What follows belongs to an exercise in optimizing a design on an open flow for small area; a production flow would make more cautious choices.
RTL that was checked went through simulation tests only; none was proved equivalent to the original.
Some runs may be left out. An edit can pass the tests and still lose a function that they never use.
No functional check of the RTL was part of runs 2 to 4 and 9.

File: design/flow/design.v
module RISCVCPU(
    input  logic         clock,
    input  logic         reset,
    output logic [31:0]  imem_addr,
    input  logic [127:0] imem_data,
    output logic [9:0]   dmem_index,
    input  logic [127:0] dmem_rdata,
    output logic         dmem_we,
    output logic [127:0] dmem_wdata,
    output logic         wb_en,
    output logic [4:0]   wb_rd,
    output logic [31:0]  wb_data
);
    logic [31:0] pc;
    logic [3:0]  tcnt;
    logic        tvalid;
    logic [21:0] tvpn;
    logic [2:0]  istate;
    logic [3:0]  ivalid;
    logic [25:0] itag [0:3];
    logic        ifid0;
    logic [31:1] ifid_hi;
    wire  [31:0] ifid = {ifid_hi, ifid0};
    logic [31:7] e_ir;
    logic        eR, eI, eL, eS;
    logic [31:0] e_A, e_B;
    logic [2:0]  mcnt;
    logic [31:0] s1, s2, s3, s4, s5;
    logic        v1, v2, v3, v4, v5;
    logic [31:0] m_alu, m_bval;
    logic [4:0]  m_rd;
    logic        m_byte;
    logic        mRI, mL, mS;
    logic [31:0] w_val;
    logic [4:0]  w_rd;
    logic        w_byp, w_wr;
    logic [31:0] rf [1:31];
    logic [3:0]  sbv;
    logic [13:2] sba [0:3];
    logic [31:0] sbd [0:3];
    logic [3:0]  sbb;
    logic [1:0]  sbh, sbt;
    logic [2:0]  sbc;
    localparam logic [1:0] C_IDLE = 2'd0, C_CMP = 2'd1, C_ALLOC = 2'd2, C_WB = 2'd3;
    logic [1:0]   cstate;
    logic [3:0]   dval, ddirty, dfilled;
    logic [13:6]  dtag [0:3];
    logic [31:0]  dw [0:15];       
    logic [13:6]  wbtag;
    logic [2:0]   mwc;
    wire [6:0] id_op  = ifid[6:0];
    wire [4:0] id_rs1 = ifid[19:15];
    wire [4:0] id_rs2 = ifid[24:20];
    wire       id_v   = id_op[0];
    wire       idR = id_v & ~id_op[6] &  id_op[5] &  id_op[4];
    wire       idI = id_v & ~id_op[6] & ~id_op[5] &  id_op[4];
    wire       idL = id_v & ~id_op[6] & ~id_op[5] & ~id_op[4];
    wire       idS = id_v & ~id_op[6] &  id_op[5] & ~id_op[4];
    wire       idB = id_v &  id_op[6] & ~id_op[2];
    wire       idJ = id_v &  id_op[6] &  id_op[2];
    wire [31:0] rf1 = (id_rs1 == 5'd0) ? 32'd0 : rf[id_rs1];
    wire [31:0] rf2 = (id_rs2 == 5'd0) ? 32'd0 : rf[id_rs2];
    assign wb_en   = w_wr;
    assign wb_rd   = w_rd;
    assign wb_data = w_val;
    wire [31:0] decA = (w_wr && w_rd == id_rs1) ? w_val : rf1;
    wire [31:0] decB = (w_wr && w_rd == id_rs2) ? w_val : rf2;
    wire [4:0] e_rs1 = e_ir[19:15];
    wire [4:0] e_rs2 = e_ir[24:20];
    wire [4:0] e_rd  = e_ir[11:7];
    wire [2:0] e_f3  = e_ir[14:12];
    wire aM = (e_rs1 == m_rd) && (e_rs1 != 5'd0) && (mRI | mS);
    wire bM = (e_rs2 == m_rd) && (e_rs2 != 5'd0) && (mRI | mS);
    wire aW = (e_rs1 == w_rd) && (e_rs1 != 5'd0) && w_byp;
    wire bW = (e_rs2 == w_rd) && (e_rs2 != 5'd0) && w_byp;
    wire [31:0] Ain  = aM ? m_alu : aW ? w_val : e_A;
    wire [31:0] BypB = bM ? m_alu : bW ? w_val : e_B;
    wire [31:0] imm_i = {{20{e_ir[31]}}, e_ir[31:20]};
    wire [31:0] imm_s = {{20{e_ir[31]}}, e_ir[31:25], e_ir[11:7]};
    wire [31:0] Bin  = (eI | eL) ? imm_i : eS ? imm_s : BypB;
    wire isMUL  = eR & e_ir[25];
    wire is_sub = eR & e_ir[30];
    wire is_slt = (eR | eI) & ~e_f3[2] & e_f3[1];
    wire do_sub = is_sub | is_slt;
    wire [31:0] sum = Ain + (do_sub ? ~Bin : Bin) + {31'd0, do_sub};
    wire slt = (Ain[31] ^ Bin[31]) ? Ain[31] : sum[31];
    wire [31:0] sll = Ain << Bin[4:0];
    logic [31:0] alu;
    always_comb begin
        if (isMUL)          alu = v5 ? s5 : 32'd0;
        else if (e_f3[2])   alu = e_f3[0] ? (Ain & Bin) : (Ain | Bin);
        else if (e_f3[0])   alu = sll;
        else if (is_slt)    alu = {31'd0, slt};
        else                alu = sum;
    end
    wire stall_mul = (isMUL && mcnt == 3'd0) || (mcnt > 3'd1);
    wire        cpu_valid = mL | mS;
    wire [13:2] caddr     = m_alu[13:2];
    wire        sb_full   = (sbc == 3'd4);
    wire        sb_any    = (sbc != 3'd0);
    wire        use_cpu   = cpu_valid & ~sb_full;
    wire [13:2] aaddr     = use_cpu ? caddr : sb_any ? sba[sbh] : 12'd0;
    wire [31:0] sb_head_d = sbd[sbh];
    wire [1:0]  aidx      = aaddr[5:4];
    wire [127:0] dline  = {dw[{aidx, 2'd3}], dw[{aidx, 2'd2}], dw[{aidx, 2'd1}], dw[{aidx, 2'd0}]};
    wire [127:0] dread  = dfilled[aidx] ? dline : 128'd0;
    wire         tvld   = dval[aidx];
    wire         tdirty = ddirty[aidx];
    wire [13:6]  ttag   = dtag[aidx];
    wire         thit   = tvld && (ttag == caddr[13:6]);
    wire mem_ready = (mwc == 3'd0);
    wire cmp_miss  = (cstate == C_CMP) && !thit;
    wire cmp_hit   = (cstate == C_CMP) && thit;
    wire need_wb   = tvld & tdirty;
    wire mreq_valid = cmp_miss || (cstate == C_ALLOC) || ((cstate == C_WB) && mem_ready);
    wire mreq_rw    = (cmp_miss && need_wb) || ((cstate == C_WB) && !mem_ready);
    wire drain      = (cstate == C_IDLE) && !use_cpu && sb_any;
    wire alloc_wr   = (cstate == C_ALLOC) && mem_ready;
    assign dmem_index = (cstate == C_WB) ? {wbtag, aidx} : aaddr[13:4];
    assign dmem_we    = (mwc == 3'd1) && mreq_rw;
    assign dmem_wdata = dread;
    wire cpu_ready = cmp_hit;
    wire sb_enq    = mS && cmp_hit;            
    wire sb_deq    = sb_any && (!cpu_valid || sb_full);
    wire dstall    = (!cpu_ready && cpu_valid) || sb_full;
    logic [3:0] sbm;
    always_comb
        for (int i = 0; i < 4; i++) sbm[i] = sbv[i] && (sba[i] == caddr);
    wire sb_hit = |sbm;
    logic [7:0]  fwd_hi;
    logic [23:0] fwd_lo;
    always_comb begin
        fwd_hi = 8'd0;
        fwd_lo = 24'd0;
        for (int i = 3; i >= 0; i--) begin
            if (sbm[i]) fwd_hi = sbd[i][31:24];
            if (sbm[i] && !sbb[i]) fwd_lo = sbd[i][23:0];
        end
    end
    logic [31:0] cword;
    always_comb
        case (caddr[3:2])
            2'd0: cword = dread[31:0];
            2'd1: cword = dread[63:32];
            2'd2: cword = dread[95:64];
            default: cword = dread[127:96];
        endcase
    wire [31:0] raw = sb_hit ? {fwd_hi, fwd_lo} : cword;
    wire [31:0] ldval = m_byte ? {{24{raw[31]}}, raw[31:24]} : raw;
    wire [31:0] mem_out = mL ? ldval : mS ? 32'd0 : m_alu;
    wire cAM = (id_rs1 == e_rd) && (id_rs1 != 5'd0) && (eR | eI | eS);
    wire cBM = (id_rs2 == e_rd) && (id_rs2 != 5'd0) && (eR | eI | eS);
    wire cAW = (id_rs1 == m_rd) && (id_rs1 != 5'd0) && (mRI | mL | mS);
    wire cBW = (id_rs2 == m_rd) && (id_rs2 != 5'd0) && (mRI | mL | mS);
    wire [31:0] cA = cAM ? alu : cAW ? mem_out : decA;
    wire [31:0] cB = cBM ? alu : cBW ? mem_out : decB;
    wire takebranch = (idB && (cA == cB)) || idJ;
    wire lu = eL && ( ((idL | idJ) && (id_rs1 == e_rd)) ||
                      ((idS | idR | idI | idB) && ((id_rs1 == e_rd) || (id_rs2 == e_rd))) );
    wire        tmatch = (pc[31:10] == tvpn);
    wire [31:0] phys   = (tvalid && tmatch) ? pc : 32'hDEAD_BEEF;
    wire        itlb_stall = !((tcnt == 4'd15) && tmatch);
    wire [1:0]  iidx   = phys[5:4];
    wire        ihit   = ivalid[iidx] && (itag[iidx] == phys[31:6]);
    wire        icstall = !((istate == 3'd0) && ihit);
    assign imem_addr = {2'b00, phys[31:4], 2'b00};
    logic [31:0] iword;
    always_comb
        case (phys[3:2])
            2'd0: iword = imem_data[127:96];
            2'd1: iword = imem_data[95:64];
            2'd2: iword = imem_data[63:32];
            default: iword = imem_data[31:0];
        endcase
    wire [31:0] if_instr = icstall ? 32'h00000013 : iword;
    wire stall = lu | dstall | stall_mul | itlb_stall;
    wire [31:0] boff   = {{19{ifid[31]}}, ifid[31], ifid[7], ifid[30:25], ifid[11:8], 1'b0};
    wire [31:0] id_immi = {{20{ifid[31]}}, ifid[31:20]};
    wire [31:0] pc_target = idJ ? (cA + id_immi) : (pc - 32'd4 + boff);
    always_ff @(posedge clock or posedge reset)
        if (reset)                  pc <= 32'd0;
        else if (takebranch)        pc <= pc_target;
        else if (!stall && !icstall) pc <= pc + 32'd4;
    always_ff @(posedge clock or posedge reset)
        if (reset) begin
            tcnt   <= 4'd0;
            tvalid <= 1'b0;
        end else if (tcnt == 4'd15) begin
            if (!tmatch) tcnt <= 4'd0;
        end else if (tcnt == 4'd10) begin
            tcnt   <= 4'd15;
            tvalid <= 1'b1;
        end else
            tcnt <= tcnt + 4'd1;
    always_ff @(posedge clock)
        if (tcnt == 4'd10) tvpn <= pc[31:10];
    always_ff @(posedge clock or posedge reset)
        if (reset) begin
            istate <= 3'd4;
            ivalid <= 4'd0;
        end else begin
            case (istate)
                3'd0:    if (!ihit) istate <= 3'd3;
                3'd4:    istate <= 3'd0;
                default: istate <= istate - 3'd1;
            endcase
            if (istate == 3'd2) ivalid[iidx] <= 1'b1;
        end
    always_ff @(posedge clock)
        if (istate == 3'd2) itag[iidx] <= phys[31:6];
    wire brflush = takebranch && !stall;
    wire en_ifid = !stall_mul && !dstall && !lu;
    wire en_idex = !stall_mul && !dstall;
    wire en_exmem = !stall_mul && !dstall;
    wire en_memwb = stall_mul || !dstall;
    always_ff @(posedge clock or posedge reset)
        if (reset)        ifid0 <= 1'b0;
        else if (en_ifid) ifid0 <= if_instr[0] & !brflush;
    always_ff @(posedge clock)
        if (en_ifid) ifid_hi <= if_instr[31:1];
    always_ff @(posedge clock or posedge reset)
        if (reset) begin
            {eR, eI, eL, eS} <= 4'd0;
        end else if (en_idex) begin
            {eR, eI, eL, eS} <= lu ? 4'd0 : {idR, idI, idL, idS};
        end
    always_ff @(posedge clock)
        if (en_idex) begin
            e_ir <= ifid[31:7];
            e_A  <= decA;
            e_B  <= decB;
        end
    always_ff @(posedge clock or posedge reset)
        if (reset) begin
            mcnt <= 3'd0;
            {v1, v2, v3, v4, v5} <= 5'd0;
        end else begin
            if (isMUL && mcnt == 3'd0) mcnt <= 3'd5;
            else if (mcnt != 3'd0)     mcnt <= mcnt - 3'd1;
            {v1, v2, v3, v4, v5} <= {isMUL, v1, v2, v3, v4};
        end
    always_ff @(posedge clock) begin
        s1 <= Ain * Bin;
        s2 <= s1;
        s3 <= s2;
        s4 <= s3;
        s5 <= s4;
    end
    always_ff @(posedge clock or posedge reset)
        if (reset)         {mRI, mL, mS} <= 3'd0;
        else if (en_exmem) {mRI, mL, mS} <= {eR | eI, eL, eS};
    always_ff @(posedge clock)
        if (en_exmem) begin
            m_alu  <= alu;
            m_bval <= (e_f3 == 3'd0) ? {{24{BypB[7]}}, BypB[7:0]} : BypB;
            m_rd   <= e_rd;
            m_byte <= (e_f3 == 3'd0);
        end
    always_ff @(posedge clock or posedge reset)
        if (reset) begin
            w_byp <= 1'b0;
            w_wr  <= 1'b0;
        end else if (en_memwb) begin
            w_byp <= (mRI | mL | mS) && (m_rd != 5'd0);
            w_wr  <= (mRI | mL) && (m_rd != 5'd0);
        end
    always_ff @(posedge clock)
        if (en_memwb) begin
            w_val <= mem_out;
            w_rd  <= m_rd;
        end
    always_ff @(posedge clock)
        if (w_wr) rf[w_rd] <= w_val;
    always_ff @(posedge clock or posedge reset)
        if (reset) begin
            sbv <= 4'd0;
            sbh <= 2'd0;
            sbt <= 2'd0;
            sbc <= 3'd0;
        end else begin
            if (sb_enq) begin
                sbv[sbt] <= 1'b1;
                sbt <= sbt + 2'd1;
                sbc <= sbc + 3'd1;
            end
            if (sb_deq) begin
                sbv[sbh] <= 1'b0;
                sbh <= sbh + 2'd1;
                sbc <= sbc - 3'd1;
            end
        end
    always_ff @(posedge clock)
        if (sb_enq) begin
            sba[sbt] <= caddr;
            sbd[sbt] <= m_bval;
            sbb[sbt] <= m_byte;
        end
    always_ff @(posedge clock or posedge reset)
        if (reset) begin
            cstate  <= C_IDLE;
            dval    <= 4'd0;
            dfilled <= 4'd0;
        end else begin
            case (cstate)
                C_IDLE:  if (use_cpu) cstate <= C_CMP;
                C_CMP:   if (thit) cstate <= C_IDLE;
                         else cstate <= need_wb ? C_WB : C_ALLOC;
                C_ALLOC: if (mem_ready) cstate <= C_CMP;
                default: if (mem_ready) cstate <= C_ALLOC;
            endcase
            if (drain || cmp_miss) dval[aidx] <= 1'b1;
            if (alloc_wr) dfilled[aidx] <= 1'b1;
        end
    always_ff @(posedge clock) begin
        if (drain || (cmp_hit && mS)) ddirty[aidx] <= 1'b1;
        else if (cmp_miss)            ddirty[aidx] <= mS;
        if (drain)                    dtag[aidx] <= aaddr[13:6];
        else if (cmp_miss)            dtag[aidx] <= caddr[13:6];
        if (cmp_miss && need_wb)      wbtag <= ttag;
    end
    for (genvar li = 0; li < 4; li++) begin : g_line
        for (genvar wj = 0; wj < 4; wj++) begin : g_word
            always_ff @(posedge clock)
                if (aidx == li && (alloc_wr || (drain && aaddr[3:2] == wj)))
                    dw[4*li+wj] <= alloc_wr ? dmem_rdata[32*wj +: 32] : sb_head_d;
        end
    end
    always_ff @(posedge clock or posedge reset)
        if (reset)              mwc <= 3'd7;
        else if (mwc == 3'd7) begin
            if (mreq_valid)     mwc <= 3'd5;
        end else                mwc <= mwc - 3'd1;
endmodule
File: design/flow/run.sh
#!/bin/bash
# synth_recipe.tcl (not shown) runs the flow's synth.tcl, then flattens the netlist and writes it again
# the make line also repeats each setting of config.mk as NAME=value (left out here)
make -C /OpenROAD-flow-scripts/flow DESIGN_CONFIG=/design/flow/config.mk WORK_HOME=/design/flow/orfs CLKGATE_MAP_FILE= SYNTH_SCRIPT=/design/flow/synth_recipe.tcl finish
File: design/flow/config.mk
export PLATFORM = sky130hd
export DESIGN_NAME = RISCVCPU
export DESIGN_NICKNAME = RISCVCPU
export VERILOG_FILES = /design/flow/design.v
export SDC_FILE = /design/flow/constraint.sdc
export NUM_CORES = 4
export LEC_CHECK = 0
export CAP_MARGIN = 20
export CORE_MARGIN = 2
export CORE_UTILIZATION = 40
export SLEW_MARGIN = 20
File: design/flow/constraint.sdc
create_clock -name core_clock -period 20.0 [get_ports {clock}]
set_input_delay 4.0000 -clock core_clock [delete_from_list [all_inputs] [get_ports {clock}]]
set_output_delay 4.0000 -clock core_clock [all_outputs]
set_load 0.01 [all_outputs]
### Supply network, run 1

Pins as bars on the die edge.
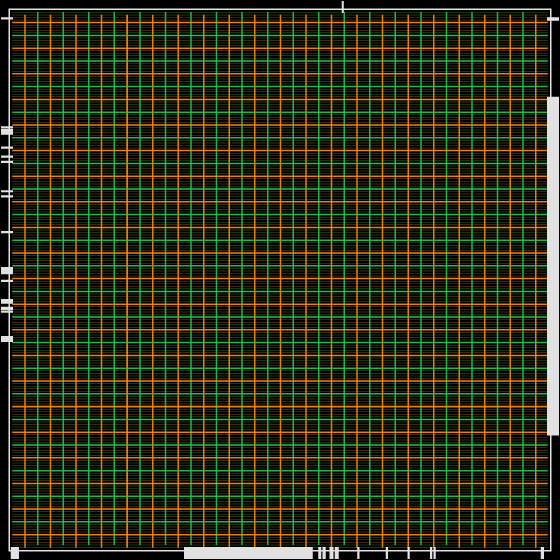
legend:
  green:
    net: VDD
  orange:
    net: VSS
met1 rails: 210
met4 straps: 41
Core Area: 323,500 sq um
die span in y: 573.7 um
chip width: 573.7 um

### Placement by cell class, run 1

Scale bar: 200 um. Fill, decap, tap and diode cells in gray.
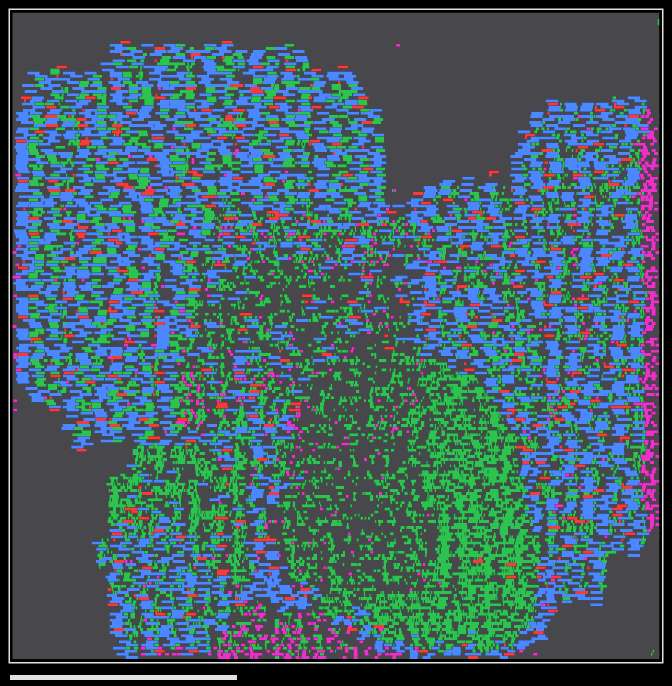
legend:
  red:
    class: clock drivers and dummy loads
    cells: 480
    share_of_their_area: 5.9%
  green:
    class: remaining logic cells
    cells: 6,971
    share_of_their_area: 42%
  blue:
    class: sequential cells
    cells: 2,334
    share_of_their_area: 47%
  magenta:
    class: remaining buffers and delay cells
    cells: 818
    share_of_their_area: 5.1%
fraction of area in registers: 45.65%
standard-cell row count: 209
cell area after layout: 149,000 sq um

### Routed clock nets over the placement, run 1

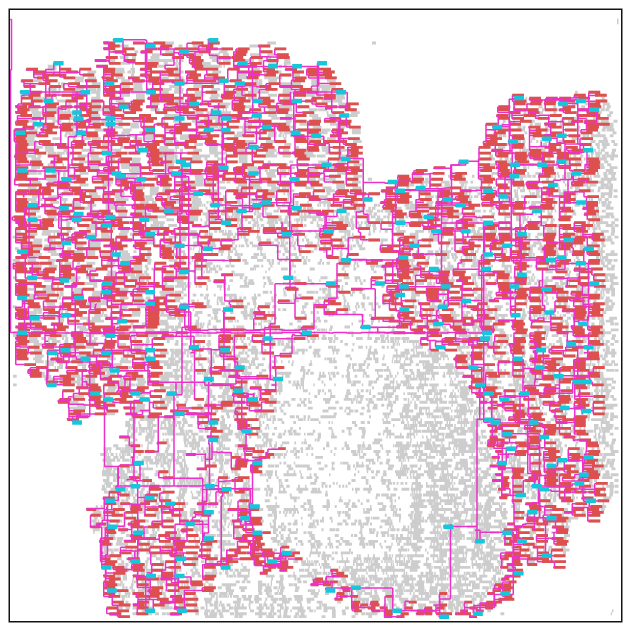
legend:
  red:
    item: flip-flops
    count: 2,334
  magenta:
    item: clock wires
    length: 29.7 mm
  cyan:
    item: clock-net drivers
    count: 265
routed clock nets: 266
flops lie: widely spread

### Signal wires by layer, run 1

Scale bar: 200 um. Only two layers are drawn.
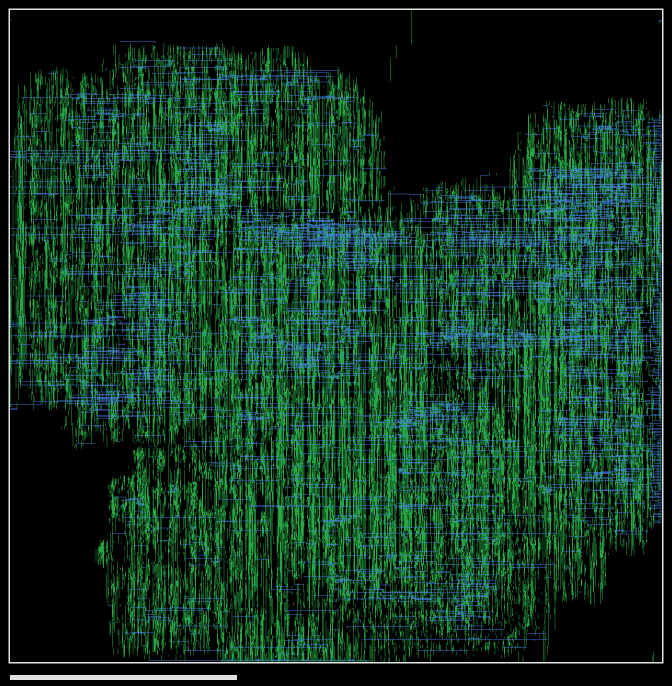
legend:
  green:
    layer: M2
    wire_length: 231 mm
  blue:
    layer: M3
    wire_length: 51.2 mm
average wire per cell in the routed design: 33.83 um
vias: 93,236
drt total wl: 505,400 um
total track usage: 29.98%

==> out/metrics.yaml, run 1 <==
synth:
  synth_top_family_by_area: "multiplexers"
  ys_seq_area_share_pct: 52.35
  synth.top_cells.by_area: "edfxtp_1 (48%), mux4_2 (10%), fa_1 (6.4%), dfxtp_1 (2.6%), ha_1 (2.6%)"
  yosys.area_share.adder_pct: 9.060
  async_reset_ff_share_pct: 3.642
  synth-compound-area-share_pct: 11.12
  yosysTopAreaCell: "edfxtp_1"
  syn-cell-area_sq_um: 129800
  synth_edf_count: 2079
  synth_cells: 9971
  synthXorXnorAreaFrac_pct: 2.665
  synth_most_common_cell: "edfxtp_1"
  synth_seq_cells: 2334
  synth_warnings: 2
  synth_common_cells: "edfxtp_1 (2,079), nor2_1 (790), nand2_1 (644)"
outcome:
  run_status: "timing/DRC/antenna clean"
worst_setup_path:
  arrival_ps: 12930
  cp_max_fo: 47
  r2r_setup_slack_ps: 7840
  r2r_cells: 39
  slowest_stage: "nor3_1"
  crit_path_end: "pc[30]"
  critPathCaptureType: "flip-flop"
  cpMostUsedCell: "buf_4"
  cpPeakStageDelay_ps: 790
  required_ps: 20770
  cp-start-kind: "flip-flop"
  worstSetupStartpoint: "sbh[1]"
timing:
  worst_pin_slew_ps: 1344
  setup_slack_ps: 7837
  holdWs_ps: 306.5
  period_minus_slack_ps: 12160
  hold_viol: 0
  clock_skew_ps: 107.0
  tns_ps: 0
  min_period_over_period_pct: 60.82
  grt_setup_unrepaired: "no"
min_path:
  hold_depth: 0
  min_to: "s2[24]"
clock_network:
  cts_max_level: 5
  post_cts_buffers: 0
  cts.clk_slew.worst_paths_ps: 60
  ctsHoldBuffers: 0
  root_buffer: "clkbuf_16"
  worst_skew_pair.late_latency_ps: 940
  numClockSinks: 2334
  clk_path_buf_depth: 4
cells_and_area:
  clock_area_share_pct: 5.731
  area.growth.synth_to_final_pct: 14.76
  nonClockInverterCount: 644
  multi_input_comb_cells: 6327
  nets: 11328
  seq_cells: 2334
  drive_gt1_share_pct: 15.70
  multi_input_area_sq_um: 57230
  utilization_pct: 46.05
  layout_common_cells: "edfxtp_1 (2,079), nor2_1 (749), nand2_1 (642)"
  nClkBuffers: 329
  final-nonclk-buf-share_pct: 4.918
  instances_no_fill: 14941
  layout_commonest_cell: "edfxtp_1"
  dominant_cells: "sequential cells"
  buffers: 818
place:
  dp_cells: 14443
  dp_hpwl_um: 350000
  dpl-instance-area_sq_um: 140300
die:
  start_util_pct: 40.13
  io_pins: 467
  taps: 4325
route:
  wl_met2_um: 230600
  antenna_left: 0
  top_layer: "met5"
  dr_wl_met3_um: 51230
  drc: 0
global_route:
  grt_pass1_vias: 92267
  grt_pass1_wl_um: 706600
  antenna_found_initial: 25
flow_run:
  drv_cap: 0
## run 1: state kept, by name, summed over array words and instances (netlist names), 8 cells and up, named ones only
name / cells
s1: 32
s3: 32
e_ir: 25
m_bval: 32
s2: 32
e_B: 32
pc: 31
m_alu: 32
w_val: 32
s4: 32
sba: 48
dw: 512
sbd: 128
e_A: 32
dtag: 32
tvpn: 22
ifid_hi: 29
itag: 104
s5: 32
wbtag: 8
rf: 992
## run 1: layer usage
metal	up-vias	track usage [%]
met5	-	0
met4	16	15.28
met3	1115	6.613
met2	5524	47.02
met1	48032	39.16
li1	38549	-
## run 1: cell families (layout without fill, tap and decap cells)
kind of cell,after synthesis,count (layout)
AOI/OAI and AO/OA,2093,2093
xor gates and xnor gates,395,395
adders and majority gates,696,696
buffers and inverters,1313,1942
DFF,2334,2334
muxes,914,914
other,1,17
and+or+nand+nor,2225,2225
## run 1: worst max-delay path, delay by kind of cell, from the launching register on
family                   cells  cell delay [ps]
AO/OA/AOI/OAI               20             4370
buffers and inverters        7             2800
AND/OR/NAND/NOR              6             2150
multiplexers                 3             1270
adder cells (fa/ha/maj)      2              730
flip-flops                   1              340
XOR/XNOR                     1              180
==> run 1 -> run 2 <==
--- a/design/flow/design.v
+++ b/design/flow/design.v
@@ -26,5 +26,5 @@
     logic [31:0] e_A, e_B;
     logic [2:0]  mcnt;
-    logic [31:0] s1, s2, s3, s4, s5;
+    logic [31:0] mq0, mqp;
     logic        v1, v2, v3, v4, v5;
     logic [31:0] m_alu, m_bval;
@@ -59,6 +59,13 @@
     wire       idB = id_v &  id_op[6] & ~id_op[2];
     wire       idJ = id_v &  id_op[6] &  id_op[2];
-    wire [31:0] rf1 = (id_rs1 == 5'd0) ? 32'd0 : rf[id_rs1];
-    wire [31:0] rf2 = (id_rs2 == 5'd0) ? 32'd0 : rf[id_rs2];
+    logic [31:0] rf1, rf2;
+    always_comb begin
+        rf1 = 32'd0;
+        rf2 = 32'd0;
+        for (int i = 1; i < 32; i++) begin
+            rf1 = rf1 | (rf[i] & {32{id_rs1 == 5'(i)}});
+            rf2 = rf2 | (rf[i] & {32{id_rs2 == 5'(i)}});
+        end
+    end
     assign wb_en   = w_wr;
     assign wb_rd   = w_rd;
@@ -88,5 +95,5 @@
     logic [31:0] alu;
     always_comb begin
-        if (isMUL)          alu = v5 ? s5 : 32'd0;
+        if (isMUL)          alu = (mcnt == 3'd1) ? mq0 : v5 ? mqp : 32'd0;
         else if (e_f3[2])   alu = e_f3[0] ? (Ain & Bin) : (Ain | Bin);
         else if (e_f3[0])   alu = sll;
@@ -95,4 +102,28 @@
     end
     wire stall_mul = (isMUL && mcnt == 3'd0) || (mcnt > 3'd1);
+    logic [31:0] prod;
+    logic [31:0] pprow [0:15];
+    logic [31:0] ppneg;
+    always_comb begin
+        ppneg = 32'd0;
+        for (int j = 0; j < 16; j++) begin
+            logic bh, bm, bl, neg, one, two;
+            logic [32:0] x;
+            logic [31:0] pp;
+            bh = Bin[2*j+1];
+            bm = Bin[2*j];
+            bl = (j == 0) ? 1'b0 : Bin[2*j-1];
+            neg = bh & ~(bm & bl);
+            one = bm ^ bl;
+            two = (bh & ~bm & ~bl) | (~bh & bm & bl);
+            x = {Ain ^ {32{neg}}, neg};
+            for (int k = 0; k < 32; k++) pp[k] = (one & x[k+1]) | (two & x[k]);
+            pprow[j] = pp << (2*j);
+            ppneg[2*j] = neg;
+        end
+        prod = pprow[0] + pprow[1] + pprow[2] + pprow[3] + pprow[4] + pprow[5] + pprow[6] + pprow[7]
+             + pprow[8] + pprow[9] + pprow[10] + pprow[11] + pprow[12] + pprow[13] + pprow[14] + pprow[15]
+             + ppneg;
+    end
     wire        cpu_valid = mL | mS;
     wire [13:2] caddr     = m_alu[13:2];
@@ -103,6 +134,10 @@
     wire [31:0] sb_head_d = sbd[sbh];
     wire [1:0]  aidx      = aaddr[5:4];
-    wire [127:0] dline  = {dw[{aidx, 2'd3}], dw[{aidx, 2'd2}], dw[{aidx, 2'd1}], dw[{aidx, 2'd0}]};
-    wire [127:0] dread  = dfilled[aidx] ? dline : 128'd0;
+    logic [127:0] dread;
+    always_comb begin
+        dread = 128'd0;
+        for (int l = 0; l < 4; l++)
+            dread = dread | ({dw[4*l+3], dw[4*l+2], dw[4*l+1], dw[4*l]} & {128{aidx == 2'(l) && dfilled[l]}});
+    end
     wire         tvld   = dval[aidx];
     wire         tdirty = ddirty[aidx];
@@ -175,11 +210,12 @@
     wire [31:0] if_instr = icstall ? 32'h00000013 : iword;
     wire stall = lu | dstall | stall_mul | itlb_stall;
-    wire [31:0] boff   = {{19{ifid[31]}}, ifid[31], ifid[7], ifid[30:25], ifid[11:8], 1'b0};
-    wire [31:0] id_immi = {{20{ifid[31]}}, ifid[31:20]};
-    wire [31:0] pc_target = idJ ? (cA + id_immi) : (pc - 32'd4 + boff);
+    wire [13:0] boff_m4 = {ifid[31], ifid[31], ifid[7], ifid[30:25], ifid[11:8], 1'b0} - 14'd4;
+    wire [31:0] add_a = idJ ? cA : pc;
+    wire [31:0] add_b = idJ ? {{20{ifid[31]}}, ifid[31:20]} :
+                        takebranch ? {{18{boff_m4[13]}}, boff_m4} : 32'd4;
+    wire [31:0] pc_next = add_a + add_b;
     always_ff @(posedge clock or posedge reset)
         if (reset)                  pc <= 32'd0;
-        else if (takebranch)        pc <= pc_target;
-        else if (!stall && !icstall) pc <= pc + 32'd4;
+        else if (takebranch || (!stall && !icstall)) pc <= pc_next;
     always_ff @(posedge clock or posedge reset)
         if (reset) begin
@@ -241,9 +277,6 @@
         end
     always_ff @(posedge clock) begin
-        s1 <= Ain * Bin;
-        s2 <= s1;
-        s3 <= s2;
-        s4 <= s3;
-        s5 <= s4;
+        if (isMUL && mcnt == 3'd0) mq0 <= prod;
+        if (mcnt == 3'd1)          mqp <= prod;
     end
     always_ff @(posedge clock or posedge reset)
==> design/flow/flow/run.sh (new file) <==
#!/bin/bash
# Own layout flow: the standard flow (standard.sh) unchanged, except that
# the port buffers that global placement inserts use the smallest buffer cell.
set -euo pipefail
bash standard.sh "BUFFER_PORTS_ARGS=-buffer_cell sky130_fd_sc_hd__buf_1" finish > standard_flow.log 2>&1
==> design/flow/standard.sh (new file) <==
#!/bin/bash
# synth_recipe.tcl (not shown) runs the flow's synth.tcl, then flattens the netlist and writes it again
# the make line also repeats each setting of config.mk as NAME=value (left out here)
make -C /OpenROAD-flow-scripts/flow DESIGN_CONFIG=/design/flow/config.mk WORK_HOME=/design/flow/orfs CLKGATE_MAP_FILE= SYNTH_SCRIPT=/design/flow/synth_recipe.tcl "${@:-finish}"
--- a/design/flow/config.mk
+++ b/design/flow/config.mk
@@ -9,3 +9,5 @@
 export CORE_MARGIN = 2
 export CORE_UTILIZATION = 40
+export CTS_CLUSTER_DIAMETER = 100
+export CTS_CLUSTER_SIZE = 22
 export SLEW_MARGIN = 20
removed: design/flow/run.sh
### Placement by cell class, run 2

Scale bar: 200 um. Fill, decap, tap and diode cells in gray.
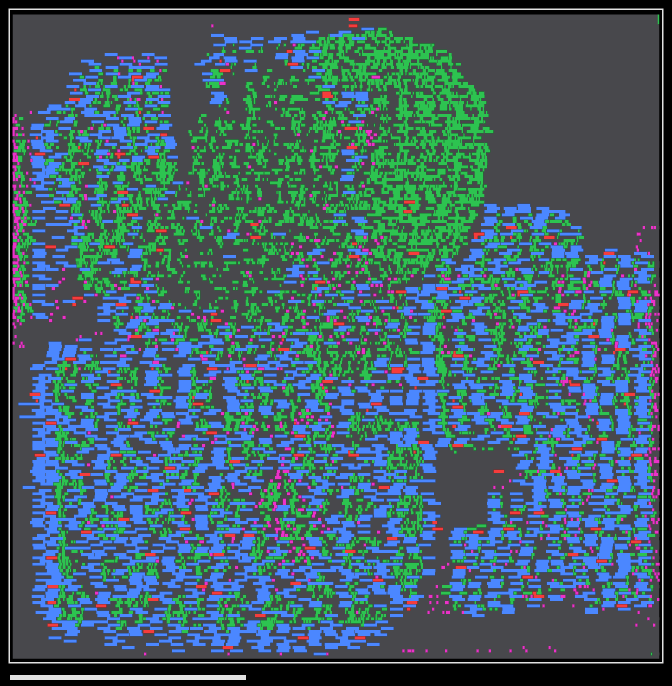
legend:
  magenta:
    class: remaining buffers and delay cells
    cells: 845
    share_of_their_area: 3.7%
  blue:
    class: sequential cells
    cells: 2,229
    share_of_their_area: 52%
  green:
    class: remaining logic cells
    cells: 7,263
    share_of_their_area: 41%
  red:
    class: clock drivers and dummy loads
    cells: 186
    share_of_their_area: 2.8%
standard-cell row count: 201
cell area after layout: 132,300 sq um

==> run 2 against run 1 <==
  * Still clean
  * Via count grew 7.6%
  * Sequential share of layout area rose by 4.6 points
  * Sequential cell count fell by 105
  * First-iteration DRC count grew 67%
  * Core utilization down 2.0 points
  * Fmax down 17%
  * Critical path depth up 6
  * Die area down 7.0%
  * Clock-buffer cell count down 166
  * Largest cell class unchanged
  * Highest routed layer unchanged
==> out/metrics.yaml, run 2 <==
timing:
  hold_viol: 0  # unchanged
  min_period_over_period_pct: 73.06  # +12 points
  setup_viol: 0
  grt_setup_unrepaired: "no"
  worst_pin_slew_ps: 1335  # -8.823 ps
  clock_skew_ps: 130.5  # +23.58 ps
  holdWs_ps: 356.0  # +49.50 ps
  slew_violations: 0
  period_minus_slack_ps: 14610  # +2448 ps
  tns_ps: 0  # unchanged
  setup_slack_ps: 5389  # -2448 ps
place:
  dp_hpwl_um: 354800  # +1.4%
  dp_cells: 14290  # -1.1%
  dpl-instance-area_sq_um: 128500  # -8.4%
route:
  antenna_left: 0  # unchanged
  vias_per_cell: 6.918
  wirelength_um: 539900  # +6.8%
  top_layer: "met5"
  first_pass_iters: 12
  dr_wl_met3_um: 81050  # +58%
  wl_met2_um: 221600  # -3.9%
  drc: 0  # unchanged
  wl_met1_um: 199300
  vias: 100281  # +7.6%
worst_setup_path:
  cpMostUsedCell: "a21oi_1"
  r2r_end: "pc[30]"
  cp_max_fo: 22  # -53%
  critPathCaptureType: "flip-flop"
  critPathTopFamily: "compound AO/OA/AOI/OAI gates"
  required_ps: 20770  # about the same
  arrival_ps: 15380  # +2450 ps
  r2r_cells: 45  # +15%
  cpPeakStageDelay_ps: 1090  # +300 ps
  crit_path_end: "pc[30]"
  critPathBufInv: 2  # -5
  worstSetupStartpoint: "w_rd[3]"
  slowest_stage: "nor4_1"
  crit_cells: 45  # +15%
  criticalPathCategory: "flip-flop to flip-flop"
  r2r_setup_slack_ps: 5390  # -2450 ps
  cp-start-kind: "flip-flop"
synth:
  avgSynthCellArea_sq_um: 11.82
  syn-cell-area_sq_um: 120700  # -7.0%
  synth_seq_cells: 2229  # -4.5%
  ys_seq_area_share_pct: 55.10  # +2.7 points
  synth_warnings: 3  # +1
  ys_types: 112
  synth_common_cells: "edfxtp_1 (2,143), a22oi_1 (935), nand2_1 (706)"
  synth.top_cells.by_area: "edfxtp_1 (53%), a22oi_1 (5.8%), fa_1 (3.4%), xnor2_1 (3.2%), nand3_1 (2.6%)"
  synth_most_common_cell: "edfxtp_1"
  synth_edf_count: 2143  # +3.1%
  async_reset_ff_share_pct: 3.858  # +0.22 points
  yosysTopAreaCell: "edfxtp_1"
  synth_cells: 10213  # +2.4%
global_route:
  track_usage_pct: 33.90  # +3.9 points
  grt_pass1_vias: 93417  # +1.2%
  antenna_found_initial: 47  # +88%
  grt.overflow.total: 0
  grt_pass1_wl_um: 738300  # +4.5%
  met3_usage_pct: 11.38  # +4.8 points
clock_network:
  cts.clk_slew.worst_paths_ps: 90  # +30 ps
  ctsHoldBuffers: 0  # unchanged
  clk_path_buf_depth: 4  # unchanged
  cts-resized-gates: 0
  cts_max_level: 3  # -2
  worst_skew_pair.late_latency_ps: 990  # +50 ps
  numClockSinks: 2229  # -4.5%
  cts_tree: "yes"
  post_cts_buffers: 0  # unchanged
  root_buffer: "clkbuf_16"
die:
  chipWidth_um: 553.3  # -3.6%
  fp.dieArea_sq_um: 306200
  fp.dieH_um: 553.3  # -3.6%
  start_util_pct: 40.23  # +0.097 points
  core_area_sq_um: 300000  # -7.2%
  io_pins: 467  # unchanged
cells_and_area:
  largest_reg_flops: 992  # unchanged
  instances_no_fill: 14496  # -3.0%
  regMostFlops: "rf"
  top_regs: "rf x992, dw x512, sbd x128"
  area.growth.synth_to_final_pct: 9.578
  layout_commonest_cell: "edfxtp_1"
  drive_gt1_share_pct: 9.703  # -6.0 points
  layout_common_cells: "edfxtp_1 (2,143), a22oi_1 (934), nand2_1 (703)"
  nets: 11130  # -1.7%
  utilization_pct: 44.08  # -2.0 points
outcome:
  run_status: "timing/DRC/antenna clean"
min_path:
  min_to: "v3"
  worst_hold_startpoint: "v2"
  hold_path.class: "flip-flop to flip-flop"
  hold_depth: 0  # unchanged
flow_run:
  drv_cap: 0  # unchanged
### Routing congestion, run 2

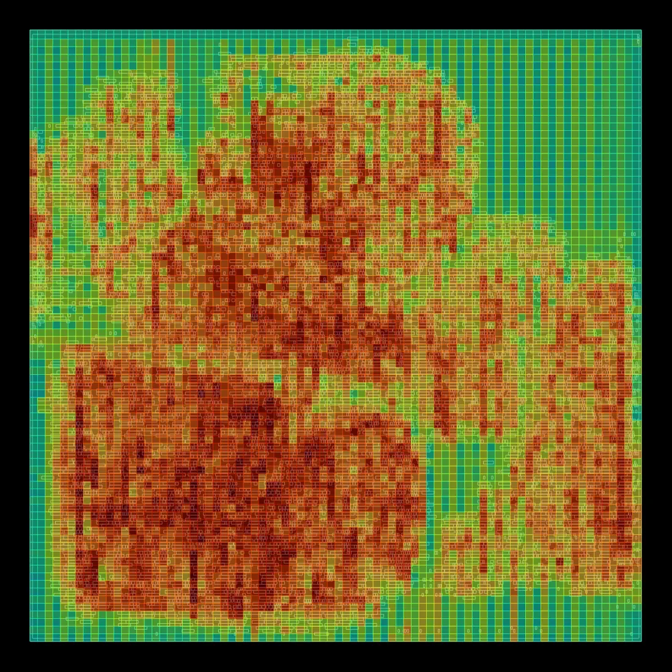
GRT busiest layer: met2
grt met1 use: 45.08%
M2 GR Usage: 48.51%
average wire per cell in the routed design: 37.25 um

-- run 2: kinds of logic (layout without fill, tap and decap cells) --
| logic type | Yosys count | count (layout) | share of synthesized area (%) |
|---|---|---|---|
| flops | 2229 | 2229 | 55.10 |
| fa+ha+maj | 423 | 423 | 5.631 |
| buf+inv | 1080 | 1387 | 3.459 |
| xor+xnor | 550 | 550 | 3.997 |
| mux | 343 | 343 | 3.772 |
| simple gates | 2875 | 2875 | 11.82 |
| compound gates | 2712 | 2712 | 16.21 |
| other cells | 1 | 19 | 0.003107 |
-- run 2: cell type report --
cell class | instances | area, sq um
Antenna cell | 15 | 37.54
Clock buffer | 163 | 3259
Clock inverter | 23 | 334.1
Fill cell | 27566 | 167800
Inverter | 356 | 1346
Multi-Input combinational cell | 6907 | 51110
Sequential cell | 2229 | 66510
Tap cell | 3958 | 4952
Timing Repair Buffer | 845 | 4701
==> run 2 -> run 3 <==
--- a/design/flow/config.mk
+++ b/design/flow/config.mk
@@ -10,4 +10,4 @@
 export CORE_UTILIZATION = 40
 export CTS_CLUSTER_DIAMETER = 100
-export CTS_CLUSTER_SIZE = 22
+export CTS_CLUSTER_SIZE = 18
 export SLEW_MARGIN = 20
### Routed clock nets over the placement, run 3

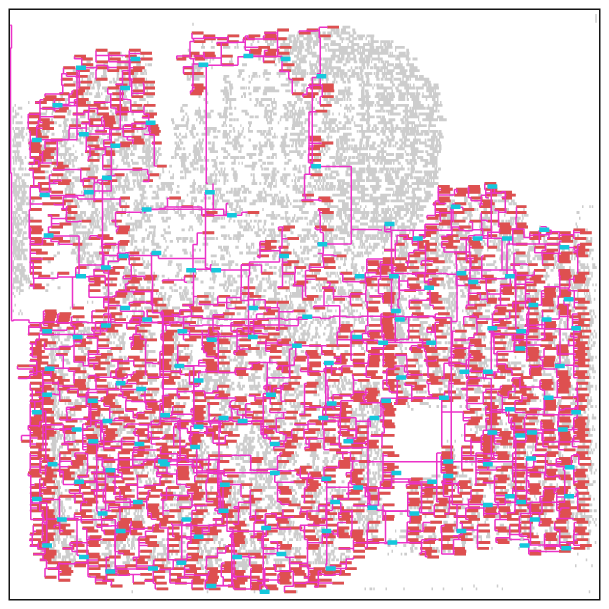
legend:
  magenta:
    item: clock wires
    length: 26.7 mm
  cyan:
    item: clock-net drivers
    count: 150
  red:
    item: flip-flops
    count: 2,229
routed clock nets: 151

==> run 3 against run 2 <==
  * Still clean
  * Cell count is 0.22% higher
  * Worst setup slack better by 34 ps
  * Worst hold slack worse by 7.1 ps
  * Via count is 0.37% lower
  * Critical path depth stayed put
  * Sequential cell count stayed put
  * First-iteration DRC count is 1.8% lower
  * Clock skew is 45 ps lower
  * Die area stayed put
  * Critical path type unchanged
  * Highest routed layer unchanged
==> out/metrics.yaml, run 3 <==
timing:
  min_period_over_period_pct: 72.89  # -0.17 points
  grt_setup_unrepaired: "no"
  holdWs_ps: 348.8  # -7.143 ps
  worst_pin_slew_ps: 1341  # +6.111 ps
  clock_skew_ps: 85.32  # -45.21 ps
  setup_viol: 0  # unchanged
  slew_violations: 0  # unchanged
  tns_ps: 0  # unchanged
  period_minus_slack_ps: 14580  # -33.51 ps
min_path:
  hold_path.class: "flip-flop to flip-flop"
  hold_depth: 0  # unchanged
cells_and_area:
  instances_no_fill: 14528  # +0.22%
  area.growth.synth_to_final_pct: 10.14
  design_area_sq_um: 132900  # +0.52%
  layout_common_cells: "edfxtp_1 (2,143), a22oi_1 (934), nand2_1 (703)"
  layout_commonest_cell: "edfxtp_1"
  top_regs: "rf x992, dw x512, sbd x128"
  largest_reg_flops: 992  # unchanged
  utilization_pct: 44.31  # +0.23 points
  nets: 11158  # +0.25%
  regMostFlops: "rf"
synth:
  avgSynthCellArea_sq_um: 11.82  # unchanged
  yosysTopAreaCell: "edfxtp_1"
  synth_edf_count: 2143  # unchanged
  ys_types: 112  # unchanged
  synth_common_cells: "edfxtp_1 (2,143), a22oi_1 (935), nand2_1 (706)"
  ys_seq_area_share_pct: 55.10  # unchanged
  syn-cell-area_sq_um: 120700  # unchanged
  async_reset_ff_share_pct: 3.858  # unchanged
  synth_cells: 10213  # unchanged
  synth_most_common_cell: "edfxtp_1"
  synth.top_cells.by_area: "edfxtp_1 (53%), a22oi_1 (5.8%), fa_1 (3.4%), xnor2_1 (3.2%), nand3_1 (2.6%)"
  synth_seq_cells: 2229  # unchanged
worst_setup_path:
  cp-start-kind: "flip-flop"
  arrival_ps: 15350  # -30 ps
  cpPeakStageDelay_ps: 1080  # about the same
  cpMostUsedCell: "a21oi_1"
  r2r_setup_slack_ps: 5420  # +30 ps
  slowest_stage: "nor4_1"
  cp_max_fo: 22  # unchanged
  r2r_cells: 45  # unchanged
  critPathCaptureType: "flip-flop"
  criticalPathCategory: "flip-flop to flip-flop"
clock_network:
  cts.clk_slew.worst_paths_ps: 80  # about the same
  clk_path_buf_depth: 4  # unchanged
  worst_skew_pair.late_latency_ps: 920  # -70 ps
  cts_max_level: 4  # +1
  root_buffer: "clkbuf_16"
  ctsHoldBuffers: 0  # unchanged
  numClockSinks: 2229  # unchanged
  cts-resized-gates: 0  # unchanged
global_route:
  grt_pass1_wl_um: 740200  # +0.25%
  grt_pass1_vias: 93609  # +0.21%
  grtUsageMet2_pct: 48.80  # +0.29 points
  track_usage_pct: 34.01  # +0.11 points
  grt-busiest-layer: "met2"
  grt.overflow.total: 0  # unchanged
  met1_usage_pct: 44.93  # -0.15 points
  antenna_found_initial: 49  # +4.3%
die:
  core_area_sq_um: 300000  # unchanged
  fp.dieH_um: 553.3  # unchanged
  rows: 201  # unchanged
  io_pins: 467  # unchanged
  start_util_pct: 40.23  # unchanged
  fp.dieArea_sq_um: 306200  # unchanged
  chipWidth_um: 553.3  # unchanged
route:
  wirelength_um: 540900  # +0.18%
  top_layer: "met5"
  dr_wl_met3_um: 80730  # -0.40%
  vias_per_cell: 6.877  # -0.59%
  first_pass_iters: 10  # -2
  vias: 99914  # -0.37%
  antenna_left: 0  # unchanged
place:
  dp_cells: 14290  # unchanged
  dp_hpwl_um: 354800  # unchanged
outcome:
  run_status: "timing/DRC/antenna clean"
flow_run:
  drv_cap: 0  # unchanged
### Signal wires by layer, run 3

Scale bar: 200 um. Only two layers are drawn.
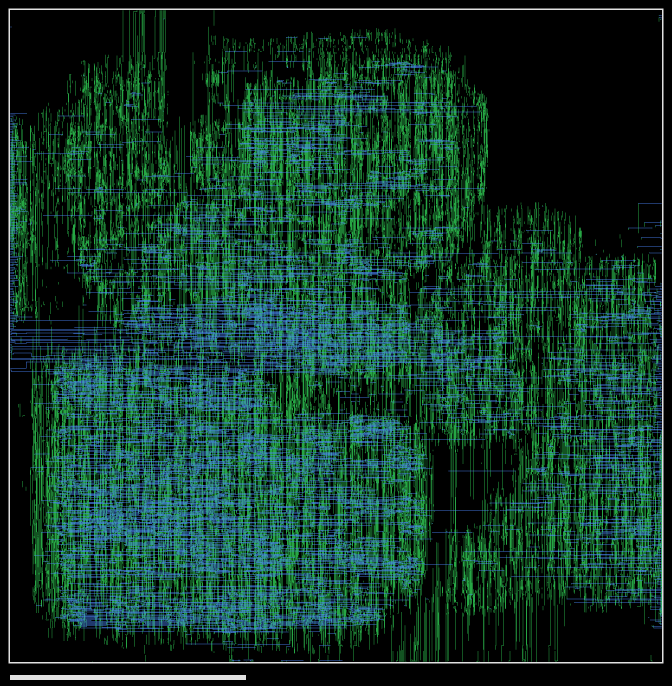
legend:
  green:
    layer: M2
    wire_length: 223 mm
  blue:
    layer: M3
    wire_length: 80.7 mm

## run 3: worst paths after layout
kind,from,to
min,v3,v4
max in group asynchronous,reset,sbh[1]
min in group asynchronous,reset,v4
max reg2reg,w_rd[3],pc[30]
min reg2reg,v3,v4
max,w_rd[3],pc[30]
## run 3: final cells by class
cell class | instances | area (sq um) | area share, %
flip-flops and latches | 2229 | 66510 | 50.03
multi-input cells | 6907 | 51120 | 38.45
well taps | 3958 | 4952 | 3.725
repair buffers | 847 | 4720 | 3.550
clock buffers | 196 | 4023 | 3.026
inverters | 356 | 1346 | 1.013
clock inverters | 20 | 231.5 | 0.1741
diodes | 15 | 37.54 | 0.02824
## run 3: cells by family after synthesis
family | share of synthesized area, %
xor gates and xnor gates | 3.997
other | 0.003107
buffers and inverters | 3.459
muxes | 3.772
and+or+nand+nor | 11.82
DFF | 55.10
AOI/OAI and AO/OA | 16.21
adders and majority gates | 5.631
## run 3: critical path, delay by kind of cell, from the launching register on
family	cells	cell delay (ps)
compound gates	26	6720
flops	1	820
xor+xnor	3	540
mux	2	1030
buf+inv	2	670
simple gates	10	3710
fa+ha+maj	2	890
==> run 3 -> run 4 <==
--- a/design/flow/design.v
+++ b/design/flow/design.v
@@ -26,5 +26,5 @@
     logic [31:0] e_A, e_B;
     logic [2:0]  mcnt;
-    logic [31:0] mq0, mqp;
+    logic [31:0] s1, s2, s3, s4, s5;
     logic        v1, v2, v3, v4, v5;
     logic [31:0] m_alu, m_bval;
@@ -95,5 +95,5 @@
     logic [31:0] alu;
     always_comb begin
-        if (isMUL)          alu = (mcnt == 3'd1) ? mq0 : v5 ? mqp : 32'd0;
+        if (isMUL)          alu = v5 ? s5 : 32'd0;
         else if (e_f3[2])   alu = e_f3[0] ? (Ain & Bin) : (Ain | Bin);
         else if (e_f3[0])   alu = sll;
@@ -277,6 +277,9 @@
         end
     always_ff @(posedge clock) begin
-        if (isMUL && mcnt == 3'd0) mq0 <= prod;
-        if (mcnt == 3'd1)          mqp <= prod;
+        s1 <= prod;
+        s2 <= s1;
+        s3 <= s2;
+        s4 <= s3;
+        s5 <= s4;
     end
     always_ff @(posedge clock or posedge reset)
==> design/flow/run.sh (new file) <==
#!/bin/bash
# synth_recipe.tcl (not shown) runs the flow's synth.tcl, then flattens the netlist and writes it again
# the make line also repeats each setting of config.mk as NAME=value (left out here)
make -C /OpenROAD-flow-scripts/flow DESIGN_CONFIG=/design/flow/config.mk WORK_HOME=/design/flow/orfs CLKGATE_MAP_FILE= SYNTH_SCRIPT=/design/flow/synth_recipe.tcl finish
--- a/design/flow/config.mk
+++ b/design/flow/config.mk
@@ -8,6 +8,5 @@
 export CAP_MARGIN = 20
 export CORE_MARGIN = 2
-export CORE_UTILIZATION = 40
-export CTS_CLUSTER_DIAMETER = 100
-export CTS_CLUSTER_SIZE = 18
+export CORE_UTILIZATION = 55
+export CTS_BUF_LIST = sky130_fd_sc_hd__clkbuf_8
 export SLEW_MARGIN = 20
removed: design/flow/flow/run.sh
removed: design/flow/standard.sh
### Routing congestion, run 4

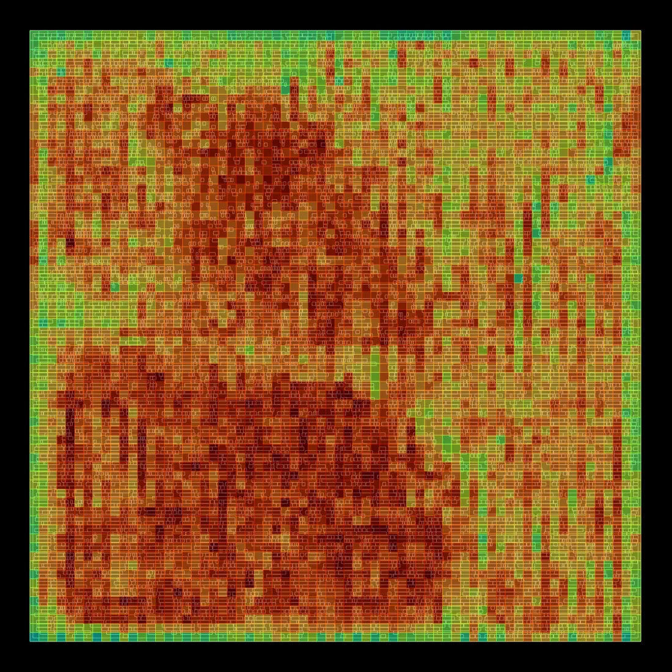
total track usage: 45.58%
met3 Track Usage GR: 17.68%

==> run 4 against run 3 <==
  * Synthesized cell count is 3.2% lower
  * Still clean
  * Fmax barely moved
  * Register-to-register slack about the same
  * Critical endpoint is now pc[31]
  * Global-route usage up 12 points
  * Routed wire length is 4.3% lower
==> out/metrics.yaml, run 4 <==
min_path:
  worst_hold_startpoint: "s3[29]"
  hold_path.class: "flip-flop to flip-flop"
clock_network:
  clk_path_buf_depth: 4  # unchanged
  root_buffer: "clkbuf_8"
  cts.clk_slew.worst_paths_ps: 60  # -20 ps
  ctsHoldBuffers: 0  # unchanged
  worst_skew_pair.late_latency_ps: 1210  # +290 ps
  numClockSinks: 2325  # +4.3%
  cts-resized-gates: 0  # unchanged
  cts_max_level: 5  # +1
cells_and_area:
  design_area_sq_um: 136000  # +2.3%
  regMostFlops: "rf"
  instances_no_fill: 13563  # -6.6%
  layout_common_cells: "edfxtp_1 (2,079), a22oi_1 (1,057), nand2_1 (763)"
  top_regs: "rf x992, dw x512, sbd x128"
  utilization_pct: 62.80  # +18 points
  nets: 11065  # -0.83%
  layout_commonest_cell: "edfxtp_1"
  area.growth.synth_to_final_pct: 13.88
synth:
  ys_seq_area_share_pct: 56.77  # +1.7 points
  yosys.area_share.adder_pct: 5.709  # +0.078 points
  avgSynthCellArea_sq_um: 12.08  # +2.2%
  synth_edf_count: 2079  # -3.0%
  yosysTopAreaCell: "edfxtp_1"
  synth.mux.area_fraction_pct: 3.325  # -0.45 points
  synth_top_family_by_area: "compound AO/OA/AOI/OAI gates"
  synth.top_cells.by_area: "edfxtp_1 (52%), a22oi_1 (6.7%), fa_1 (3.4%), xnor2_1 (3.4%), dfxtp_1 (2.7%)"
  synth_most_common_cell: "edfxtp_1"
  synthXorXnorAreaFrac_pct: 4.217  # +0.22 points
  synth-compound-area-share_pct: 17.00  # +0.79 points
  ys_types: 113  # +0.89%
  yosys.area_share.simple_pct: 9.646  # -2.2 points
  synth_cells: 9884  # -3.2%
  synth_seq_cells: 2325  # +4.3%
  syn-cell-area_sq_um: 119400  # -1.1%
  async_reset_ff_share_pct: 3.699  # -0.16 points
  synth_common_cells: "edfxtp_1 (2,079), a22oi_1 (1,058), nand2_1 (764)"
place:
  dp_hpwl_um: 324900  # -8.4%
  dp_cells: 12861  # -10%
  pre_cts_slack_ps: 5890
global_route:
  grt-busiest-layer: "met2"
  antenna_found_initial: 30  # -39%
  grt_pass1_wl_um: 714200  # -3.5%
  grtUsageMet2_pct: 63.99  # +15 points
  met1_usage_pct: 59.16  # +14 points
  grt_pass1_vias: 94081  # +0.50%
worst_setup_path:
  worstReg2RegStart: "mS"
  cpMostUsedCell: "a21oi_1"
  criticalPathCategory: "flip-flop to flip-flop"
  critPathTopFamily: "compound AO/OA/AOI/OAI gates"
  arrival_ps: 15550  # +200 ps
  critPathBufInv: 5  # +3
  cp_max_fo: 55  # +150%
  critPathCaptureType: "flip-flop"
  worstSetupStartpoint: "mS"
timing:
  period_minus_slack_ps: 14580  # -0.8000 ps
  min_period_over_period_pct: 72.89  # about the same
  slew_violations: 0  # unchanged
  slew_headroom_pct: 8.025
  clock_skew_ps: 168.6  # +83.25 ps
  grt_setup_unrepaired: "no"
  worst_pin_slew_ps: 1369  # +27.73 ps
  holdWs_ps: 246.6  # -102.3 ps
  setup_viol: 0  # unchanged
die:
  chipWidth_um: 469.9  # -15%
  fp.dieArea_sq_um: 220800  # -28%
  start_util_pct: 55.15  # +15 points
  rows: 171  # -15%
  fp.dieH_um: 469.9  # -15%
  core_area_sq_um: 216500  # -28%
outcome:
  run_status: "timing/DRC/antenna clean"
route:
  dr_wl_met3_um: 81720  # +1.2%
  vias_per_cell: 7.312  # +6.3%
  first_pass_iters: 12  # +2
  antenna_left: 0  # unchanged
  top_layer: "met5"
### Signal wires by layer, run 4

Scale bar: 100 um. Only two layers are drawn.
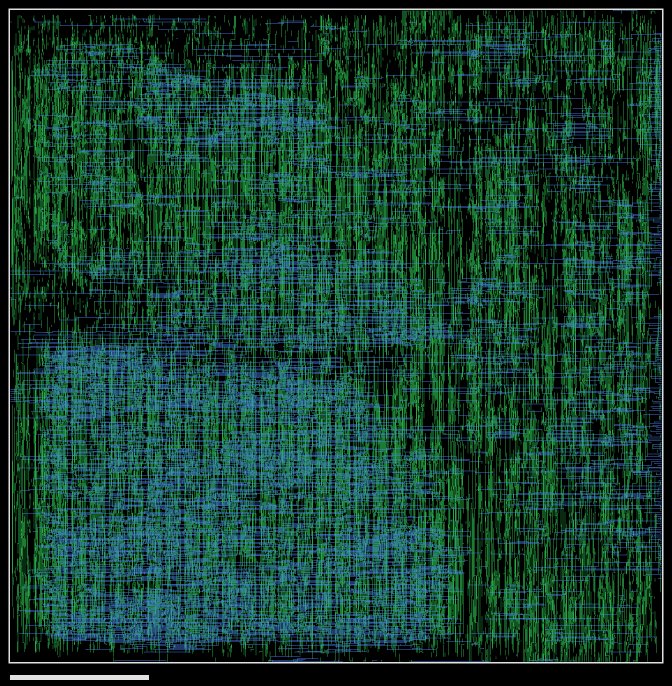
drt total wl: 517,500 um
vias: 99,174
average wire per cell in the routed design: 38.16 um

[run 4: cell types whose count changed in the layout (fill, tap and decap cells not counted), moves of 63 or more]
cell	before	now
dfxtp_1	0	160
clkinv_1	5	68
o21ai_0	307	389
clkbuf_8	1	405
nand3_1	624	326
and3_1	157	56
a22oi_1	934	1057
clkdlybuf4s50_1	0	454
inv_1	338	420
clkbuf_16	154	0
nand4_1	236	168
buf_1	454	0
edfxtp_1	2143	2079
[run 4: final cells by class]
| class | instances | area, sq um | area share [%] |
|---|---|---|---|
| repair buffers | 810 | 7224 | 5.313 |
| clock inverters | 274 | 1755 | 1.291 |
| well taps | 2854 | 3571 | 2.626 |
| clock buffers | 405 | 5574 | 4.099 |
| flip-flops and latches | 2325 | 67800 | 49.86 |
| multi-input cells | 6546 | 48760 | 35.86 |
| inverters | 328 | 1244 | 0.9146 |
| diodes | 21 | 52.55 | 0.03865 |
[run 4: worst paths after layout]
path | slack, ps | depth (start not counted) | endpoint
hold reg to reg | 250 | 0 | s4[29]
setup reg to reg | 5420 | 47 | pc[31]
hold / removal | 250 | 0 | s4[29]
min in group asynchronous | 3310 | 2 | istate[0]
setup / recovery | 5420 | 47 | pc[31]
max in group asynchronous | 15440 | 3 | pc[3]
==> run 4 -> run 5 <==
--- a/design/flow/design.v
+++ b/design/flow/design.v
@@ -26,5 +26,8 @@
     logic [31:0] e_A, e_B;
     logic [2:0]  mcnt;
-    logic [31:0] s1, s2, s3, s4, s5;
+    logic [31:0] mq0, mqp;
+    logic [31:0] macc;           
+    logic [31:0] mw;             
+    logic        mwa, mwb;       
     logic        v1, v2, v3, v4, v5;
     logic [31:0] m_alu, m_bval;
@@ -95,5 +98,5 @@
     logic [31:0] alu;
     always_comb begin
-        if (isMUL)          alu = v5 ? s5 : 32'd0;
+        if (isMUL)          alu = (mcnt == 3'd1) ? mq0 : v5 ? mqp : 32'd0;
         else if (e_f3[2])   alu = e_f3[0] ? (Ain & Bin) : (Ain | Bin);
         else if (e_f3[0])   alu = sll;
@@ -102,27 +105,33 @@
     end
     wire stall_mul = (isMUL && mcnt == 3'd0) || (mcnt > 3'd1);
-    logic [31:0] prod;
-    logic [31:0] pprow [0:15];
+    wire        mfirst = (mcnt == 3'd0) || (mcnt == 3'd3);
+    wire        mhi    = mfirst;
+    wire        mmid   = (mcnt == 3'd5) || (mcnt == 3'd2);
+    wire        mold   = (mcnt == 3'd5) || (mcnt == 3'd4);
+    wire [31:0] mA = (mold && mwa) ? mw : Ain;
+    wire [31:0] mB = (mold && mwb) ? mw : Bin;
+    wire [12:0] mwin = mhi ? {4'd0, mB[31:23]} : mmid ? mB[23:11] : {mB[11:0], 1'b0};
+    logic [31:0] mstep;
+    logic [31:0] pprow [0:5];
     logic [31:0] ppneg;
     always_comb begin
         ppneg = 32'd0;
-        for (int j = 0; j < 16; j++) begin
+        for (int j = 0; j < 6; j++) begin
             logic bh, bm, bl, neg, one, two;
             logic [32:0] x;
             logic [31:0] pp;
-            bh = Bin[2*j+1];
-            bm = Bin[2*j];
-            bl = (j == 0) ? 1'b0 : Bin[2*j-1];
+            bh = mwin[2*j+2];
+            bm = mwin[2*j+1];
+            bl = mwin[2*j];
             neg = bh & ~(bm & bl);
             one = bm ^ bl;
             two = (bh & ~bm & ~bl) | (~bh & bm & bl);
-            x = {Ain ^ {32{neg}}, neg};
+            x = {mA ^ {32{neg}}, neg};
             for (int k = 0; k < 32; k++) pp[k] = (one & x[k+1]) | (two & x[k]);
             pprow[j] = pp << (2*j);
             ppneg[2*j] = neg;
         end
-        prod = pprow[0] + pprow[1] + pprow[2] + pprow[3] + pprow[4] + pprow[5] + pprow[6] + pprow[7]
-             + pprow[8] + pprow[9] + pprow[10] + pprow[11] + pprow[12] + pprow[13] + pprow[14] + pprow[15]
-             + ppneg;
+        mstep = (mfirst ? 32'd0 : {macc[19:0], 12'd0})
+              + pprow[0] + pprow[1] + pprow[2] + pprow[3] + pprow[4] + pprow[5] + ppneg;
     end
     wire        cpu_valid = mL | mS;
@@ -277,9 +286,12 @@
         end
     always_ff @(posedge clock) begin
-        s1 <= prod;
-        s2 <= s1;
-        s3 <= s2;
-        s4 <= s3;
-        s5 <= s4;
+        macc <= mstep;
+        if (mcnt == 3'd4) mq0 <= mstep;
+        if (mcnt == 3'd1) mqp <= mstep;
+        if (mcnt == 3'd0) begin
+            mw  <= w_val;
+            mwa <= aW && !aM;
+            mwb <= bW && !bM;
+        end
     end
     always_ff @(posedge clock or posedge reset)
--- a/design/flow/config.mk
+++ b/design/flow/config.mk
@@ -8,5 +8,6 @@
 export CAP_MARGIN = 20
 export CORE_MARGIN = 2
-export CORE_UTILIZATION = 55
-export CTS_BUF_LIST = sky130_fd_sc_hd__clkbuf_8
+export CORE_UTILIZATION = 40
+export CTS_CLUSTER_DIAMETER = 100
+export CTS_CLUSTER_SIZE = 22
 export SLEW_MARGIN = 20
### Routing congestion, run 5

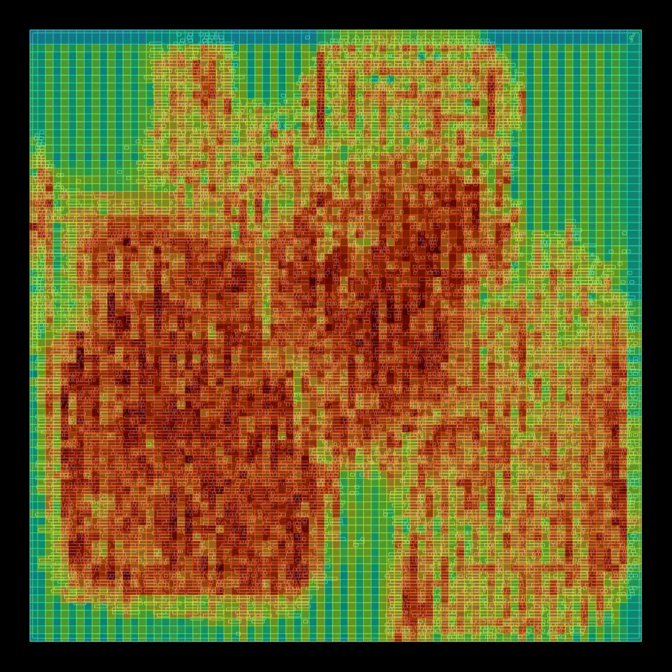
total track usage: 35.58%
grt met1 use: 44.35%
M2 GR Usage: 52.34%
average wire per cell in the routed design: 39.13 um
Core Util, Final: 45.16%

==> run 5 against run 4 <==
  * Still clean on timing, DRC and antenna
  * Cell area decreased by 3.5%
  * Critical path depth shrank 2
  * Register-to-register slack got worse by 370 ps
  * Via count is 3.5% lower
  * Worst hold slack improved by 110 ps
  * Synthesized area fell by 2.3%
  * Sequential share of layout area grew 1.9 points
  * Largest cell class unchanged
==> out/metrics.yaml, run 5 <==
clock_network:
  cts_max_level: 3  # -2
  clk_path_buf_depth: 4  # unchanged
  post_cts_buffers: 0
  cts-resized-gates: 0  # unchanged
  cts.clk_slew.worst_paths_ps: 100  # +40 ps
  numClockSinks: 2283  # -1.8%
  root_buffer: "clkbuf_16"
  worst_skew_pair.late_latency_ps: 980  # -230 ps
  ctsHoldBuffers: 0  # unchanged
  cts_buffers: 125
global_route:
  grt.overflow.total: 0
  grt-busiest-layer: "met2"
  grt_pass1_wl_um: 736200  # +3.1%
  grt_start_max_net_pins: 94
  grt_pass1_vias: 90122  # -4.2%
  met3_usage_pct: 12.86  # -4.8 points
  antenna_found_initial: 34  # +13%
cells_and_area:
  layout_common_cells: "edfxtp_1 (2,177), a22oi_1 (989), nand2_1 (751)"
  layout_commonest_cell: "edfxtp_1"
  area.growth.synth_to_final_pct: 12.55
  design_area_sq_um: 131200  # -3.5%
  largest_reg_flops: 992
  instances_no_fill: 13888  # +2.4%
  drive_gt1_share_pct: 10.04
  nets: 10421  # -5.8%
  regMostFlops: "rf"
  top_regs: "rf x992, dw x512, sbd x128"
timing:
  setup_slack_ps: 5050
  slew_violations: 0  # unchanged
  setup_viol: 0  # unchanged
  min_period_over_period_pct: 74.75  # +1.9 points
  period_minus_slack_ps: 14950  # +373.2 ps
  slew_headroom_pct: 12.29  # +4.3 points
  tns_ps: 0
  clock_skew_ps: 123.2  # -45.35 ps
  hold_viol: 0
  grt_setup_unrepaired: "no"
  fmax_mhz: 66.89
  worst_pin_slew_ps: 1302  # -67.16 ps
worst_setup_path:
  r2r_end: "pc[31]"
  critPathCaptureType: "flip-flop"
  criticalPathCategory: "flip-flop to flip-flop"
  r2r_cells: 45  # -4.3%
  worstSetupStartpoint: "mS"
  r2r_setup_slack_ps: 5050  # -370 ps
  critPathTopFamily: "compound AO/OA/AOI/OAI gates"
  cp_max_fo: 29  # -47%
  critPathBufInv: 5  # unchanged
  crit_path_end: "pc[31]"
  slowest_stage: "nor3_1"
  worstReg2RegStart: "mS"
  arrival_ps: 15740  # +190 ps
  crit_cells: 45  # -4.3%
  cp-start-kind: "flip-flop"
route:
  antenna_left: 0  # unchanged
  vias: 95661  # -3.5%
  dr_wl_met3_um: 78890  # -3.5%
  wirelength_um: 543400  # +5.0%
  vias_per_cell: 6.888  # -5.8%
  wl_met1_um: 193200
  dr.first_iter.drc_count: 17853
  first_pass_iters: 12  # unchanged
  top_layer: "met5"
synth:
  synth_seq_cells: 2283  # -1.8%
  ys_types: 106  # -6.2%
  yosysTopAreaCell: "edfxtp_1"
  synth_common_cells: "edfxtp_1 (2,177), a22oi_1 (990), nand2_1 (754)"
  avgSynthCellArea_sq_um: 12.15  # +0.60%
  async_reset_ff_share_pct: 3.767  # +0.068 points
  synth_cells: 9594  # -2.9%
  synth_top_area_share_pct: 56.07
  synth.top_cells.by_area: "edfxtp_1 (56%), a22oi_1 (6.4%), xnor2_1 (2.7%), nand2_1 (2.4%), fa_1 (2.1%)"
  synth_most_common_cell: "edfxtp_1"
  ys_seq_area_share_pct: 58.26  # +1.5 points
  synth_warnings: 3
  syn-cell-area_sq_um: 116600  # -2.3%
  synth_edf_count: 2177  # +4.7%
place:
  gp_congestion: 1.030
  dp_cells: 13675  # +6.3%
  pre_cts_slack_ps: 5676  # -214.3 ps
  portBuffers: 454
  dp_hpwl_um: 350400  # +7.9%
die:
  rows: 198  # +16%
  fp.dieArea_sq_um: 295800  # +34%
  start_util_pct: 40.12  # -15 points
  io_pins: 467
min_path:
  hold_path.class: "flip-flop to flip-flop"
  hold_depth: 0  # unchanged
  min_to: "v3"
  worst_hold_startpoint: "v2"
outcome:
  run_status: "timing/DRC/antenna clean"
flow_run:
  drv_cap: 0
### Supply network, run 5

Pins as bars on the die edge.
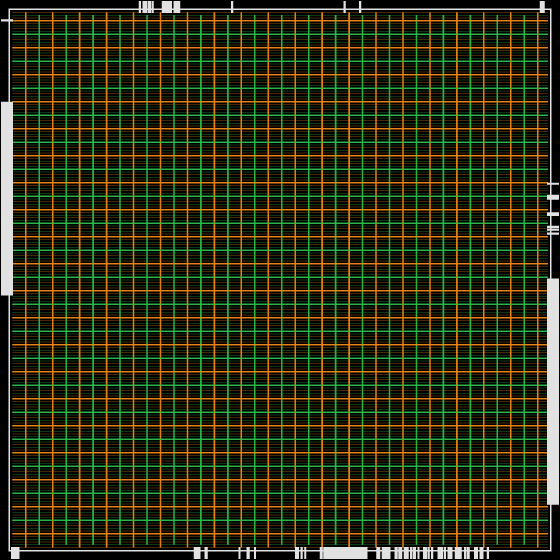
chip width: 543.9 um
Core Area: 290,600 sq um
die span in y: 543.9 um

==> run 5: cell types whose count changed after synthesis, sizes merged, moves of 91 or more <==
cell    delta
a22o      +97
dfxtp    -140
edfxtp    +98
inv       -91
o21ai    -124
xnor2     -94
==> run 5: through the flow <==
| step | utilization, % | hold WS [ps] |
|---|---|---|
| 6_report | 45.16 | 355.9 |
| 4_1_cts | 45.11 | 361.1 |
| 3_5_place_dp | 43.86 | 339.6 |
| 2_1_floorplan | - | 331.2 |
| 5_1_grt | 45.14 | 370.5 |
| 3_3_place_gp | 43.84 | 333.4 |
==> run 5: logic make-up after synthesis <==
kind of cell	after synthesis	synth area share [%]
DFF	2283	58.26
muxes	303	3.500
other	1	0.003216
AOI/OAI and AO/OA	2778	17.25
adders and majority gates	274	3.696
buffers and inverters	911	3.055
and+or+nand+nor	2586	10.80
xor gates and xnor gates	458	3.440
==> run 5: area by class of cell <==
class	instances	area, sq um
fillers	26131	159400
flip-flops and latches	2283	67940
multi-input cells	6403	46280
repair buffers	855	7552
well taps	3900	4880
clock buffers	172	3393
inverters	235	889.6
clock inverters	19	247.7
diodes	21	52.55
==> run 5 -> run 6 <==
==> design/flow/flow/run.sh (new file) <==
#!/bin/bash
# Own layout flow: the standard flow (standard.sh) unchanged, except that
# the port buffers that global placement inserts use the smallest buffer cell.
set -euo pipefail
bash standard.sh "BUFFER_PORTS_ARGS=-buffer_cell sky130_fd_sc_hd__buf_1" finish > standard_flow.log 2>&1
==> design/flow/standard.sh (new file) <==
#!/bin/bash
# synth_recipe.tcl (not shown) runs the flow's synth.tcl, then flattens the netlist and writes it again
# the make line also repeats each setting of config.mk as NAME=value (left out here)
make -C /OpenROAD-flow-scripts/flow DESIGN_CONFIG=/design/flow/config.mk WORK_HOME=/design/flow/orfs CLKGATE_MAP_FILE= SYNTH_SCRIPT=/design/flow/synth_recipe.tcl "${@:-finish}"
removed: design/flow/run.sh
### Routed clock nets over the placement, run 6

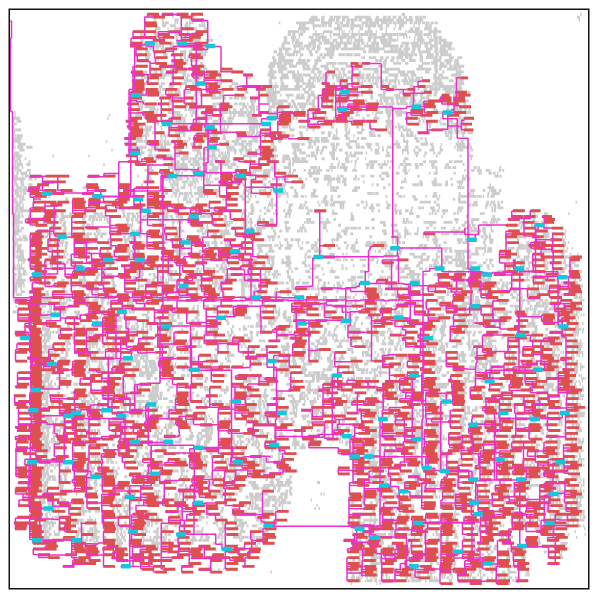

==> run 6 against run 5 <==
  * Routed wire length rose by 0.71%
  * Worst hold slack got worse by 0.88 ps
  * Synthesized cell count did not move
  * Sequential share of layout area rose by 1.1 points
  * Non-clock buffer count rose by 9
  * Sequential cell count did not move
  * Register-to-register slack got worse by 80 ps
  * Critical path type unchanged
  * Clock-buffer cell count fell by 7
  * Critical path depth did not move
  * Core utilization fell by 0.93 points
  * Critical endpoint unchanged
  * Worst setup slack got worse by 78 ps
==> out/metrics.yaml, run 6 <==
global_route:
  met1_usage_pct: 45.60  # +1.3 points
  met3_usage_pct: 10.74  # -2.1 points
  grt_pass1_wl_um: 735500  # -0.10%
  antenna_found_initial: 40  # +18%
  grt-busiest-layer: "met2"
  grt_pass1_vias: 89588  # -0.59%
  grtUsageMet2_pct: 52.93  # +0.59 points
cells_and_area:
  instances_no_fill: 13894  # +0.043%
  multi_input_area_sq_um: 46360  # +0.17%
  buffers: 864  # +1.1%
  num_antenna_cells: 21  # unchanged
  dominant_cells: "sequential cells"
  largest_reg_flops: 992  # unchanged
  n_fill_cell: 26670  # +2.1%
  area.growth.synth_to_final_pct: 10.23
  utilization_pct: 44.23  # -0.93 points
  final-nonclk-buf-share_pct: 3.735  # -2.0 points
  layout_common_cells: "edfxtp_1 (2,177), a22oi_1 (989), nand2_1 (750)"
  nets: 10430  # +0.086%
  layout_commonest_cell: "edfxtp_1"
  nonClockInverterCount: 235  # unchanged
  seq_cells: 2283  # unchanged
  nClkBuffers: 165  # -4.1%
  regMostFlops: "rf"
  seq_share_pct: 52.86  # +1.1 points
  design_area_sq_um: 128500  # -2.1%
  multi_input_comb_cells: 6403  # unchanged
timing:
  hold_viol: 0  # unchanged
  grt_setup_unrepaired: "no"
  slew_violations: 0  # unchanged
  worst_pin_slew_ps: 1274  # -28.34 ps
  setup_slack_ps: 4972  # -78.11 ps
  tns_ps: 0  # unchanged
  slew_headroom_pct: 12.66  # +0.38 points
  clock_skew_ps: 93.25  # -29.97 ps
  period_minus_slack_ps: 15030  # +78.11 ps
  min_period_over_period_pct: 75.14  # +0.39 points
  holdWs_ps: 355.0  # -0.8750 ps
  fmax_mhz: 66.54  # -0.52%
die:
  fp.dieArea_sq_um: 295800  # unchanged
  rows: 198  # unchanged
  start_util_pct: 40.12  # unchanged
  io_pins: 467  # unchanged
  core_area_sq_um: 290600  # unchanged
  chipWidth_um: 543.9  # unchanged
worst_setup_path:
  cpPeakStageDelay_ps: 980
  cp_max_fo: 56  # +93%
  criticalPathCategory: "flip-flop to flip-flop"
  cp-start-kind: "flip-flop"
  r2r_cells: 45  # unchanged
  critPathCaptureType: "flip-flop"
  slowest_stage: "o31ai_1"
route:
  vias: 96188  # +0.55%
  antenna_left: 0  # unchanged
  wl_per_cell_um: 39.39  # +0.67%
  vias_per_cell: 6.923  # +0.51%
  wirelength_um: 547300  # +0.71%
  first_pass_iters: 13  # +1
min_path:
  hold_depth: 0  # unchanged
  hold_path.class: "flip-flop to flip-flop"
synth:
  synth_top_area_share_pct: 56.07  # unchanged
  syn-cell-area_sq_um: 116600  # unchanged
  yosysTopAreaCell: "edfxtp_1"
  avgSynthCellArea_sq_um: 12.15  # unchanged
  async_reset_ff_share_pct: 3.767  # unchanged
  ys_seq_area_share_pct: 58.26  # unchanged
  synth_cells: 9594  # unchanged
  ys_types: 106  # unchanged
  synth_edf_count: 2177  # unchanged
  synth_seq_cells: 2283  # unchanged
  synth_warnings: 3  # unchanged
flow_run:
  drv_cap: 0  # unchanged
clock_network:
  worst_skew_pair.late_latency_ps: 950  # -30 ps
  ctsHoldBuffers: 0  # unchanged
  post_cts_buffers: 0  # unchanged
  cts_buffers: 125  # unchanged
  cts.clk_slew.worst_paths_ps: 90  # about the same
  cts-resized-gates: 0  # unchanged
outcome:
  run_status: "timing/DRC/antenna clean"
place:
  dp_hpwl_um: 355400  # +1.4%
  gp_congestion: 1.011  # -1.8%
  dp_cells: 13683  # +0.059%
### Clock tree branches, run 6

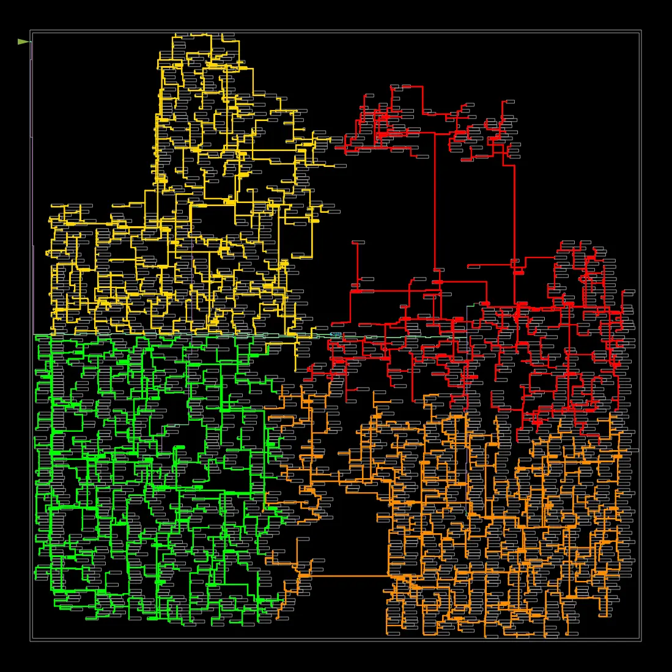
TritonCTS Sinks: 2,283
CTS H-tree lvls: 3

run 6: changes by cell type in the layout (fill, tap and decap cells not counted), sizes merged:
cell,before,now
buf,401,863
bufinv,1,2
clkbuf,172,166
clkdlybuf4s50,454,0
clkinv,11,9
inv,241,246
run 6: worst max-delay path, delay by kind of cell, from the launching register on:
family | cells | cell delay [ps]
compound gates | 25 | 7700
flops | 1 | 620
fa+ha+maj | 2 | 540
mux | 2 | 530
simple gates | 9 | 3060
buf+inv | 5 | 1900
xor+xnor | 2 | 440
run 6: path summary, 6_finish.rpt:
path / from / endpoint / slack, ps
max in group asynchronous: reset / sbh[0] / 15440
worst min register to register: v4 / v5 / 360
worst max-delay path: mS / pc[31] / 4970
worst max register to register: mS / pc[31] / 4970
min in group asynchronous: reset / pc[23] / 3250
worst min-delay path: v4 / v5 / 360
run 6: logic make-up after synthesis:
family / synth area share, %
fa+ha+maj: 3.696
flops: 58.26
compound gates: 17.25
other cells: 0.003216
buf+inv: 3.055
xor+xnor: 3.440
simple gates: 10.80
mux: 3.500
run 6: layer usage:
layer	part of all wire [%]	vias to the layer above
li1	-	38078
met3	14	1989
met2	42	8293
met4	7.7	40
met5	0.059	-
met1	36	47788
==> run 6 -> run 7 <==
--- a/design/flow/design.v
+++ b/design/flow/design.v
@@ -162,5 +162,5 @@
     wire alloc_wr   = (cstate == C_ALLOC) && mem_ready;
     assign dmem_index = (cstate == C_WB) ? {wbtag, aidx} : aaddr[13:4];
-    assign dmem_we    = (mwc == 3'd1) && mreq_rw;
+    assign dmem_we    = !reset && (mwc == 3'd1) && mreq_rw;
     assign dmem_wdata = dread;
     wire cpu_ready = cmp_hit;
### Supply network, run 7

Pins as bars on the die edge.
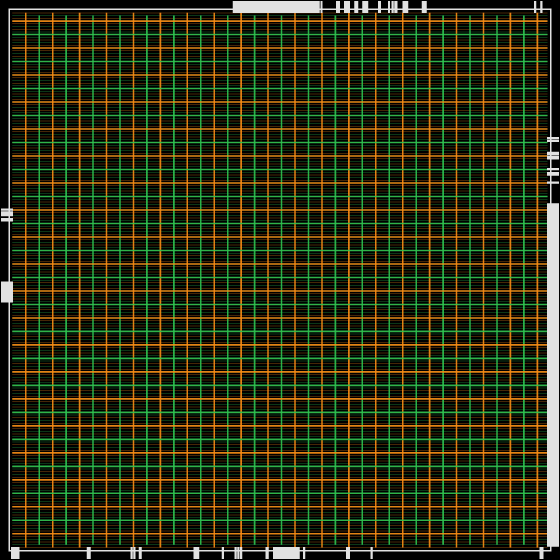
die span in y: 544.3 um
chip width: 544.3 um

==> run 7 against run 6 <==
  * Synthesized area grew 0.14%
  * Critical path depth is 1 lower
  * Global-route usage grew 0.41 points
  * Die area grew 0.14%
  * Clock skew rose by 19 ps
  * Worst setup slack better by 950 ps
  * Highest routed layer unchanged
  * Worst hold slack better by 2.5 ps
  * Synthesized cell count up 0.26%
==> out/metrics.yaml, run 7 <==
cells_and_area:
  nets: 10468  # +0.36%
  layout_commonest_cell: "edfxtp_1"
  seq_share_pct: 52.59  # -0.27 points
  num_antenna_cells: 50  # +140%
  seqCellArea_sq_um: 67940
  multi_input_area_share_pct: 35.85
  dominant_cells: "sequential cells"
  utilization_pct: 44.45  # +0.23 points
  final-nonclk-buf-share_pct: 3.764  # +0.028 points
  area.growth.synth_to_final_pct: 10.63
  seq_cells: 2283  # unchanged
  instances_no_fill: 13972  # +0.56%
  largest_reg_flops: 992  # unchanged
  buffers: 873  # +1.0%
  layout_common_cells: "edfxtp_1 (2,177), a22oi_1 (1,060), nand2_1 (740)"
  multi_input_comb_cells: 6410  # +0.11%
  design_area_sq_um: 129200  # +0.51%
  n_fill_cell: 26519  # -0.57%
  nClkBuffers: 184  # +12%
  multi_input_area_sq_um: 46310  # -0.11%
  regMostFlops: "rf"
  nonClockInverterCount: 245  # +4.3%
timing:
  period_minus_slack_ps: 14080  # -949.2 ps
  grt_setup_unrepaired: "no"
  worst_pin_slew_ps: 1389  # +115.6 ps
  holdWs_ps: 357.5  # +2.495 ps
  fmax_mhz: 71.03  # +6.7%
  tns_ps: 0  # unchanged
  slew_headroom_pct: 6.676  # -6.0 points
  min_period_over_period_pct: 70.40  # -4.7 points
  hold_viol: 0  # unchanged
  setup_slack_ps: 5921  # +949.2 ps
  slew_violations: 0  # unchanged
  clock_skew_ps: 112.5  # +19.30 ps
clock_network:
  numClockSinks: 2283  # unchanged
  cts-resized-gates: 0  # unchanged
  cts_tree: "yes"
  root_buffer: "clkbuf_16"
  post_cts_buffers: 0  # unchanged
  cts_max_level: 4  # +1
  cts.clk_slew.worst_paths_ps: 90  # about the same
  ctsHoldBuffers: 0  # unchanged
  worst_skew_pair.late_latency_ps: 940  # about the same
  cts_buffers: 137  # +9.6%
  clk_path_buf_depth: 4
route:
  wl_met2_um: 231400  # -0.44%
  wl_per_cell_um: 39.73  # +0.86%
  dr_wl_met3_um: 82500  # +10%
  top_layer: "met5"
  wirelength_um: 555100  # +1.4%
  antenna_left: 0  # unchanged
  drc: 0
  wl_met1_um: 192900  # -2.3%
  vias_per_cell: 6.980  # +0.83%
  first_pass_iters: 14  # +1
  vias: 97526  # +1.4%
synth:
  synth_warnings: 3  # unchanged
  yosysTopAreaCell: "edfxtp_1"
  ys_types: 104  # -1.9%
  synth_top_area_share_pct: 55.99  # -0.080 points
  syn-cell-area_sq_um: 116800  # +0.14%
  async_reset_ff_share_pct: 3.767  # unchanged
  synth_seq_cells: 2283  # unchanged
  synth_edf_count: 2177  # unchanged
  avgSynthCellArea_sq_um: 12.14  # -0.12%
  synth_cells: 9619  # +0.26%
  ys_seq_area_share_pct: 58.18  # -0.083 points
die:
  taps: 3900
  start_util_pct: 40.18  # +0.057 points
  rows: 198  # unchanged
  fp.dieArea_sq_um: 296300  # +0.14%
  io_pins: 467  # unchanged
  core_area_sq_um: 290600  # unchanged
place:
  gp_congestion: 1.056  # +4.4%
  dpl-instance-area_sq_um: 124800
  portBuffers: 454
  dp_hpwl_um: 362400  # +2.0%
  dp_cells: 13711  # +0.20%
flow_run:
  drv_cap: 0  # unchanged
worst_setup_path:
  cp_max_fo: 20  # -64%
  cpMostUsedCell: "a21oi_1"
  slowest_stage: "a31oi_1"
  criticalPathCategory: "flip-flop to flip-flop"
  critPathCaptureType: "flip-flop"
  cp-start-kind: "flip-flop"
  cpPeakStageDelay_ps: 900  # -80 ps
  required_ps: 20840
global_route:
  grt_pass1_vias: 90753  # +1.3%
  grt_pass1_wl_um: 743700  # +1.1%
  track_usage_pct: 36.10
  antenna_found_initial: 43  # +7.5%
outcome:
  run_status: "timing/DRC/antenna clean"
min_path:
  hold_path.class: "flip-flop to flip-flop"
### Signal wires by layer, run 7

Scale bar: 200 um. Only two layers are drawn.
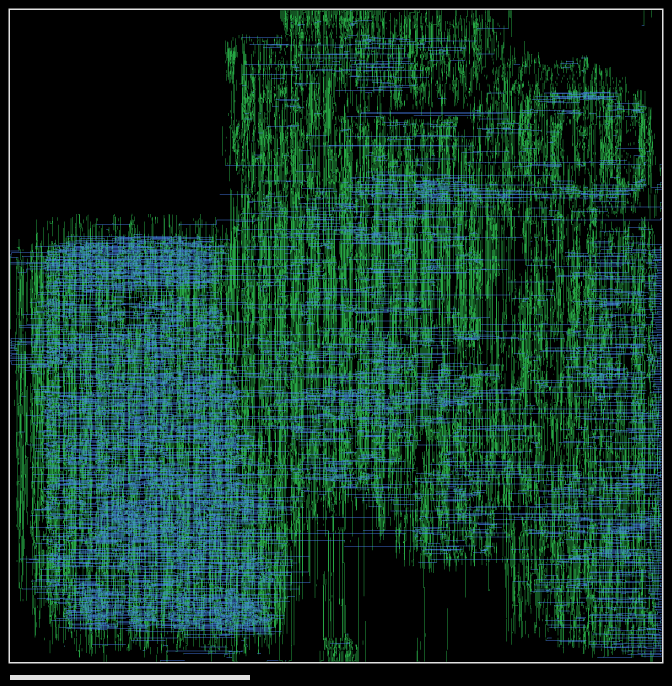
legend:
  green:
    layer: M2
    wire_length: 231 mm
  blue:
    layer: M3
    wire_length: 82.5 mm

run 7: cell families after synthesis:
kind of cell / synth area share, %
simple gates: 10.62
buf+inv: 3.082
mux: 3.441
compound gates: 17.58
fa+ha+maj: 3.708
xor+xnor: 3.390
flops: 58.18
other cells: 0.003212
run 7: critical path: cells and delay by family, from the launching register on:
kind / cells / cell delay [ps]
xor+xnor: 1 / 260
flops: 1 / 480
buf+inv: 2 / 570
compound gates: 27 / 8150
fa+ha+maj: 2 / 530
simple gates: 11 / 3360
mux: 1 / 570
run 7: routing by layer:
metal / vias to the layer above / GRT usage (%)
li1: 38316 / -
met1: 48043 / 44.58
met2: 8854 / 52.45
met3: 2279 / 13.27
met4: 34 / 24.71
met5: - / 0.2110
run 7: final timing paths:
path / start / to / slack [ps] / cells after the start
max reg2reg: e_ir[21] / pc[31] / 5920 / 44
max: e_ir[21] / pc[31] / 5920 / 44
min: v3 / v4 / 360 / 0
min reg2reg: v3 / v4 / 360 / 0
max in group asynchronous: reset / pc[3] / 15240 / 3
min in group asynchronous: reset / dfilled[2] / 3350 / 2
==> run 7 -> run 8 <==
--- a/design/flow/design.v
+++ b/design/flow/design.v
@@ -162,5 +162,5 @@
     wire alloc_wr   = (cstate == C_ALLOC) && mem_ready;
     assign dmem_index = (cstate == C_WB) ? {wbtag, aidx} : aaddr[13:4];
-    assign dmem_we    = !reset && (mwc == 3'd1) && mreq_rw;
+    assign dmem_we    = (mwc == 3'd1) && mreq_rw;
     assign dmem_wdata = dread;
     wire cpu_ready = cmp_hit;
--- a/design/flow/config.mk
+++ b/design/flow/config.mk
@@ -9,5 +9,6 @@
 export CORE_MARGIN = 2
 export CORE_UTILIZATION = 40
-export CTS_CLUSTER_DIAMETER = 100
-export CTS_CLUSTER_SIZE = 22
+export CTS_CLUSTER_DIAMETER = 90
+export CTS_CLUSTER_SIZE = 24
+export GPL_TIMING_DRIVEN = 0
 export SLEW_MARGIN = 20
### Signal wires by layer, run 8

Scale bar: 200 um. Only two layers are drawn.
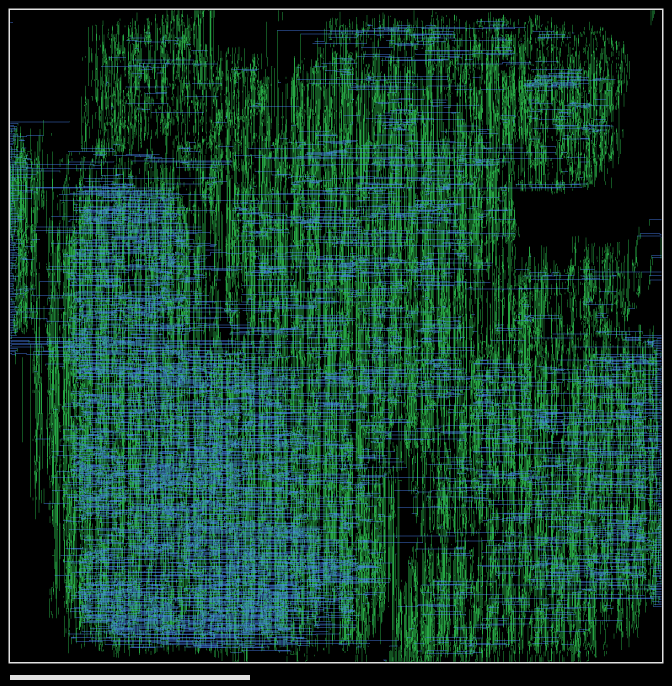
legend:
  green:
    layer: M2
    wire_length: 261 mm
  blue:
    layer: M3
    wire_length: 85.3 mm

==> run 8 against run 7 <==
  * Register-to-register slack lost 2800 ps
  * Fmax shrank 17%
  * Synthesized cell count shrank 0.26%
  * Clock-buffer cell count shrank 27
  * Worst hold slack lost 3.6 ps
  * Sequential cell count is the same
  * Critical path depth grew 5
  * Worst setup slack lost 2800 ps
  * Largest cell class unchanged
  * Clock skew grew 2.5 ps
==> out/metrics.yaml, run 8 <==
worst_setup_path:
  slowest_stage: "a21oi_1"
  critPathTopFamily: "compound AO/OA/AOI/OAI gates"
  r2r_setup_slack_ps: 3100  # -2820 ps
  r2r_cells: 49  # +11%
  criticalPathCategory: "flip-flop to flip-flop"
  cp_max_fo: 10  # -50%
  worstSetupStartpoint: "w_rd[0]"
  critPathBufInv: 6  # +4
  crit_cells: 49  # +11%
  crit_path_end: "pc[31]"
clock_network:
  post_cts_buffers: 0  # unchanged
  clk_path_buf_depth: 3  # -1
  ctsHoldBuffers: 0  # unchanged
  cts.clk_slew.worst_paths_ps: 100  # about the same
  cts_buffers: 119  # -13%
  numClockSinks: 2283  # unchanged
  cts_max_level: 3  # -1
  worst_skew_pair.late_latency_ps: 920  # -20 ps
  cts_tree: "yes"
  root_buffer: "clkbuf_16"
synth:
  synth_top_family_by_area: "compound AO/OA/AOI/OAI gates"
  synth_edf_count: 2177  # unchanged
  ys_seq_area_share_pct: 58.26  # +0.083 points
  synth_warnings: 3  # unchanged
  ys_types: 106  # +1.9%
  avgSynthCellArea_sq_um: 12.15  # +0.12%
  synth_top_area_share_pct: 56.07  # +0.080 points
  yosys.area_share.simple_pct: 10.80  # +0.18 points
  synth.mux.area_fraction_pct: 3.500  # +0.060 points
  synth_cells: 9594  # -0.26%
die:
  start_util_pct: 40.12  # -0.057 points
  fp.dieH_um: 543.9  # about the same
route:
  vias_per_cell: 6.969  # -0.16%
  vias: 100475  # +3.0%
  wl_per_cell_um: 42.48  # +6.9%
  antenna_left: 0  # unchanged
  first_pass_iters: 8  # -6
min_path:
  hold_path.class: "flip-flop to flip-flop"
  hold_depth: 0  # unchanged
  min_to: "v4"
timing:
  min_period_over_period_pct: 84.50  # +14 points
  hold_viol: 0  # unchanged
  clock_skew_ps: 115.1  # +2.528 ps
  fmax_mhz: 59.17  # -17%
  grt_setup_unrepaired: "no"
  period_minus_slack_ps: 16900  # +2821 ps
  holdWs_ps: 353.9  # -3.618 ps
  tns_ps: 0  # unchanged
global_route:
  met1_usage_pct: 50.27  # +5.7 points
  met3_usage_pct: 13.78  # +0.51 points
  track_usage_pct: 40.22  # +4.1 points
  grtUsageMet2_pct: 60.05  # +7.6 points
  grt_pass1_wl_um: 814800  # +9.6%
  grt_pass1_vias: 94231  # +3.8%
cells_and_area:
  layout_commonest_cell: "edfxtp_1"
  layout_common_cells: "edfxtp_1 (2,177), a22oi_1 (990), nand2_1 (754)"
  nets: 10923  # +4.3%
  instances_no_fill: 14417  # +3.2%
place:
  dp_hpwl_um: 456900  # +26%
  portBuffers: 454  # unchanged
outcome:
  run_status: "timing/DRC/antenna clean"
### Placement by cell class, run 8

Scale bar: 200 um. Fill, decap, tap and diode cells in gray.
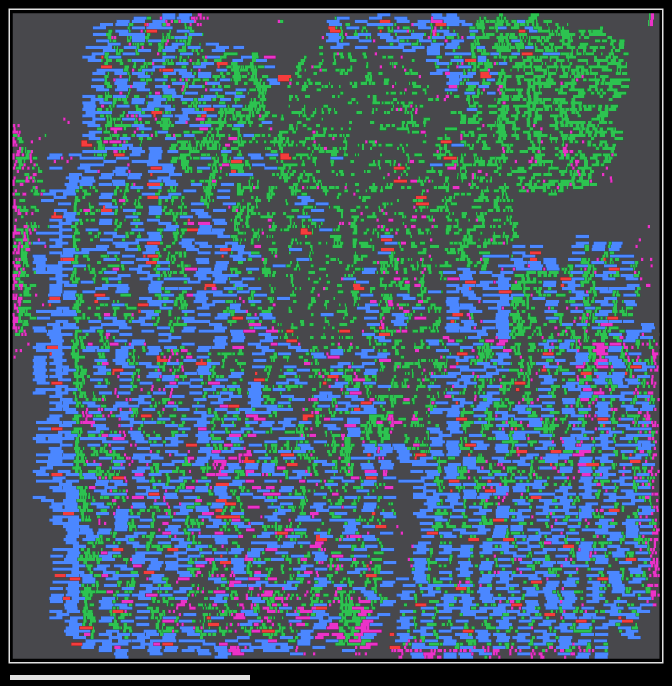
legend:
  blue:
    class: sequential cells
    cells: 2,283
    share_of_their_area: 53%
  magenta:
    class: remaining buffers and delay cells
    cells: 1,363
    share_of_their_area: 6.9%
  green:
    class: remaining logic cells
    cells: 6,638
    share_of_their_area: 37%
  red:
    class: clock drivers and dummy loads
    cells: 199
    share_of_their_area: 3.0%
Core Util, Final: 45.60%
cell area after layout: 132,500 sq um
standard-cell row count: 198

==> run 8: cell type report <==
type                            instances  area [sq um]
Sequential cell                      2283         67930
Multi-Input combinational cell       6403         46070
Clock buffer                          157          3142
Antenna cell                           34         85.08
Clock inverter                         42         680.7
Tap cell                             3900          4880
Timing Repair Buffer                  687          5998
Inverter                              235         894.6
Buffer                                676          2824
Fill cell                           26459        158100
==> run 8: stage by stage <==
stage | area, sq um | worst slack [ps]
finish | 132500 | 3100
global route | 132400 | 2596
CTS | 132300 | 3685
detailed placement | 128500 | 3804
global placement | 123200 | 3563
floorplan | 116600 | 8736
==> run 8: per-layer routing <==
layer / part of all wire, % / vias up
met3: 14 / 2208
met4: 7.6 / 58
met5: 0.11 / -
met1: 36 / 50054
met2: 43 / 8993
li1: - / 39162
==> run 9: too many edits to list; what changed since run 8 <==
design/flow/design.v: 381 -> 1515 lines; modules unchanged: 0
  RISCVCPU: edited, 381 -> 171 lines
  IF: new, 33 lines
  ITLB: new, 66 lines
  ICache: new, 107 lines
  ID: new, 46 lines
  Decoder: new, 16 lines
  RegFile: new, 23 lines
  EX: new, 96 lines
  ALUInputSelect: new, 36 lines
  ALU: new, 36 lines
  MUL: new, 90 lines
  MEM: new, 146 lines
  StoreBuffer: new, 108 lines
  dm_cache_fsm: new, 178 lines
  dm_cache_data: new, 19 lines
  dm_cache_tag: new, 19 lines
  DMemory: new, 59 lines
  PipelineRegs: new, 55 lines
  ControlUnit: new, 39 lines
  HazardUnit: new, 34 lines
  BypassUnit: new, 26 lines
==> module MEM as of run 9 <==
module MEM(
    input  logic                 clock,
    input  logic                 reset,
    input ex_mem_bus_t          ex_mem_bus_in,
    output mem_wb_bus_t          mem_wb_bus_out,
    output logic                stall,
    input logic [2:0]               excpt_in,
    output logic [9:0]          dmem_index,
    input  logic [127:0]        dmem_rdata,
    output logic                dmem_we,
    output logic [127:0]        dmem_wdata
);
    localparam ENTRY_COUNT = 4;
    cpu_req_type  cpu_req;
    assign cpu_req.addr  = ex_mem_bus_in.alu_result;   
    assign cpu_req.data  = ex_mem_bus_in.b_val;        
    assign cpu_req.rw    = (ex_mem_bus_in.opcode == SW);  
    assign cpu_req.valid = (
        (ex_mem_bus_in.opcode == LW) ||
        (ex_mem_bus_in.opcode == SW) 
    );
    mem_req_type   mem_req;
    mem_data_type  mem_data;
    logic [3:0] wstrb;
    always_comb begin
        wstrb = 4'b0000;
        if (ex_mem_bus_in.opcode == SW ) begin
            wstrb = 4'b1111;
            if (ex_mem_bus_in.funct3 == SB_FUNCT3) begin
                case (ex_mem_bus_in.alu_result[1:0])
                    2'b00: wstrb = 4'b0001;
                    2'b01: wstrb = 4'b0010;
                    2'b10: wstrb = 4'b0100;
                    2'b11: wstrb = 4'b1000;
                endcase
            end
        end
    end
    logic             sb_enq_valid;
    logic [31:0]      sb_enq_addr, sb_enq_data;
    logic             sb_enq_ready;
    logic             sb_deq_req;
    logic             sb_deq_valid;
    logic [31:0]      sb_deq_addr, sb_deq_data;
    logic             sb_drain_done;  
    logic [31:0] sb_load_data;
    logic        sb_load_hit;
    logic [2:0] sb_count;
    logic force_sb_drain;   
    StoreBuffer #(.ENTRY_COUNT(4)) sb (
        .clock       (clock),
        .reset       (reset),
        .enq_valid   (sb_enq_valid),
        .enq_addr    (sb_enq_addr),
        .enq_data    (sb_enq_data),
        .enq_ready   (sb_enq_ready),
        .enq_wstrb   (wstrb),
        .deq_req     (sb_deq_req),
        .deq_addr    (sb_deq_addr),
        .deq_data    (sb_deq_data),
        .deq_valid   (sb_deq_valid),
        .load_addr   (cpu_req.addr),
        .sb_load_data(sb_load_data),
        .sb_load_hit (sb_load_hit),
        .count_out(sb_count),
        .full       (force_sb_drain),   
        .flush       (1'b0),  
        .excpt_in    (excpt_in)
    );
    cpu_result_type cpu_res;
    dm_cache_fsm cache_controller(
        .clock       (clock),
        .reset       (reset),
        .cpu_req   (cpu_req),
        .cpu_res   (cpu_res),
        .mem_req   (mem_req),
        .mem_data  (mem_data),
        .sb_drain_valid(sb_deq_valid),    
        .sb_drain_addr (sb_deq_addr),
        .sb_drain_data (sb_deq_data),
        .sb_drain_done (sb_drain_done),   
        .force_drain   (force_sb_drain),   
        .excpt_in      (excpt_in)
    );
    DMemory main_memory (
        .clock    (clock),
        .reset    (reset),
        .mem_req  (mem_req),    
        .mem_data (mem_data),    
        .excpt_in (excpt_in),
        .dmem_index (dmem_index),
        .dmem_rdata (dmem_rdata),
        .dmem_we    (dmem_we),
        .dmem_wdata (dmem_wdata)
    );
    assign sb_deq_req = sb_deq_valid && ( ~cpu_req.valid || force_sb_drain );
    logic store_hit_and_done;
    assign store_hit_and_done = (cpu_req.valid && cpu_req.rw && cpu_res.ready);
    assign sb_enq_valid = store_hit_and_done;
    assign sb_enq_addr  = cpu_req.addr;
    assign sb_enq_data  = cpu_req.data;
    logic [31:0] finalValue;
    logic [31:0] rawData;
    always_comb begin
        finalValue = '0;
        rawData = '0;
        unique case (ex_mem_bus_in.opcode)
            ALUopR, ALUopI: begin
            finalValue = ex_mem_bus_in.alu_result;
            end
            LW: begin
            if (sb_load_hit) begin
                rawData = sb_load_data;  
            end else begin
                rawData = cpu_res.data; 
            end
            if (ex_mem_bus_in.funct3 == 3'b000) begin
                unique case (ex_mem_bus_in.alu_result[1:0])
                2'b11: finalValue = {{24{rawData[ 7]}}, rawData[ 7:0]};
                2'b10: finalValue = {{24{rawData[15]}}, rawData[15:8]};
                2'b01: finalValue = {{24{rawData[23]}}, rawData[23:16]};
                2'b00: finalValue = {{24{rawData[31]}}, rawData[31:24]};
                endcase
            end
            else begin
                finalValue = rawData;
            end
            end
            SW: begin
            finalValue = 32'b0;
            end
            default: begin
            finalValue = ex_mem_bus_in.alu_result;
            end
        endcase
    end
    assign mem_wb_bus_out.instruction = ex_mem_bus_in.instruction;
    assign mem_wb_bus_out.opcode      = ex_mem_bus_in.opcode;
    assign mem_wb_bus_out.rd          = ex_mem_bus_in.rd;
    assign mem_wb_bus_out.wb_value    = finalValue;
    assign stall = (
        (~cpu_res.ready && cpu_req.valid)
        || (store_hit_and_done && ~sb_enq_ready)
        || (force_sb_drain)
    );
endmodule
==> module StoreBuffer as of run 9 <==
module StoreBuffer #(
  parameter ENTRY_COUNT = 4
)(
  input  logic                clock,
  input  logic                reset,
  input  logic                enq_valid,       
  input  logic [31:0]         enq_addr,
  input  logic [31:0]         enq_data,
  output logic                enq_ready,       
  input  logic [3:0]          enq_wstrb, 
  input  logic                deq_req,         
  output logic [31:0]         deq_addr,
  output logic [31:0]         deq_data,
  output logic                deq_valid,       
  input  logic [31:0]         load_addr,
  output logic [31:0]         sb_load_data,
  output logic                sb_load_hit,
  output logic [$clog2(ENTRY_COUNT+1)-1:0] count_out,
  output logic full,
  input  logic                flush,
  input logic [2:0]              excpt_in
);
  logic        sb_valid [ENTRY_COUNT];
  logic [31:0] sb_addr  [ENTRY_COUNT];
  logic [31:0] sb_data  [ENTRY_COUNT];
  logic [3:0]  sb_wstrb [ENTRY_COUNT];
  int unsigned head, tail;
  logic [$clog2(ENTRY_COUNT+1)-1:0] count; 
  always_ff @(posedge clock or posedge reset) begin
    if (reset) begin
      head  <= '0;
      tail  <= '0;
      count <= '0;
      for (int i=0; i<ENTRY_COUNT; i++) begin
        sb_valid[i] <= 1'b0;
      end
    end else if (excpt_in != 3'b000) begin
      head  <= '0;
      tail  <= '0;
      count <= '0;
      for (int i=0; i<ENTRY_COUNT; i++) begin
        sb_valid[i] <= 1'b0;
      end
    end else begin
      if (flush) begin
        head  <= '0;
        tail  <= '0;
        count <= '0;
        for (int i=0; i<ENTRY_COUNT; i++) begin
          sb_valid[i] <= 1'b0;
        end
      end
      else begin
        if (enq_valid && enq_ready) begin
          sb_valid[tail] <= 1'b1;
          sb_addr[tail]  <= enq_addr;
          sb_data[tail]  <= enq_data;
          sb_wstrb[tail] <= enq_wstrb;
          tail  <= (tail + 1) % ENTRY_COUNT;
          count <= count + 1;
        end
        if (deq_req && deq_valid) begin
          sb_valid[head] <= 1'b0;
          head  <= (head + 1) % ENTRY_COUNT;
          count <= count - 1;
        end
      end
    end
  end
  function logic [31:0] apply_wstrb(
    input logic [31:0] old_data,
    input logic [31:0] new_data,
    input logic [3:0]  wstrb
  );
    logic [31:0] out;
    out = old_data;
    if (wstrb[3]) out[ 7: 0] = new_data[ 7: 0];
    if (wstrb[2]) out[15: 8] = new_data[15: 8];
    if (wstrb[1]) out[23:16] = new_data[23:16];
    if (wstrb[0]) out[31:24] = new_data[31:24];
    apply_wstrb = out;
  endfunction
  assign enq_ready = (count < ENTRY_COUNT);
  assign deq_valid = (count > 0);
  assign deq_addr = sb_addr[head];
  assign deq_data = sb_data[head];
  logic        match_found;
  logic [31:0] match_data;
  logic [31:0] newest_idx;
  logic [31:0] base_data;   
  logic [31:0] merged_data;
  always_comb begin
    match_found = 1'b0;
    base_data   = '0;
    sb_load_hit  = 1'b0;
    sb_load_data = base_data;
    merged_data = base_data;
    for (int i = ENTRY_COUNT-1; i >= 0; i--) begin
      if (sb_valid[i] && (sb_addr[i] == load_addr)) begin
        sb_load_hit  = 1'b1;
        merged_data  = apply_wstrb(merged_data, sb_data[i], sb_wstrb[i]);
      end
    end
    sb_load_data = merged_data;
  end
  assign count_out    = count;
  assign full         = (count == ENTRY_COUNT);
endmodule
==> module dm_cache_data as of run 9 <==
module dm_cache_data (
  input  bit              clock,
  input  bit              reset,        
  input  cache_req_type   data_req,     
  input  cache_data_type  data_write,   
  output cache_data_type  data_read     
);
  logic [127:0] data_mem [0:3];
  assign data_read = data_mem[data_req.index];
  always_ff @(posedge clock or posedge reset) begin
    if (reset) begin
      for (int i = 0; i < 4; i++) begin
        data_mem[i] <= '0;
      end
    end else if (data_req.we) begin
      data_mem[data_req.index] <= data_write;
    end
  end
endmodule
==> design/flow/run.sh (new file) <==
#!/bin/bash
# synth_recipe.tcl (not shown) runs the flow's synth.tcl, then flattens the netlist and writes it again
# the make line also repeats each setting of config.mk as NAME=value (left out here)
make -C /OpenROAD-flow-scripts/flow DESIGN_CONFIG=/design/flow/config.mk WORK_HOME=/design/flow/orfs CLKGATE_MAP_FILE= SYNTH_SCRIPT=/design/flow/synth_recipe.tcl finish
--- a/design/flow/config.mk
+++ b/design/flow/config.mk
@@ -9,6 +9,3 @@
 export CORE_MARGIN = 2
 export CORE_UTILIZATION = 40
-export CTS_CLUSTER_DIAMETER = 90
-export CTS_CLUSTER_SIZE = 24
-export GPL_TIMING_DRIVEN = 0
 export SLEW_MARGIN = 20
removed: design/flow/flow/run.sh
removed: design/flow/standard.sh
### Signal wires by layer, run 9

Scale bar: 200 um. Only two layers are drawn.
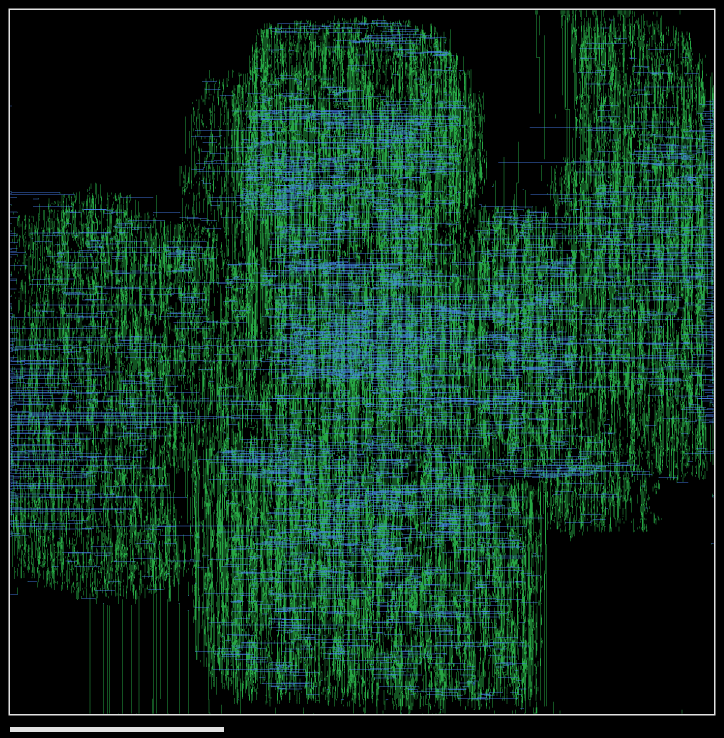
vias: 136,189
total track usage: 30.05%

==> run 9 against run 8 <==
  * Still clean on timing, DRC and antenna
  * Die area rose by 47%
  * Sequential cell count grew 717
  * Non-clock buffer count shrank 442
  * Worst setup slack better by 1900 ps
  * Synthesized area up 47%
  * Fmax grew 13%
  * Critical path depth decreased by 7
  * Sequential share of layout area down 9.3 points
  * First-iteration DRC count down 3.6%
  * Clock-buffer cell count rose by 327
  * Largest cell class is now multi-input combinational cells
==> out/metrics.yaml, run 9 <==
outcome:
  run_status: "timing/DRC/antenna clean"
die:
  start_util_pct: 40.13  # about the same
  fp.dieH_um: 658.5  # +21%
  chipWidth_um: 658.5
  rows: 240  # +21%
route:
  antenna_left: 0  # unchanged
  first_pass_iters: 7  # -1
  drc: 0
  dr_wl_met3_um: 72050  # -16%
  vias_per_cell: 6.137  # -12%
  wl_met1_um: 267700  # +22%
  wl_per_cell_um: 30.17  # -29%
  top_layer: "met5"
  wl_met2_um: 287500  # +10%
timing:
  period_minus_slack_ps: 15020  # -1879 ps
  grt_setup_unrepaired: "no"
  holdWs_ps: 330.2  # -23.74 ps
  clock_skew_ps: 69.23  # -45.85 ps
  tns_ps: 0  # unchanged
  fmax_mhz: 66.57  # +13%
  hold_viol: 0  # unchanged
  setup_viol: 0
  min_period_over_period_pct: 75.11  # -9.4 points
  setup_slack_ps: 4979  # +1879 ps
place:
  dpl-instance-area_sq_um: 182600  # +42%
  dp_hpwl_um: 456600  # about the same
  pre_cts_slack_ps: 5593  # +1789 ps
  portBuffers: 462  # +1.8%
clock_network:
  cts_buffers: 335  # +180%
  post_cts_buffers: 0  # unchanged
  cts.clk_slew.worst_paths_ps: 70  # -30 ps
  cts_max_level: 5  # +2
  worst_skew_pair.late_latency_ps: 1000  # +80 ps
  cts_tree: "yes"
  numClockSinks: 3000  # +31%
  ctsHoldBuffers: 0  # unchanged
  clk_path_buf_depth: 4  # +1
  root_buffer: "clkbuf_16"
synth:
  yosysTopAreaCell: "dfrtp_1"
  synth_top_family_by_area: "compound AO/OA/AOI/OAI gates"
  async_reset_ff_share_pct: 56.47
  synth.mux.area_fraction_pct: 13.26  # +9.8 points
  yosys.area_share.simple_pct: 11.63  # +0.83 points
  synth_edf_count: 1264  # -42%
  ys_seq_area_share_pct: 47.38  # -11 points
  avgSynthCellArea_sq_um: 10.63  # -13%
  synth_top_area_share_pct: 24.72  # -31 points
  synth_warnings: 26  # +23
  ys_types: 123  # +16%
  synth_cells: 16122  # +68%
  synth_seq_cells: 3000
  synth_common_cells: "nand2_1 (2,311), dfrtp_1 (1,693), nor2_1 (1,325)"
worst_setup_path:
  r2r_cells: 42  # -14%
  slowest_stage: "nor3_2"
  critPathTopFamily: "compound AO/OA/AOI/OAI gates"
  worstReg2RegStart: "pipeline_regs.mem_wb_reg[4]"
  cp_max_fo: 33  # +23
  cp-start-kind: "flip-flop"
  critPathCaptureType: "flip-flop"
  criticalPathCategory: "flip-flop to flip-flop"
  critPathBufInv: 6  # unchanged
  r2r_setup_slack_ps: 4980  # +1880 ps
min_path:
  min_to: "ex_stage.mul_unit.stage4_value[28]"
  hold_path.class: "flip-flop to flip-flop"
  hold_depth: 0  # unchanged
global_route:
  grtUsageMet2_pct: 44.75  # -15 points
  grt_start_max_net_pins: 197
  grt_pass1_wl_um: 956700  # +17%
  antenna_found_initial: 74
  grt-busiest-layer: "met2"
  grt.overflow.total: 0
  grt_pass1_vias: 130185  # +38%
cells_and_area:
  design_area_sq_um: 193700  # +46%
  instances_no_fill: 22190  # +54%
  layout_common_cells: "nand2_1 (2,301), dfrtp_1 (1,680), nor2_1 (1,283)"
  top_regs: "regfile.Regs x992, i_cache.dataMem x512, mem_stage.cache_controller.cdata.data_mem x512"
  regMostFlops: "regfile.Regs"
  nets: 17213  # +58%
  drive_gt1_share_pct: 13.45
  layout_commonest_cell: "nand2_1"
### Routing congestion, run 9

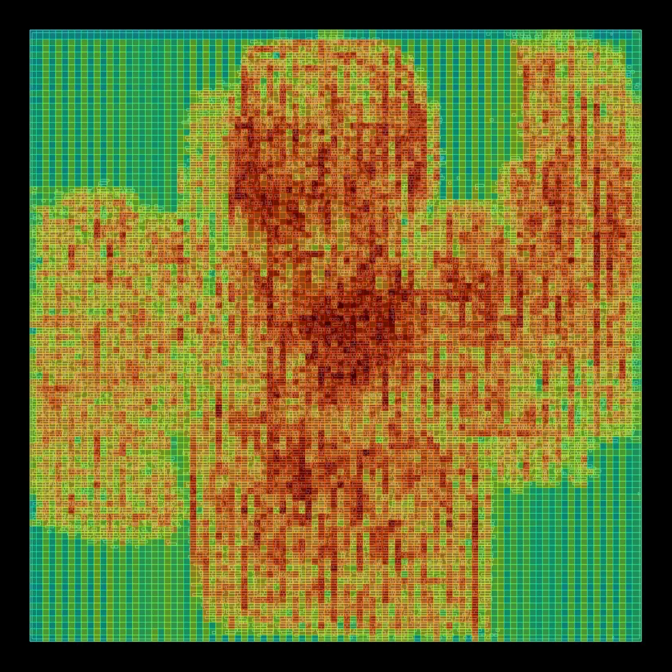
Core Util, Final: 45.36%
met3 Track Usage GR: 7.576%
grt met1 use: 40.64%

-- run 9: changes by cell type after synthesis, sizes merged, moves of 591 or more --
cell,delta
dfrtp,+1611
a22oi,-797
a21oi,+591
nor2,+827
edfxtp,-913
o21ai,+1026
nand2,+1558
-- run 9: worst max-delay path by stage --
stage,slack (ps),cells past startpoint,end,from
6_report,4980,42,pipeline_regs.if_id_reg[38],pipeline_regs.mem_wb_reg[4]
5_1_grt,4560,41,pipeline_regs.if_id_reg[38],pipeline_regs.mem_wb_reg[4]
4_1_cts,5530,42,pipeline_regs.if_id_reg[38],pipeline_regs.mem_wb_reg[4]
3_5_place_dp,5590,42,pipeline_regs.if_id_reg[38],pipeline_regs.mem_wb_reg[4]
3_3_place_gp,5890,42,pipeline_regs.if_id_reg[33],pipeline_regs.mem_wb_reg[4]
2_1_floorplan,-9830,4,mem_stage.cache_controller.rstate[1],reset
-- run 9: cell type report --
cell class	count	area (sq um)
Tap cell	5687	7116
Multi-Input combinational cell	11255	83340
Clock buffer	484	9504
Timing Repair Buffer	921	8474
Clock inverter	125	1363
Sequential cell	3000	81230
Antenna cell	18	45.04
Fill cell	39858	233300
Inverter	700	2636

==> re-timing with driven ports <==
The flow's constraints put no driver on any port. The routed layouts listed below were extracted and timed again, unchanged, in two steps. Step 1 (the two cells are an assumption about what drives the block):
set clk [get_ports {clock}]
set_driving_cell -lib_cell sky130_fd_sc_hd__clkbuf_16 $clk
set_driving_cell -lib_cell sky130_fd_sc_hd__buf_2 [delete_from_list [all_inputs] $clk]
Step 2 times the ports against the registers' clock, not the clock port: input delays grow and output delays shrink by t, the midpoint of the rising clock arrivals with the driver on. a / b / c = ideal ports / drivers / drivers and shift; a / b = the first two.
run	t (ns)	setup WS [ns]	clock arrival spread, ns	slew at the worst register clock pin (ns)	pins driven straight from the clock port
run 1	0.995	7.837 / 7.837 / 7.837	0.107 / 0.108	0.07 / 0.07	1
run 2	1.037	5.389 / 5.389 / 5.389	0.138 / 0.138	0.11 / 0.11	1
run 3	0.990	5.422 / 5.422 / 5.422	0.103 / 0.103	0.10 / 0.10	1
run 4	1.221	5.423 / 5.423 / 5.423	0.175 / 0.175	0.08 / 0.08	1
run 5	1.016	5.050 / 5.050 / 5.050	0.127 / 0.127	0.10 / 0.10	1
run 6	1.037	4.972 / 4.972 / 4.972	0.118 / 0.118	0.10 / 0.10	1
run 7	1.014	5.921 / 5.921 / 5.921	0.135 / 0.135	0.10 / 0.10	1
run 8	0.979	3.100 / 3.100 / 3.100	0.115 / 0.115	0.11 / 0.11	1
run 9	1.084	4.979 / 4.979 / 4.979	0.072 / 0.072	0.07 / 0.07	1
After both steps every run listed still meets setup and hold.
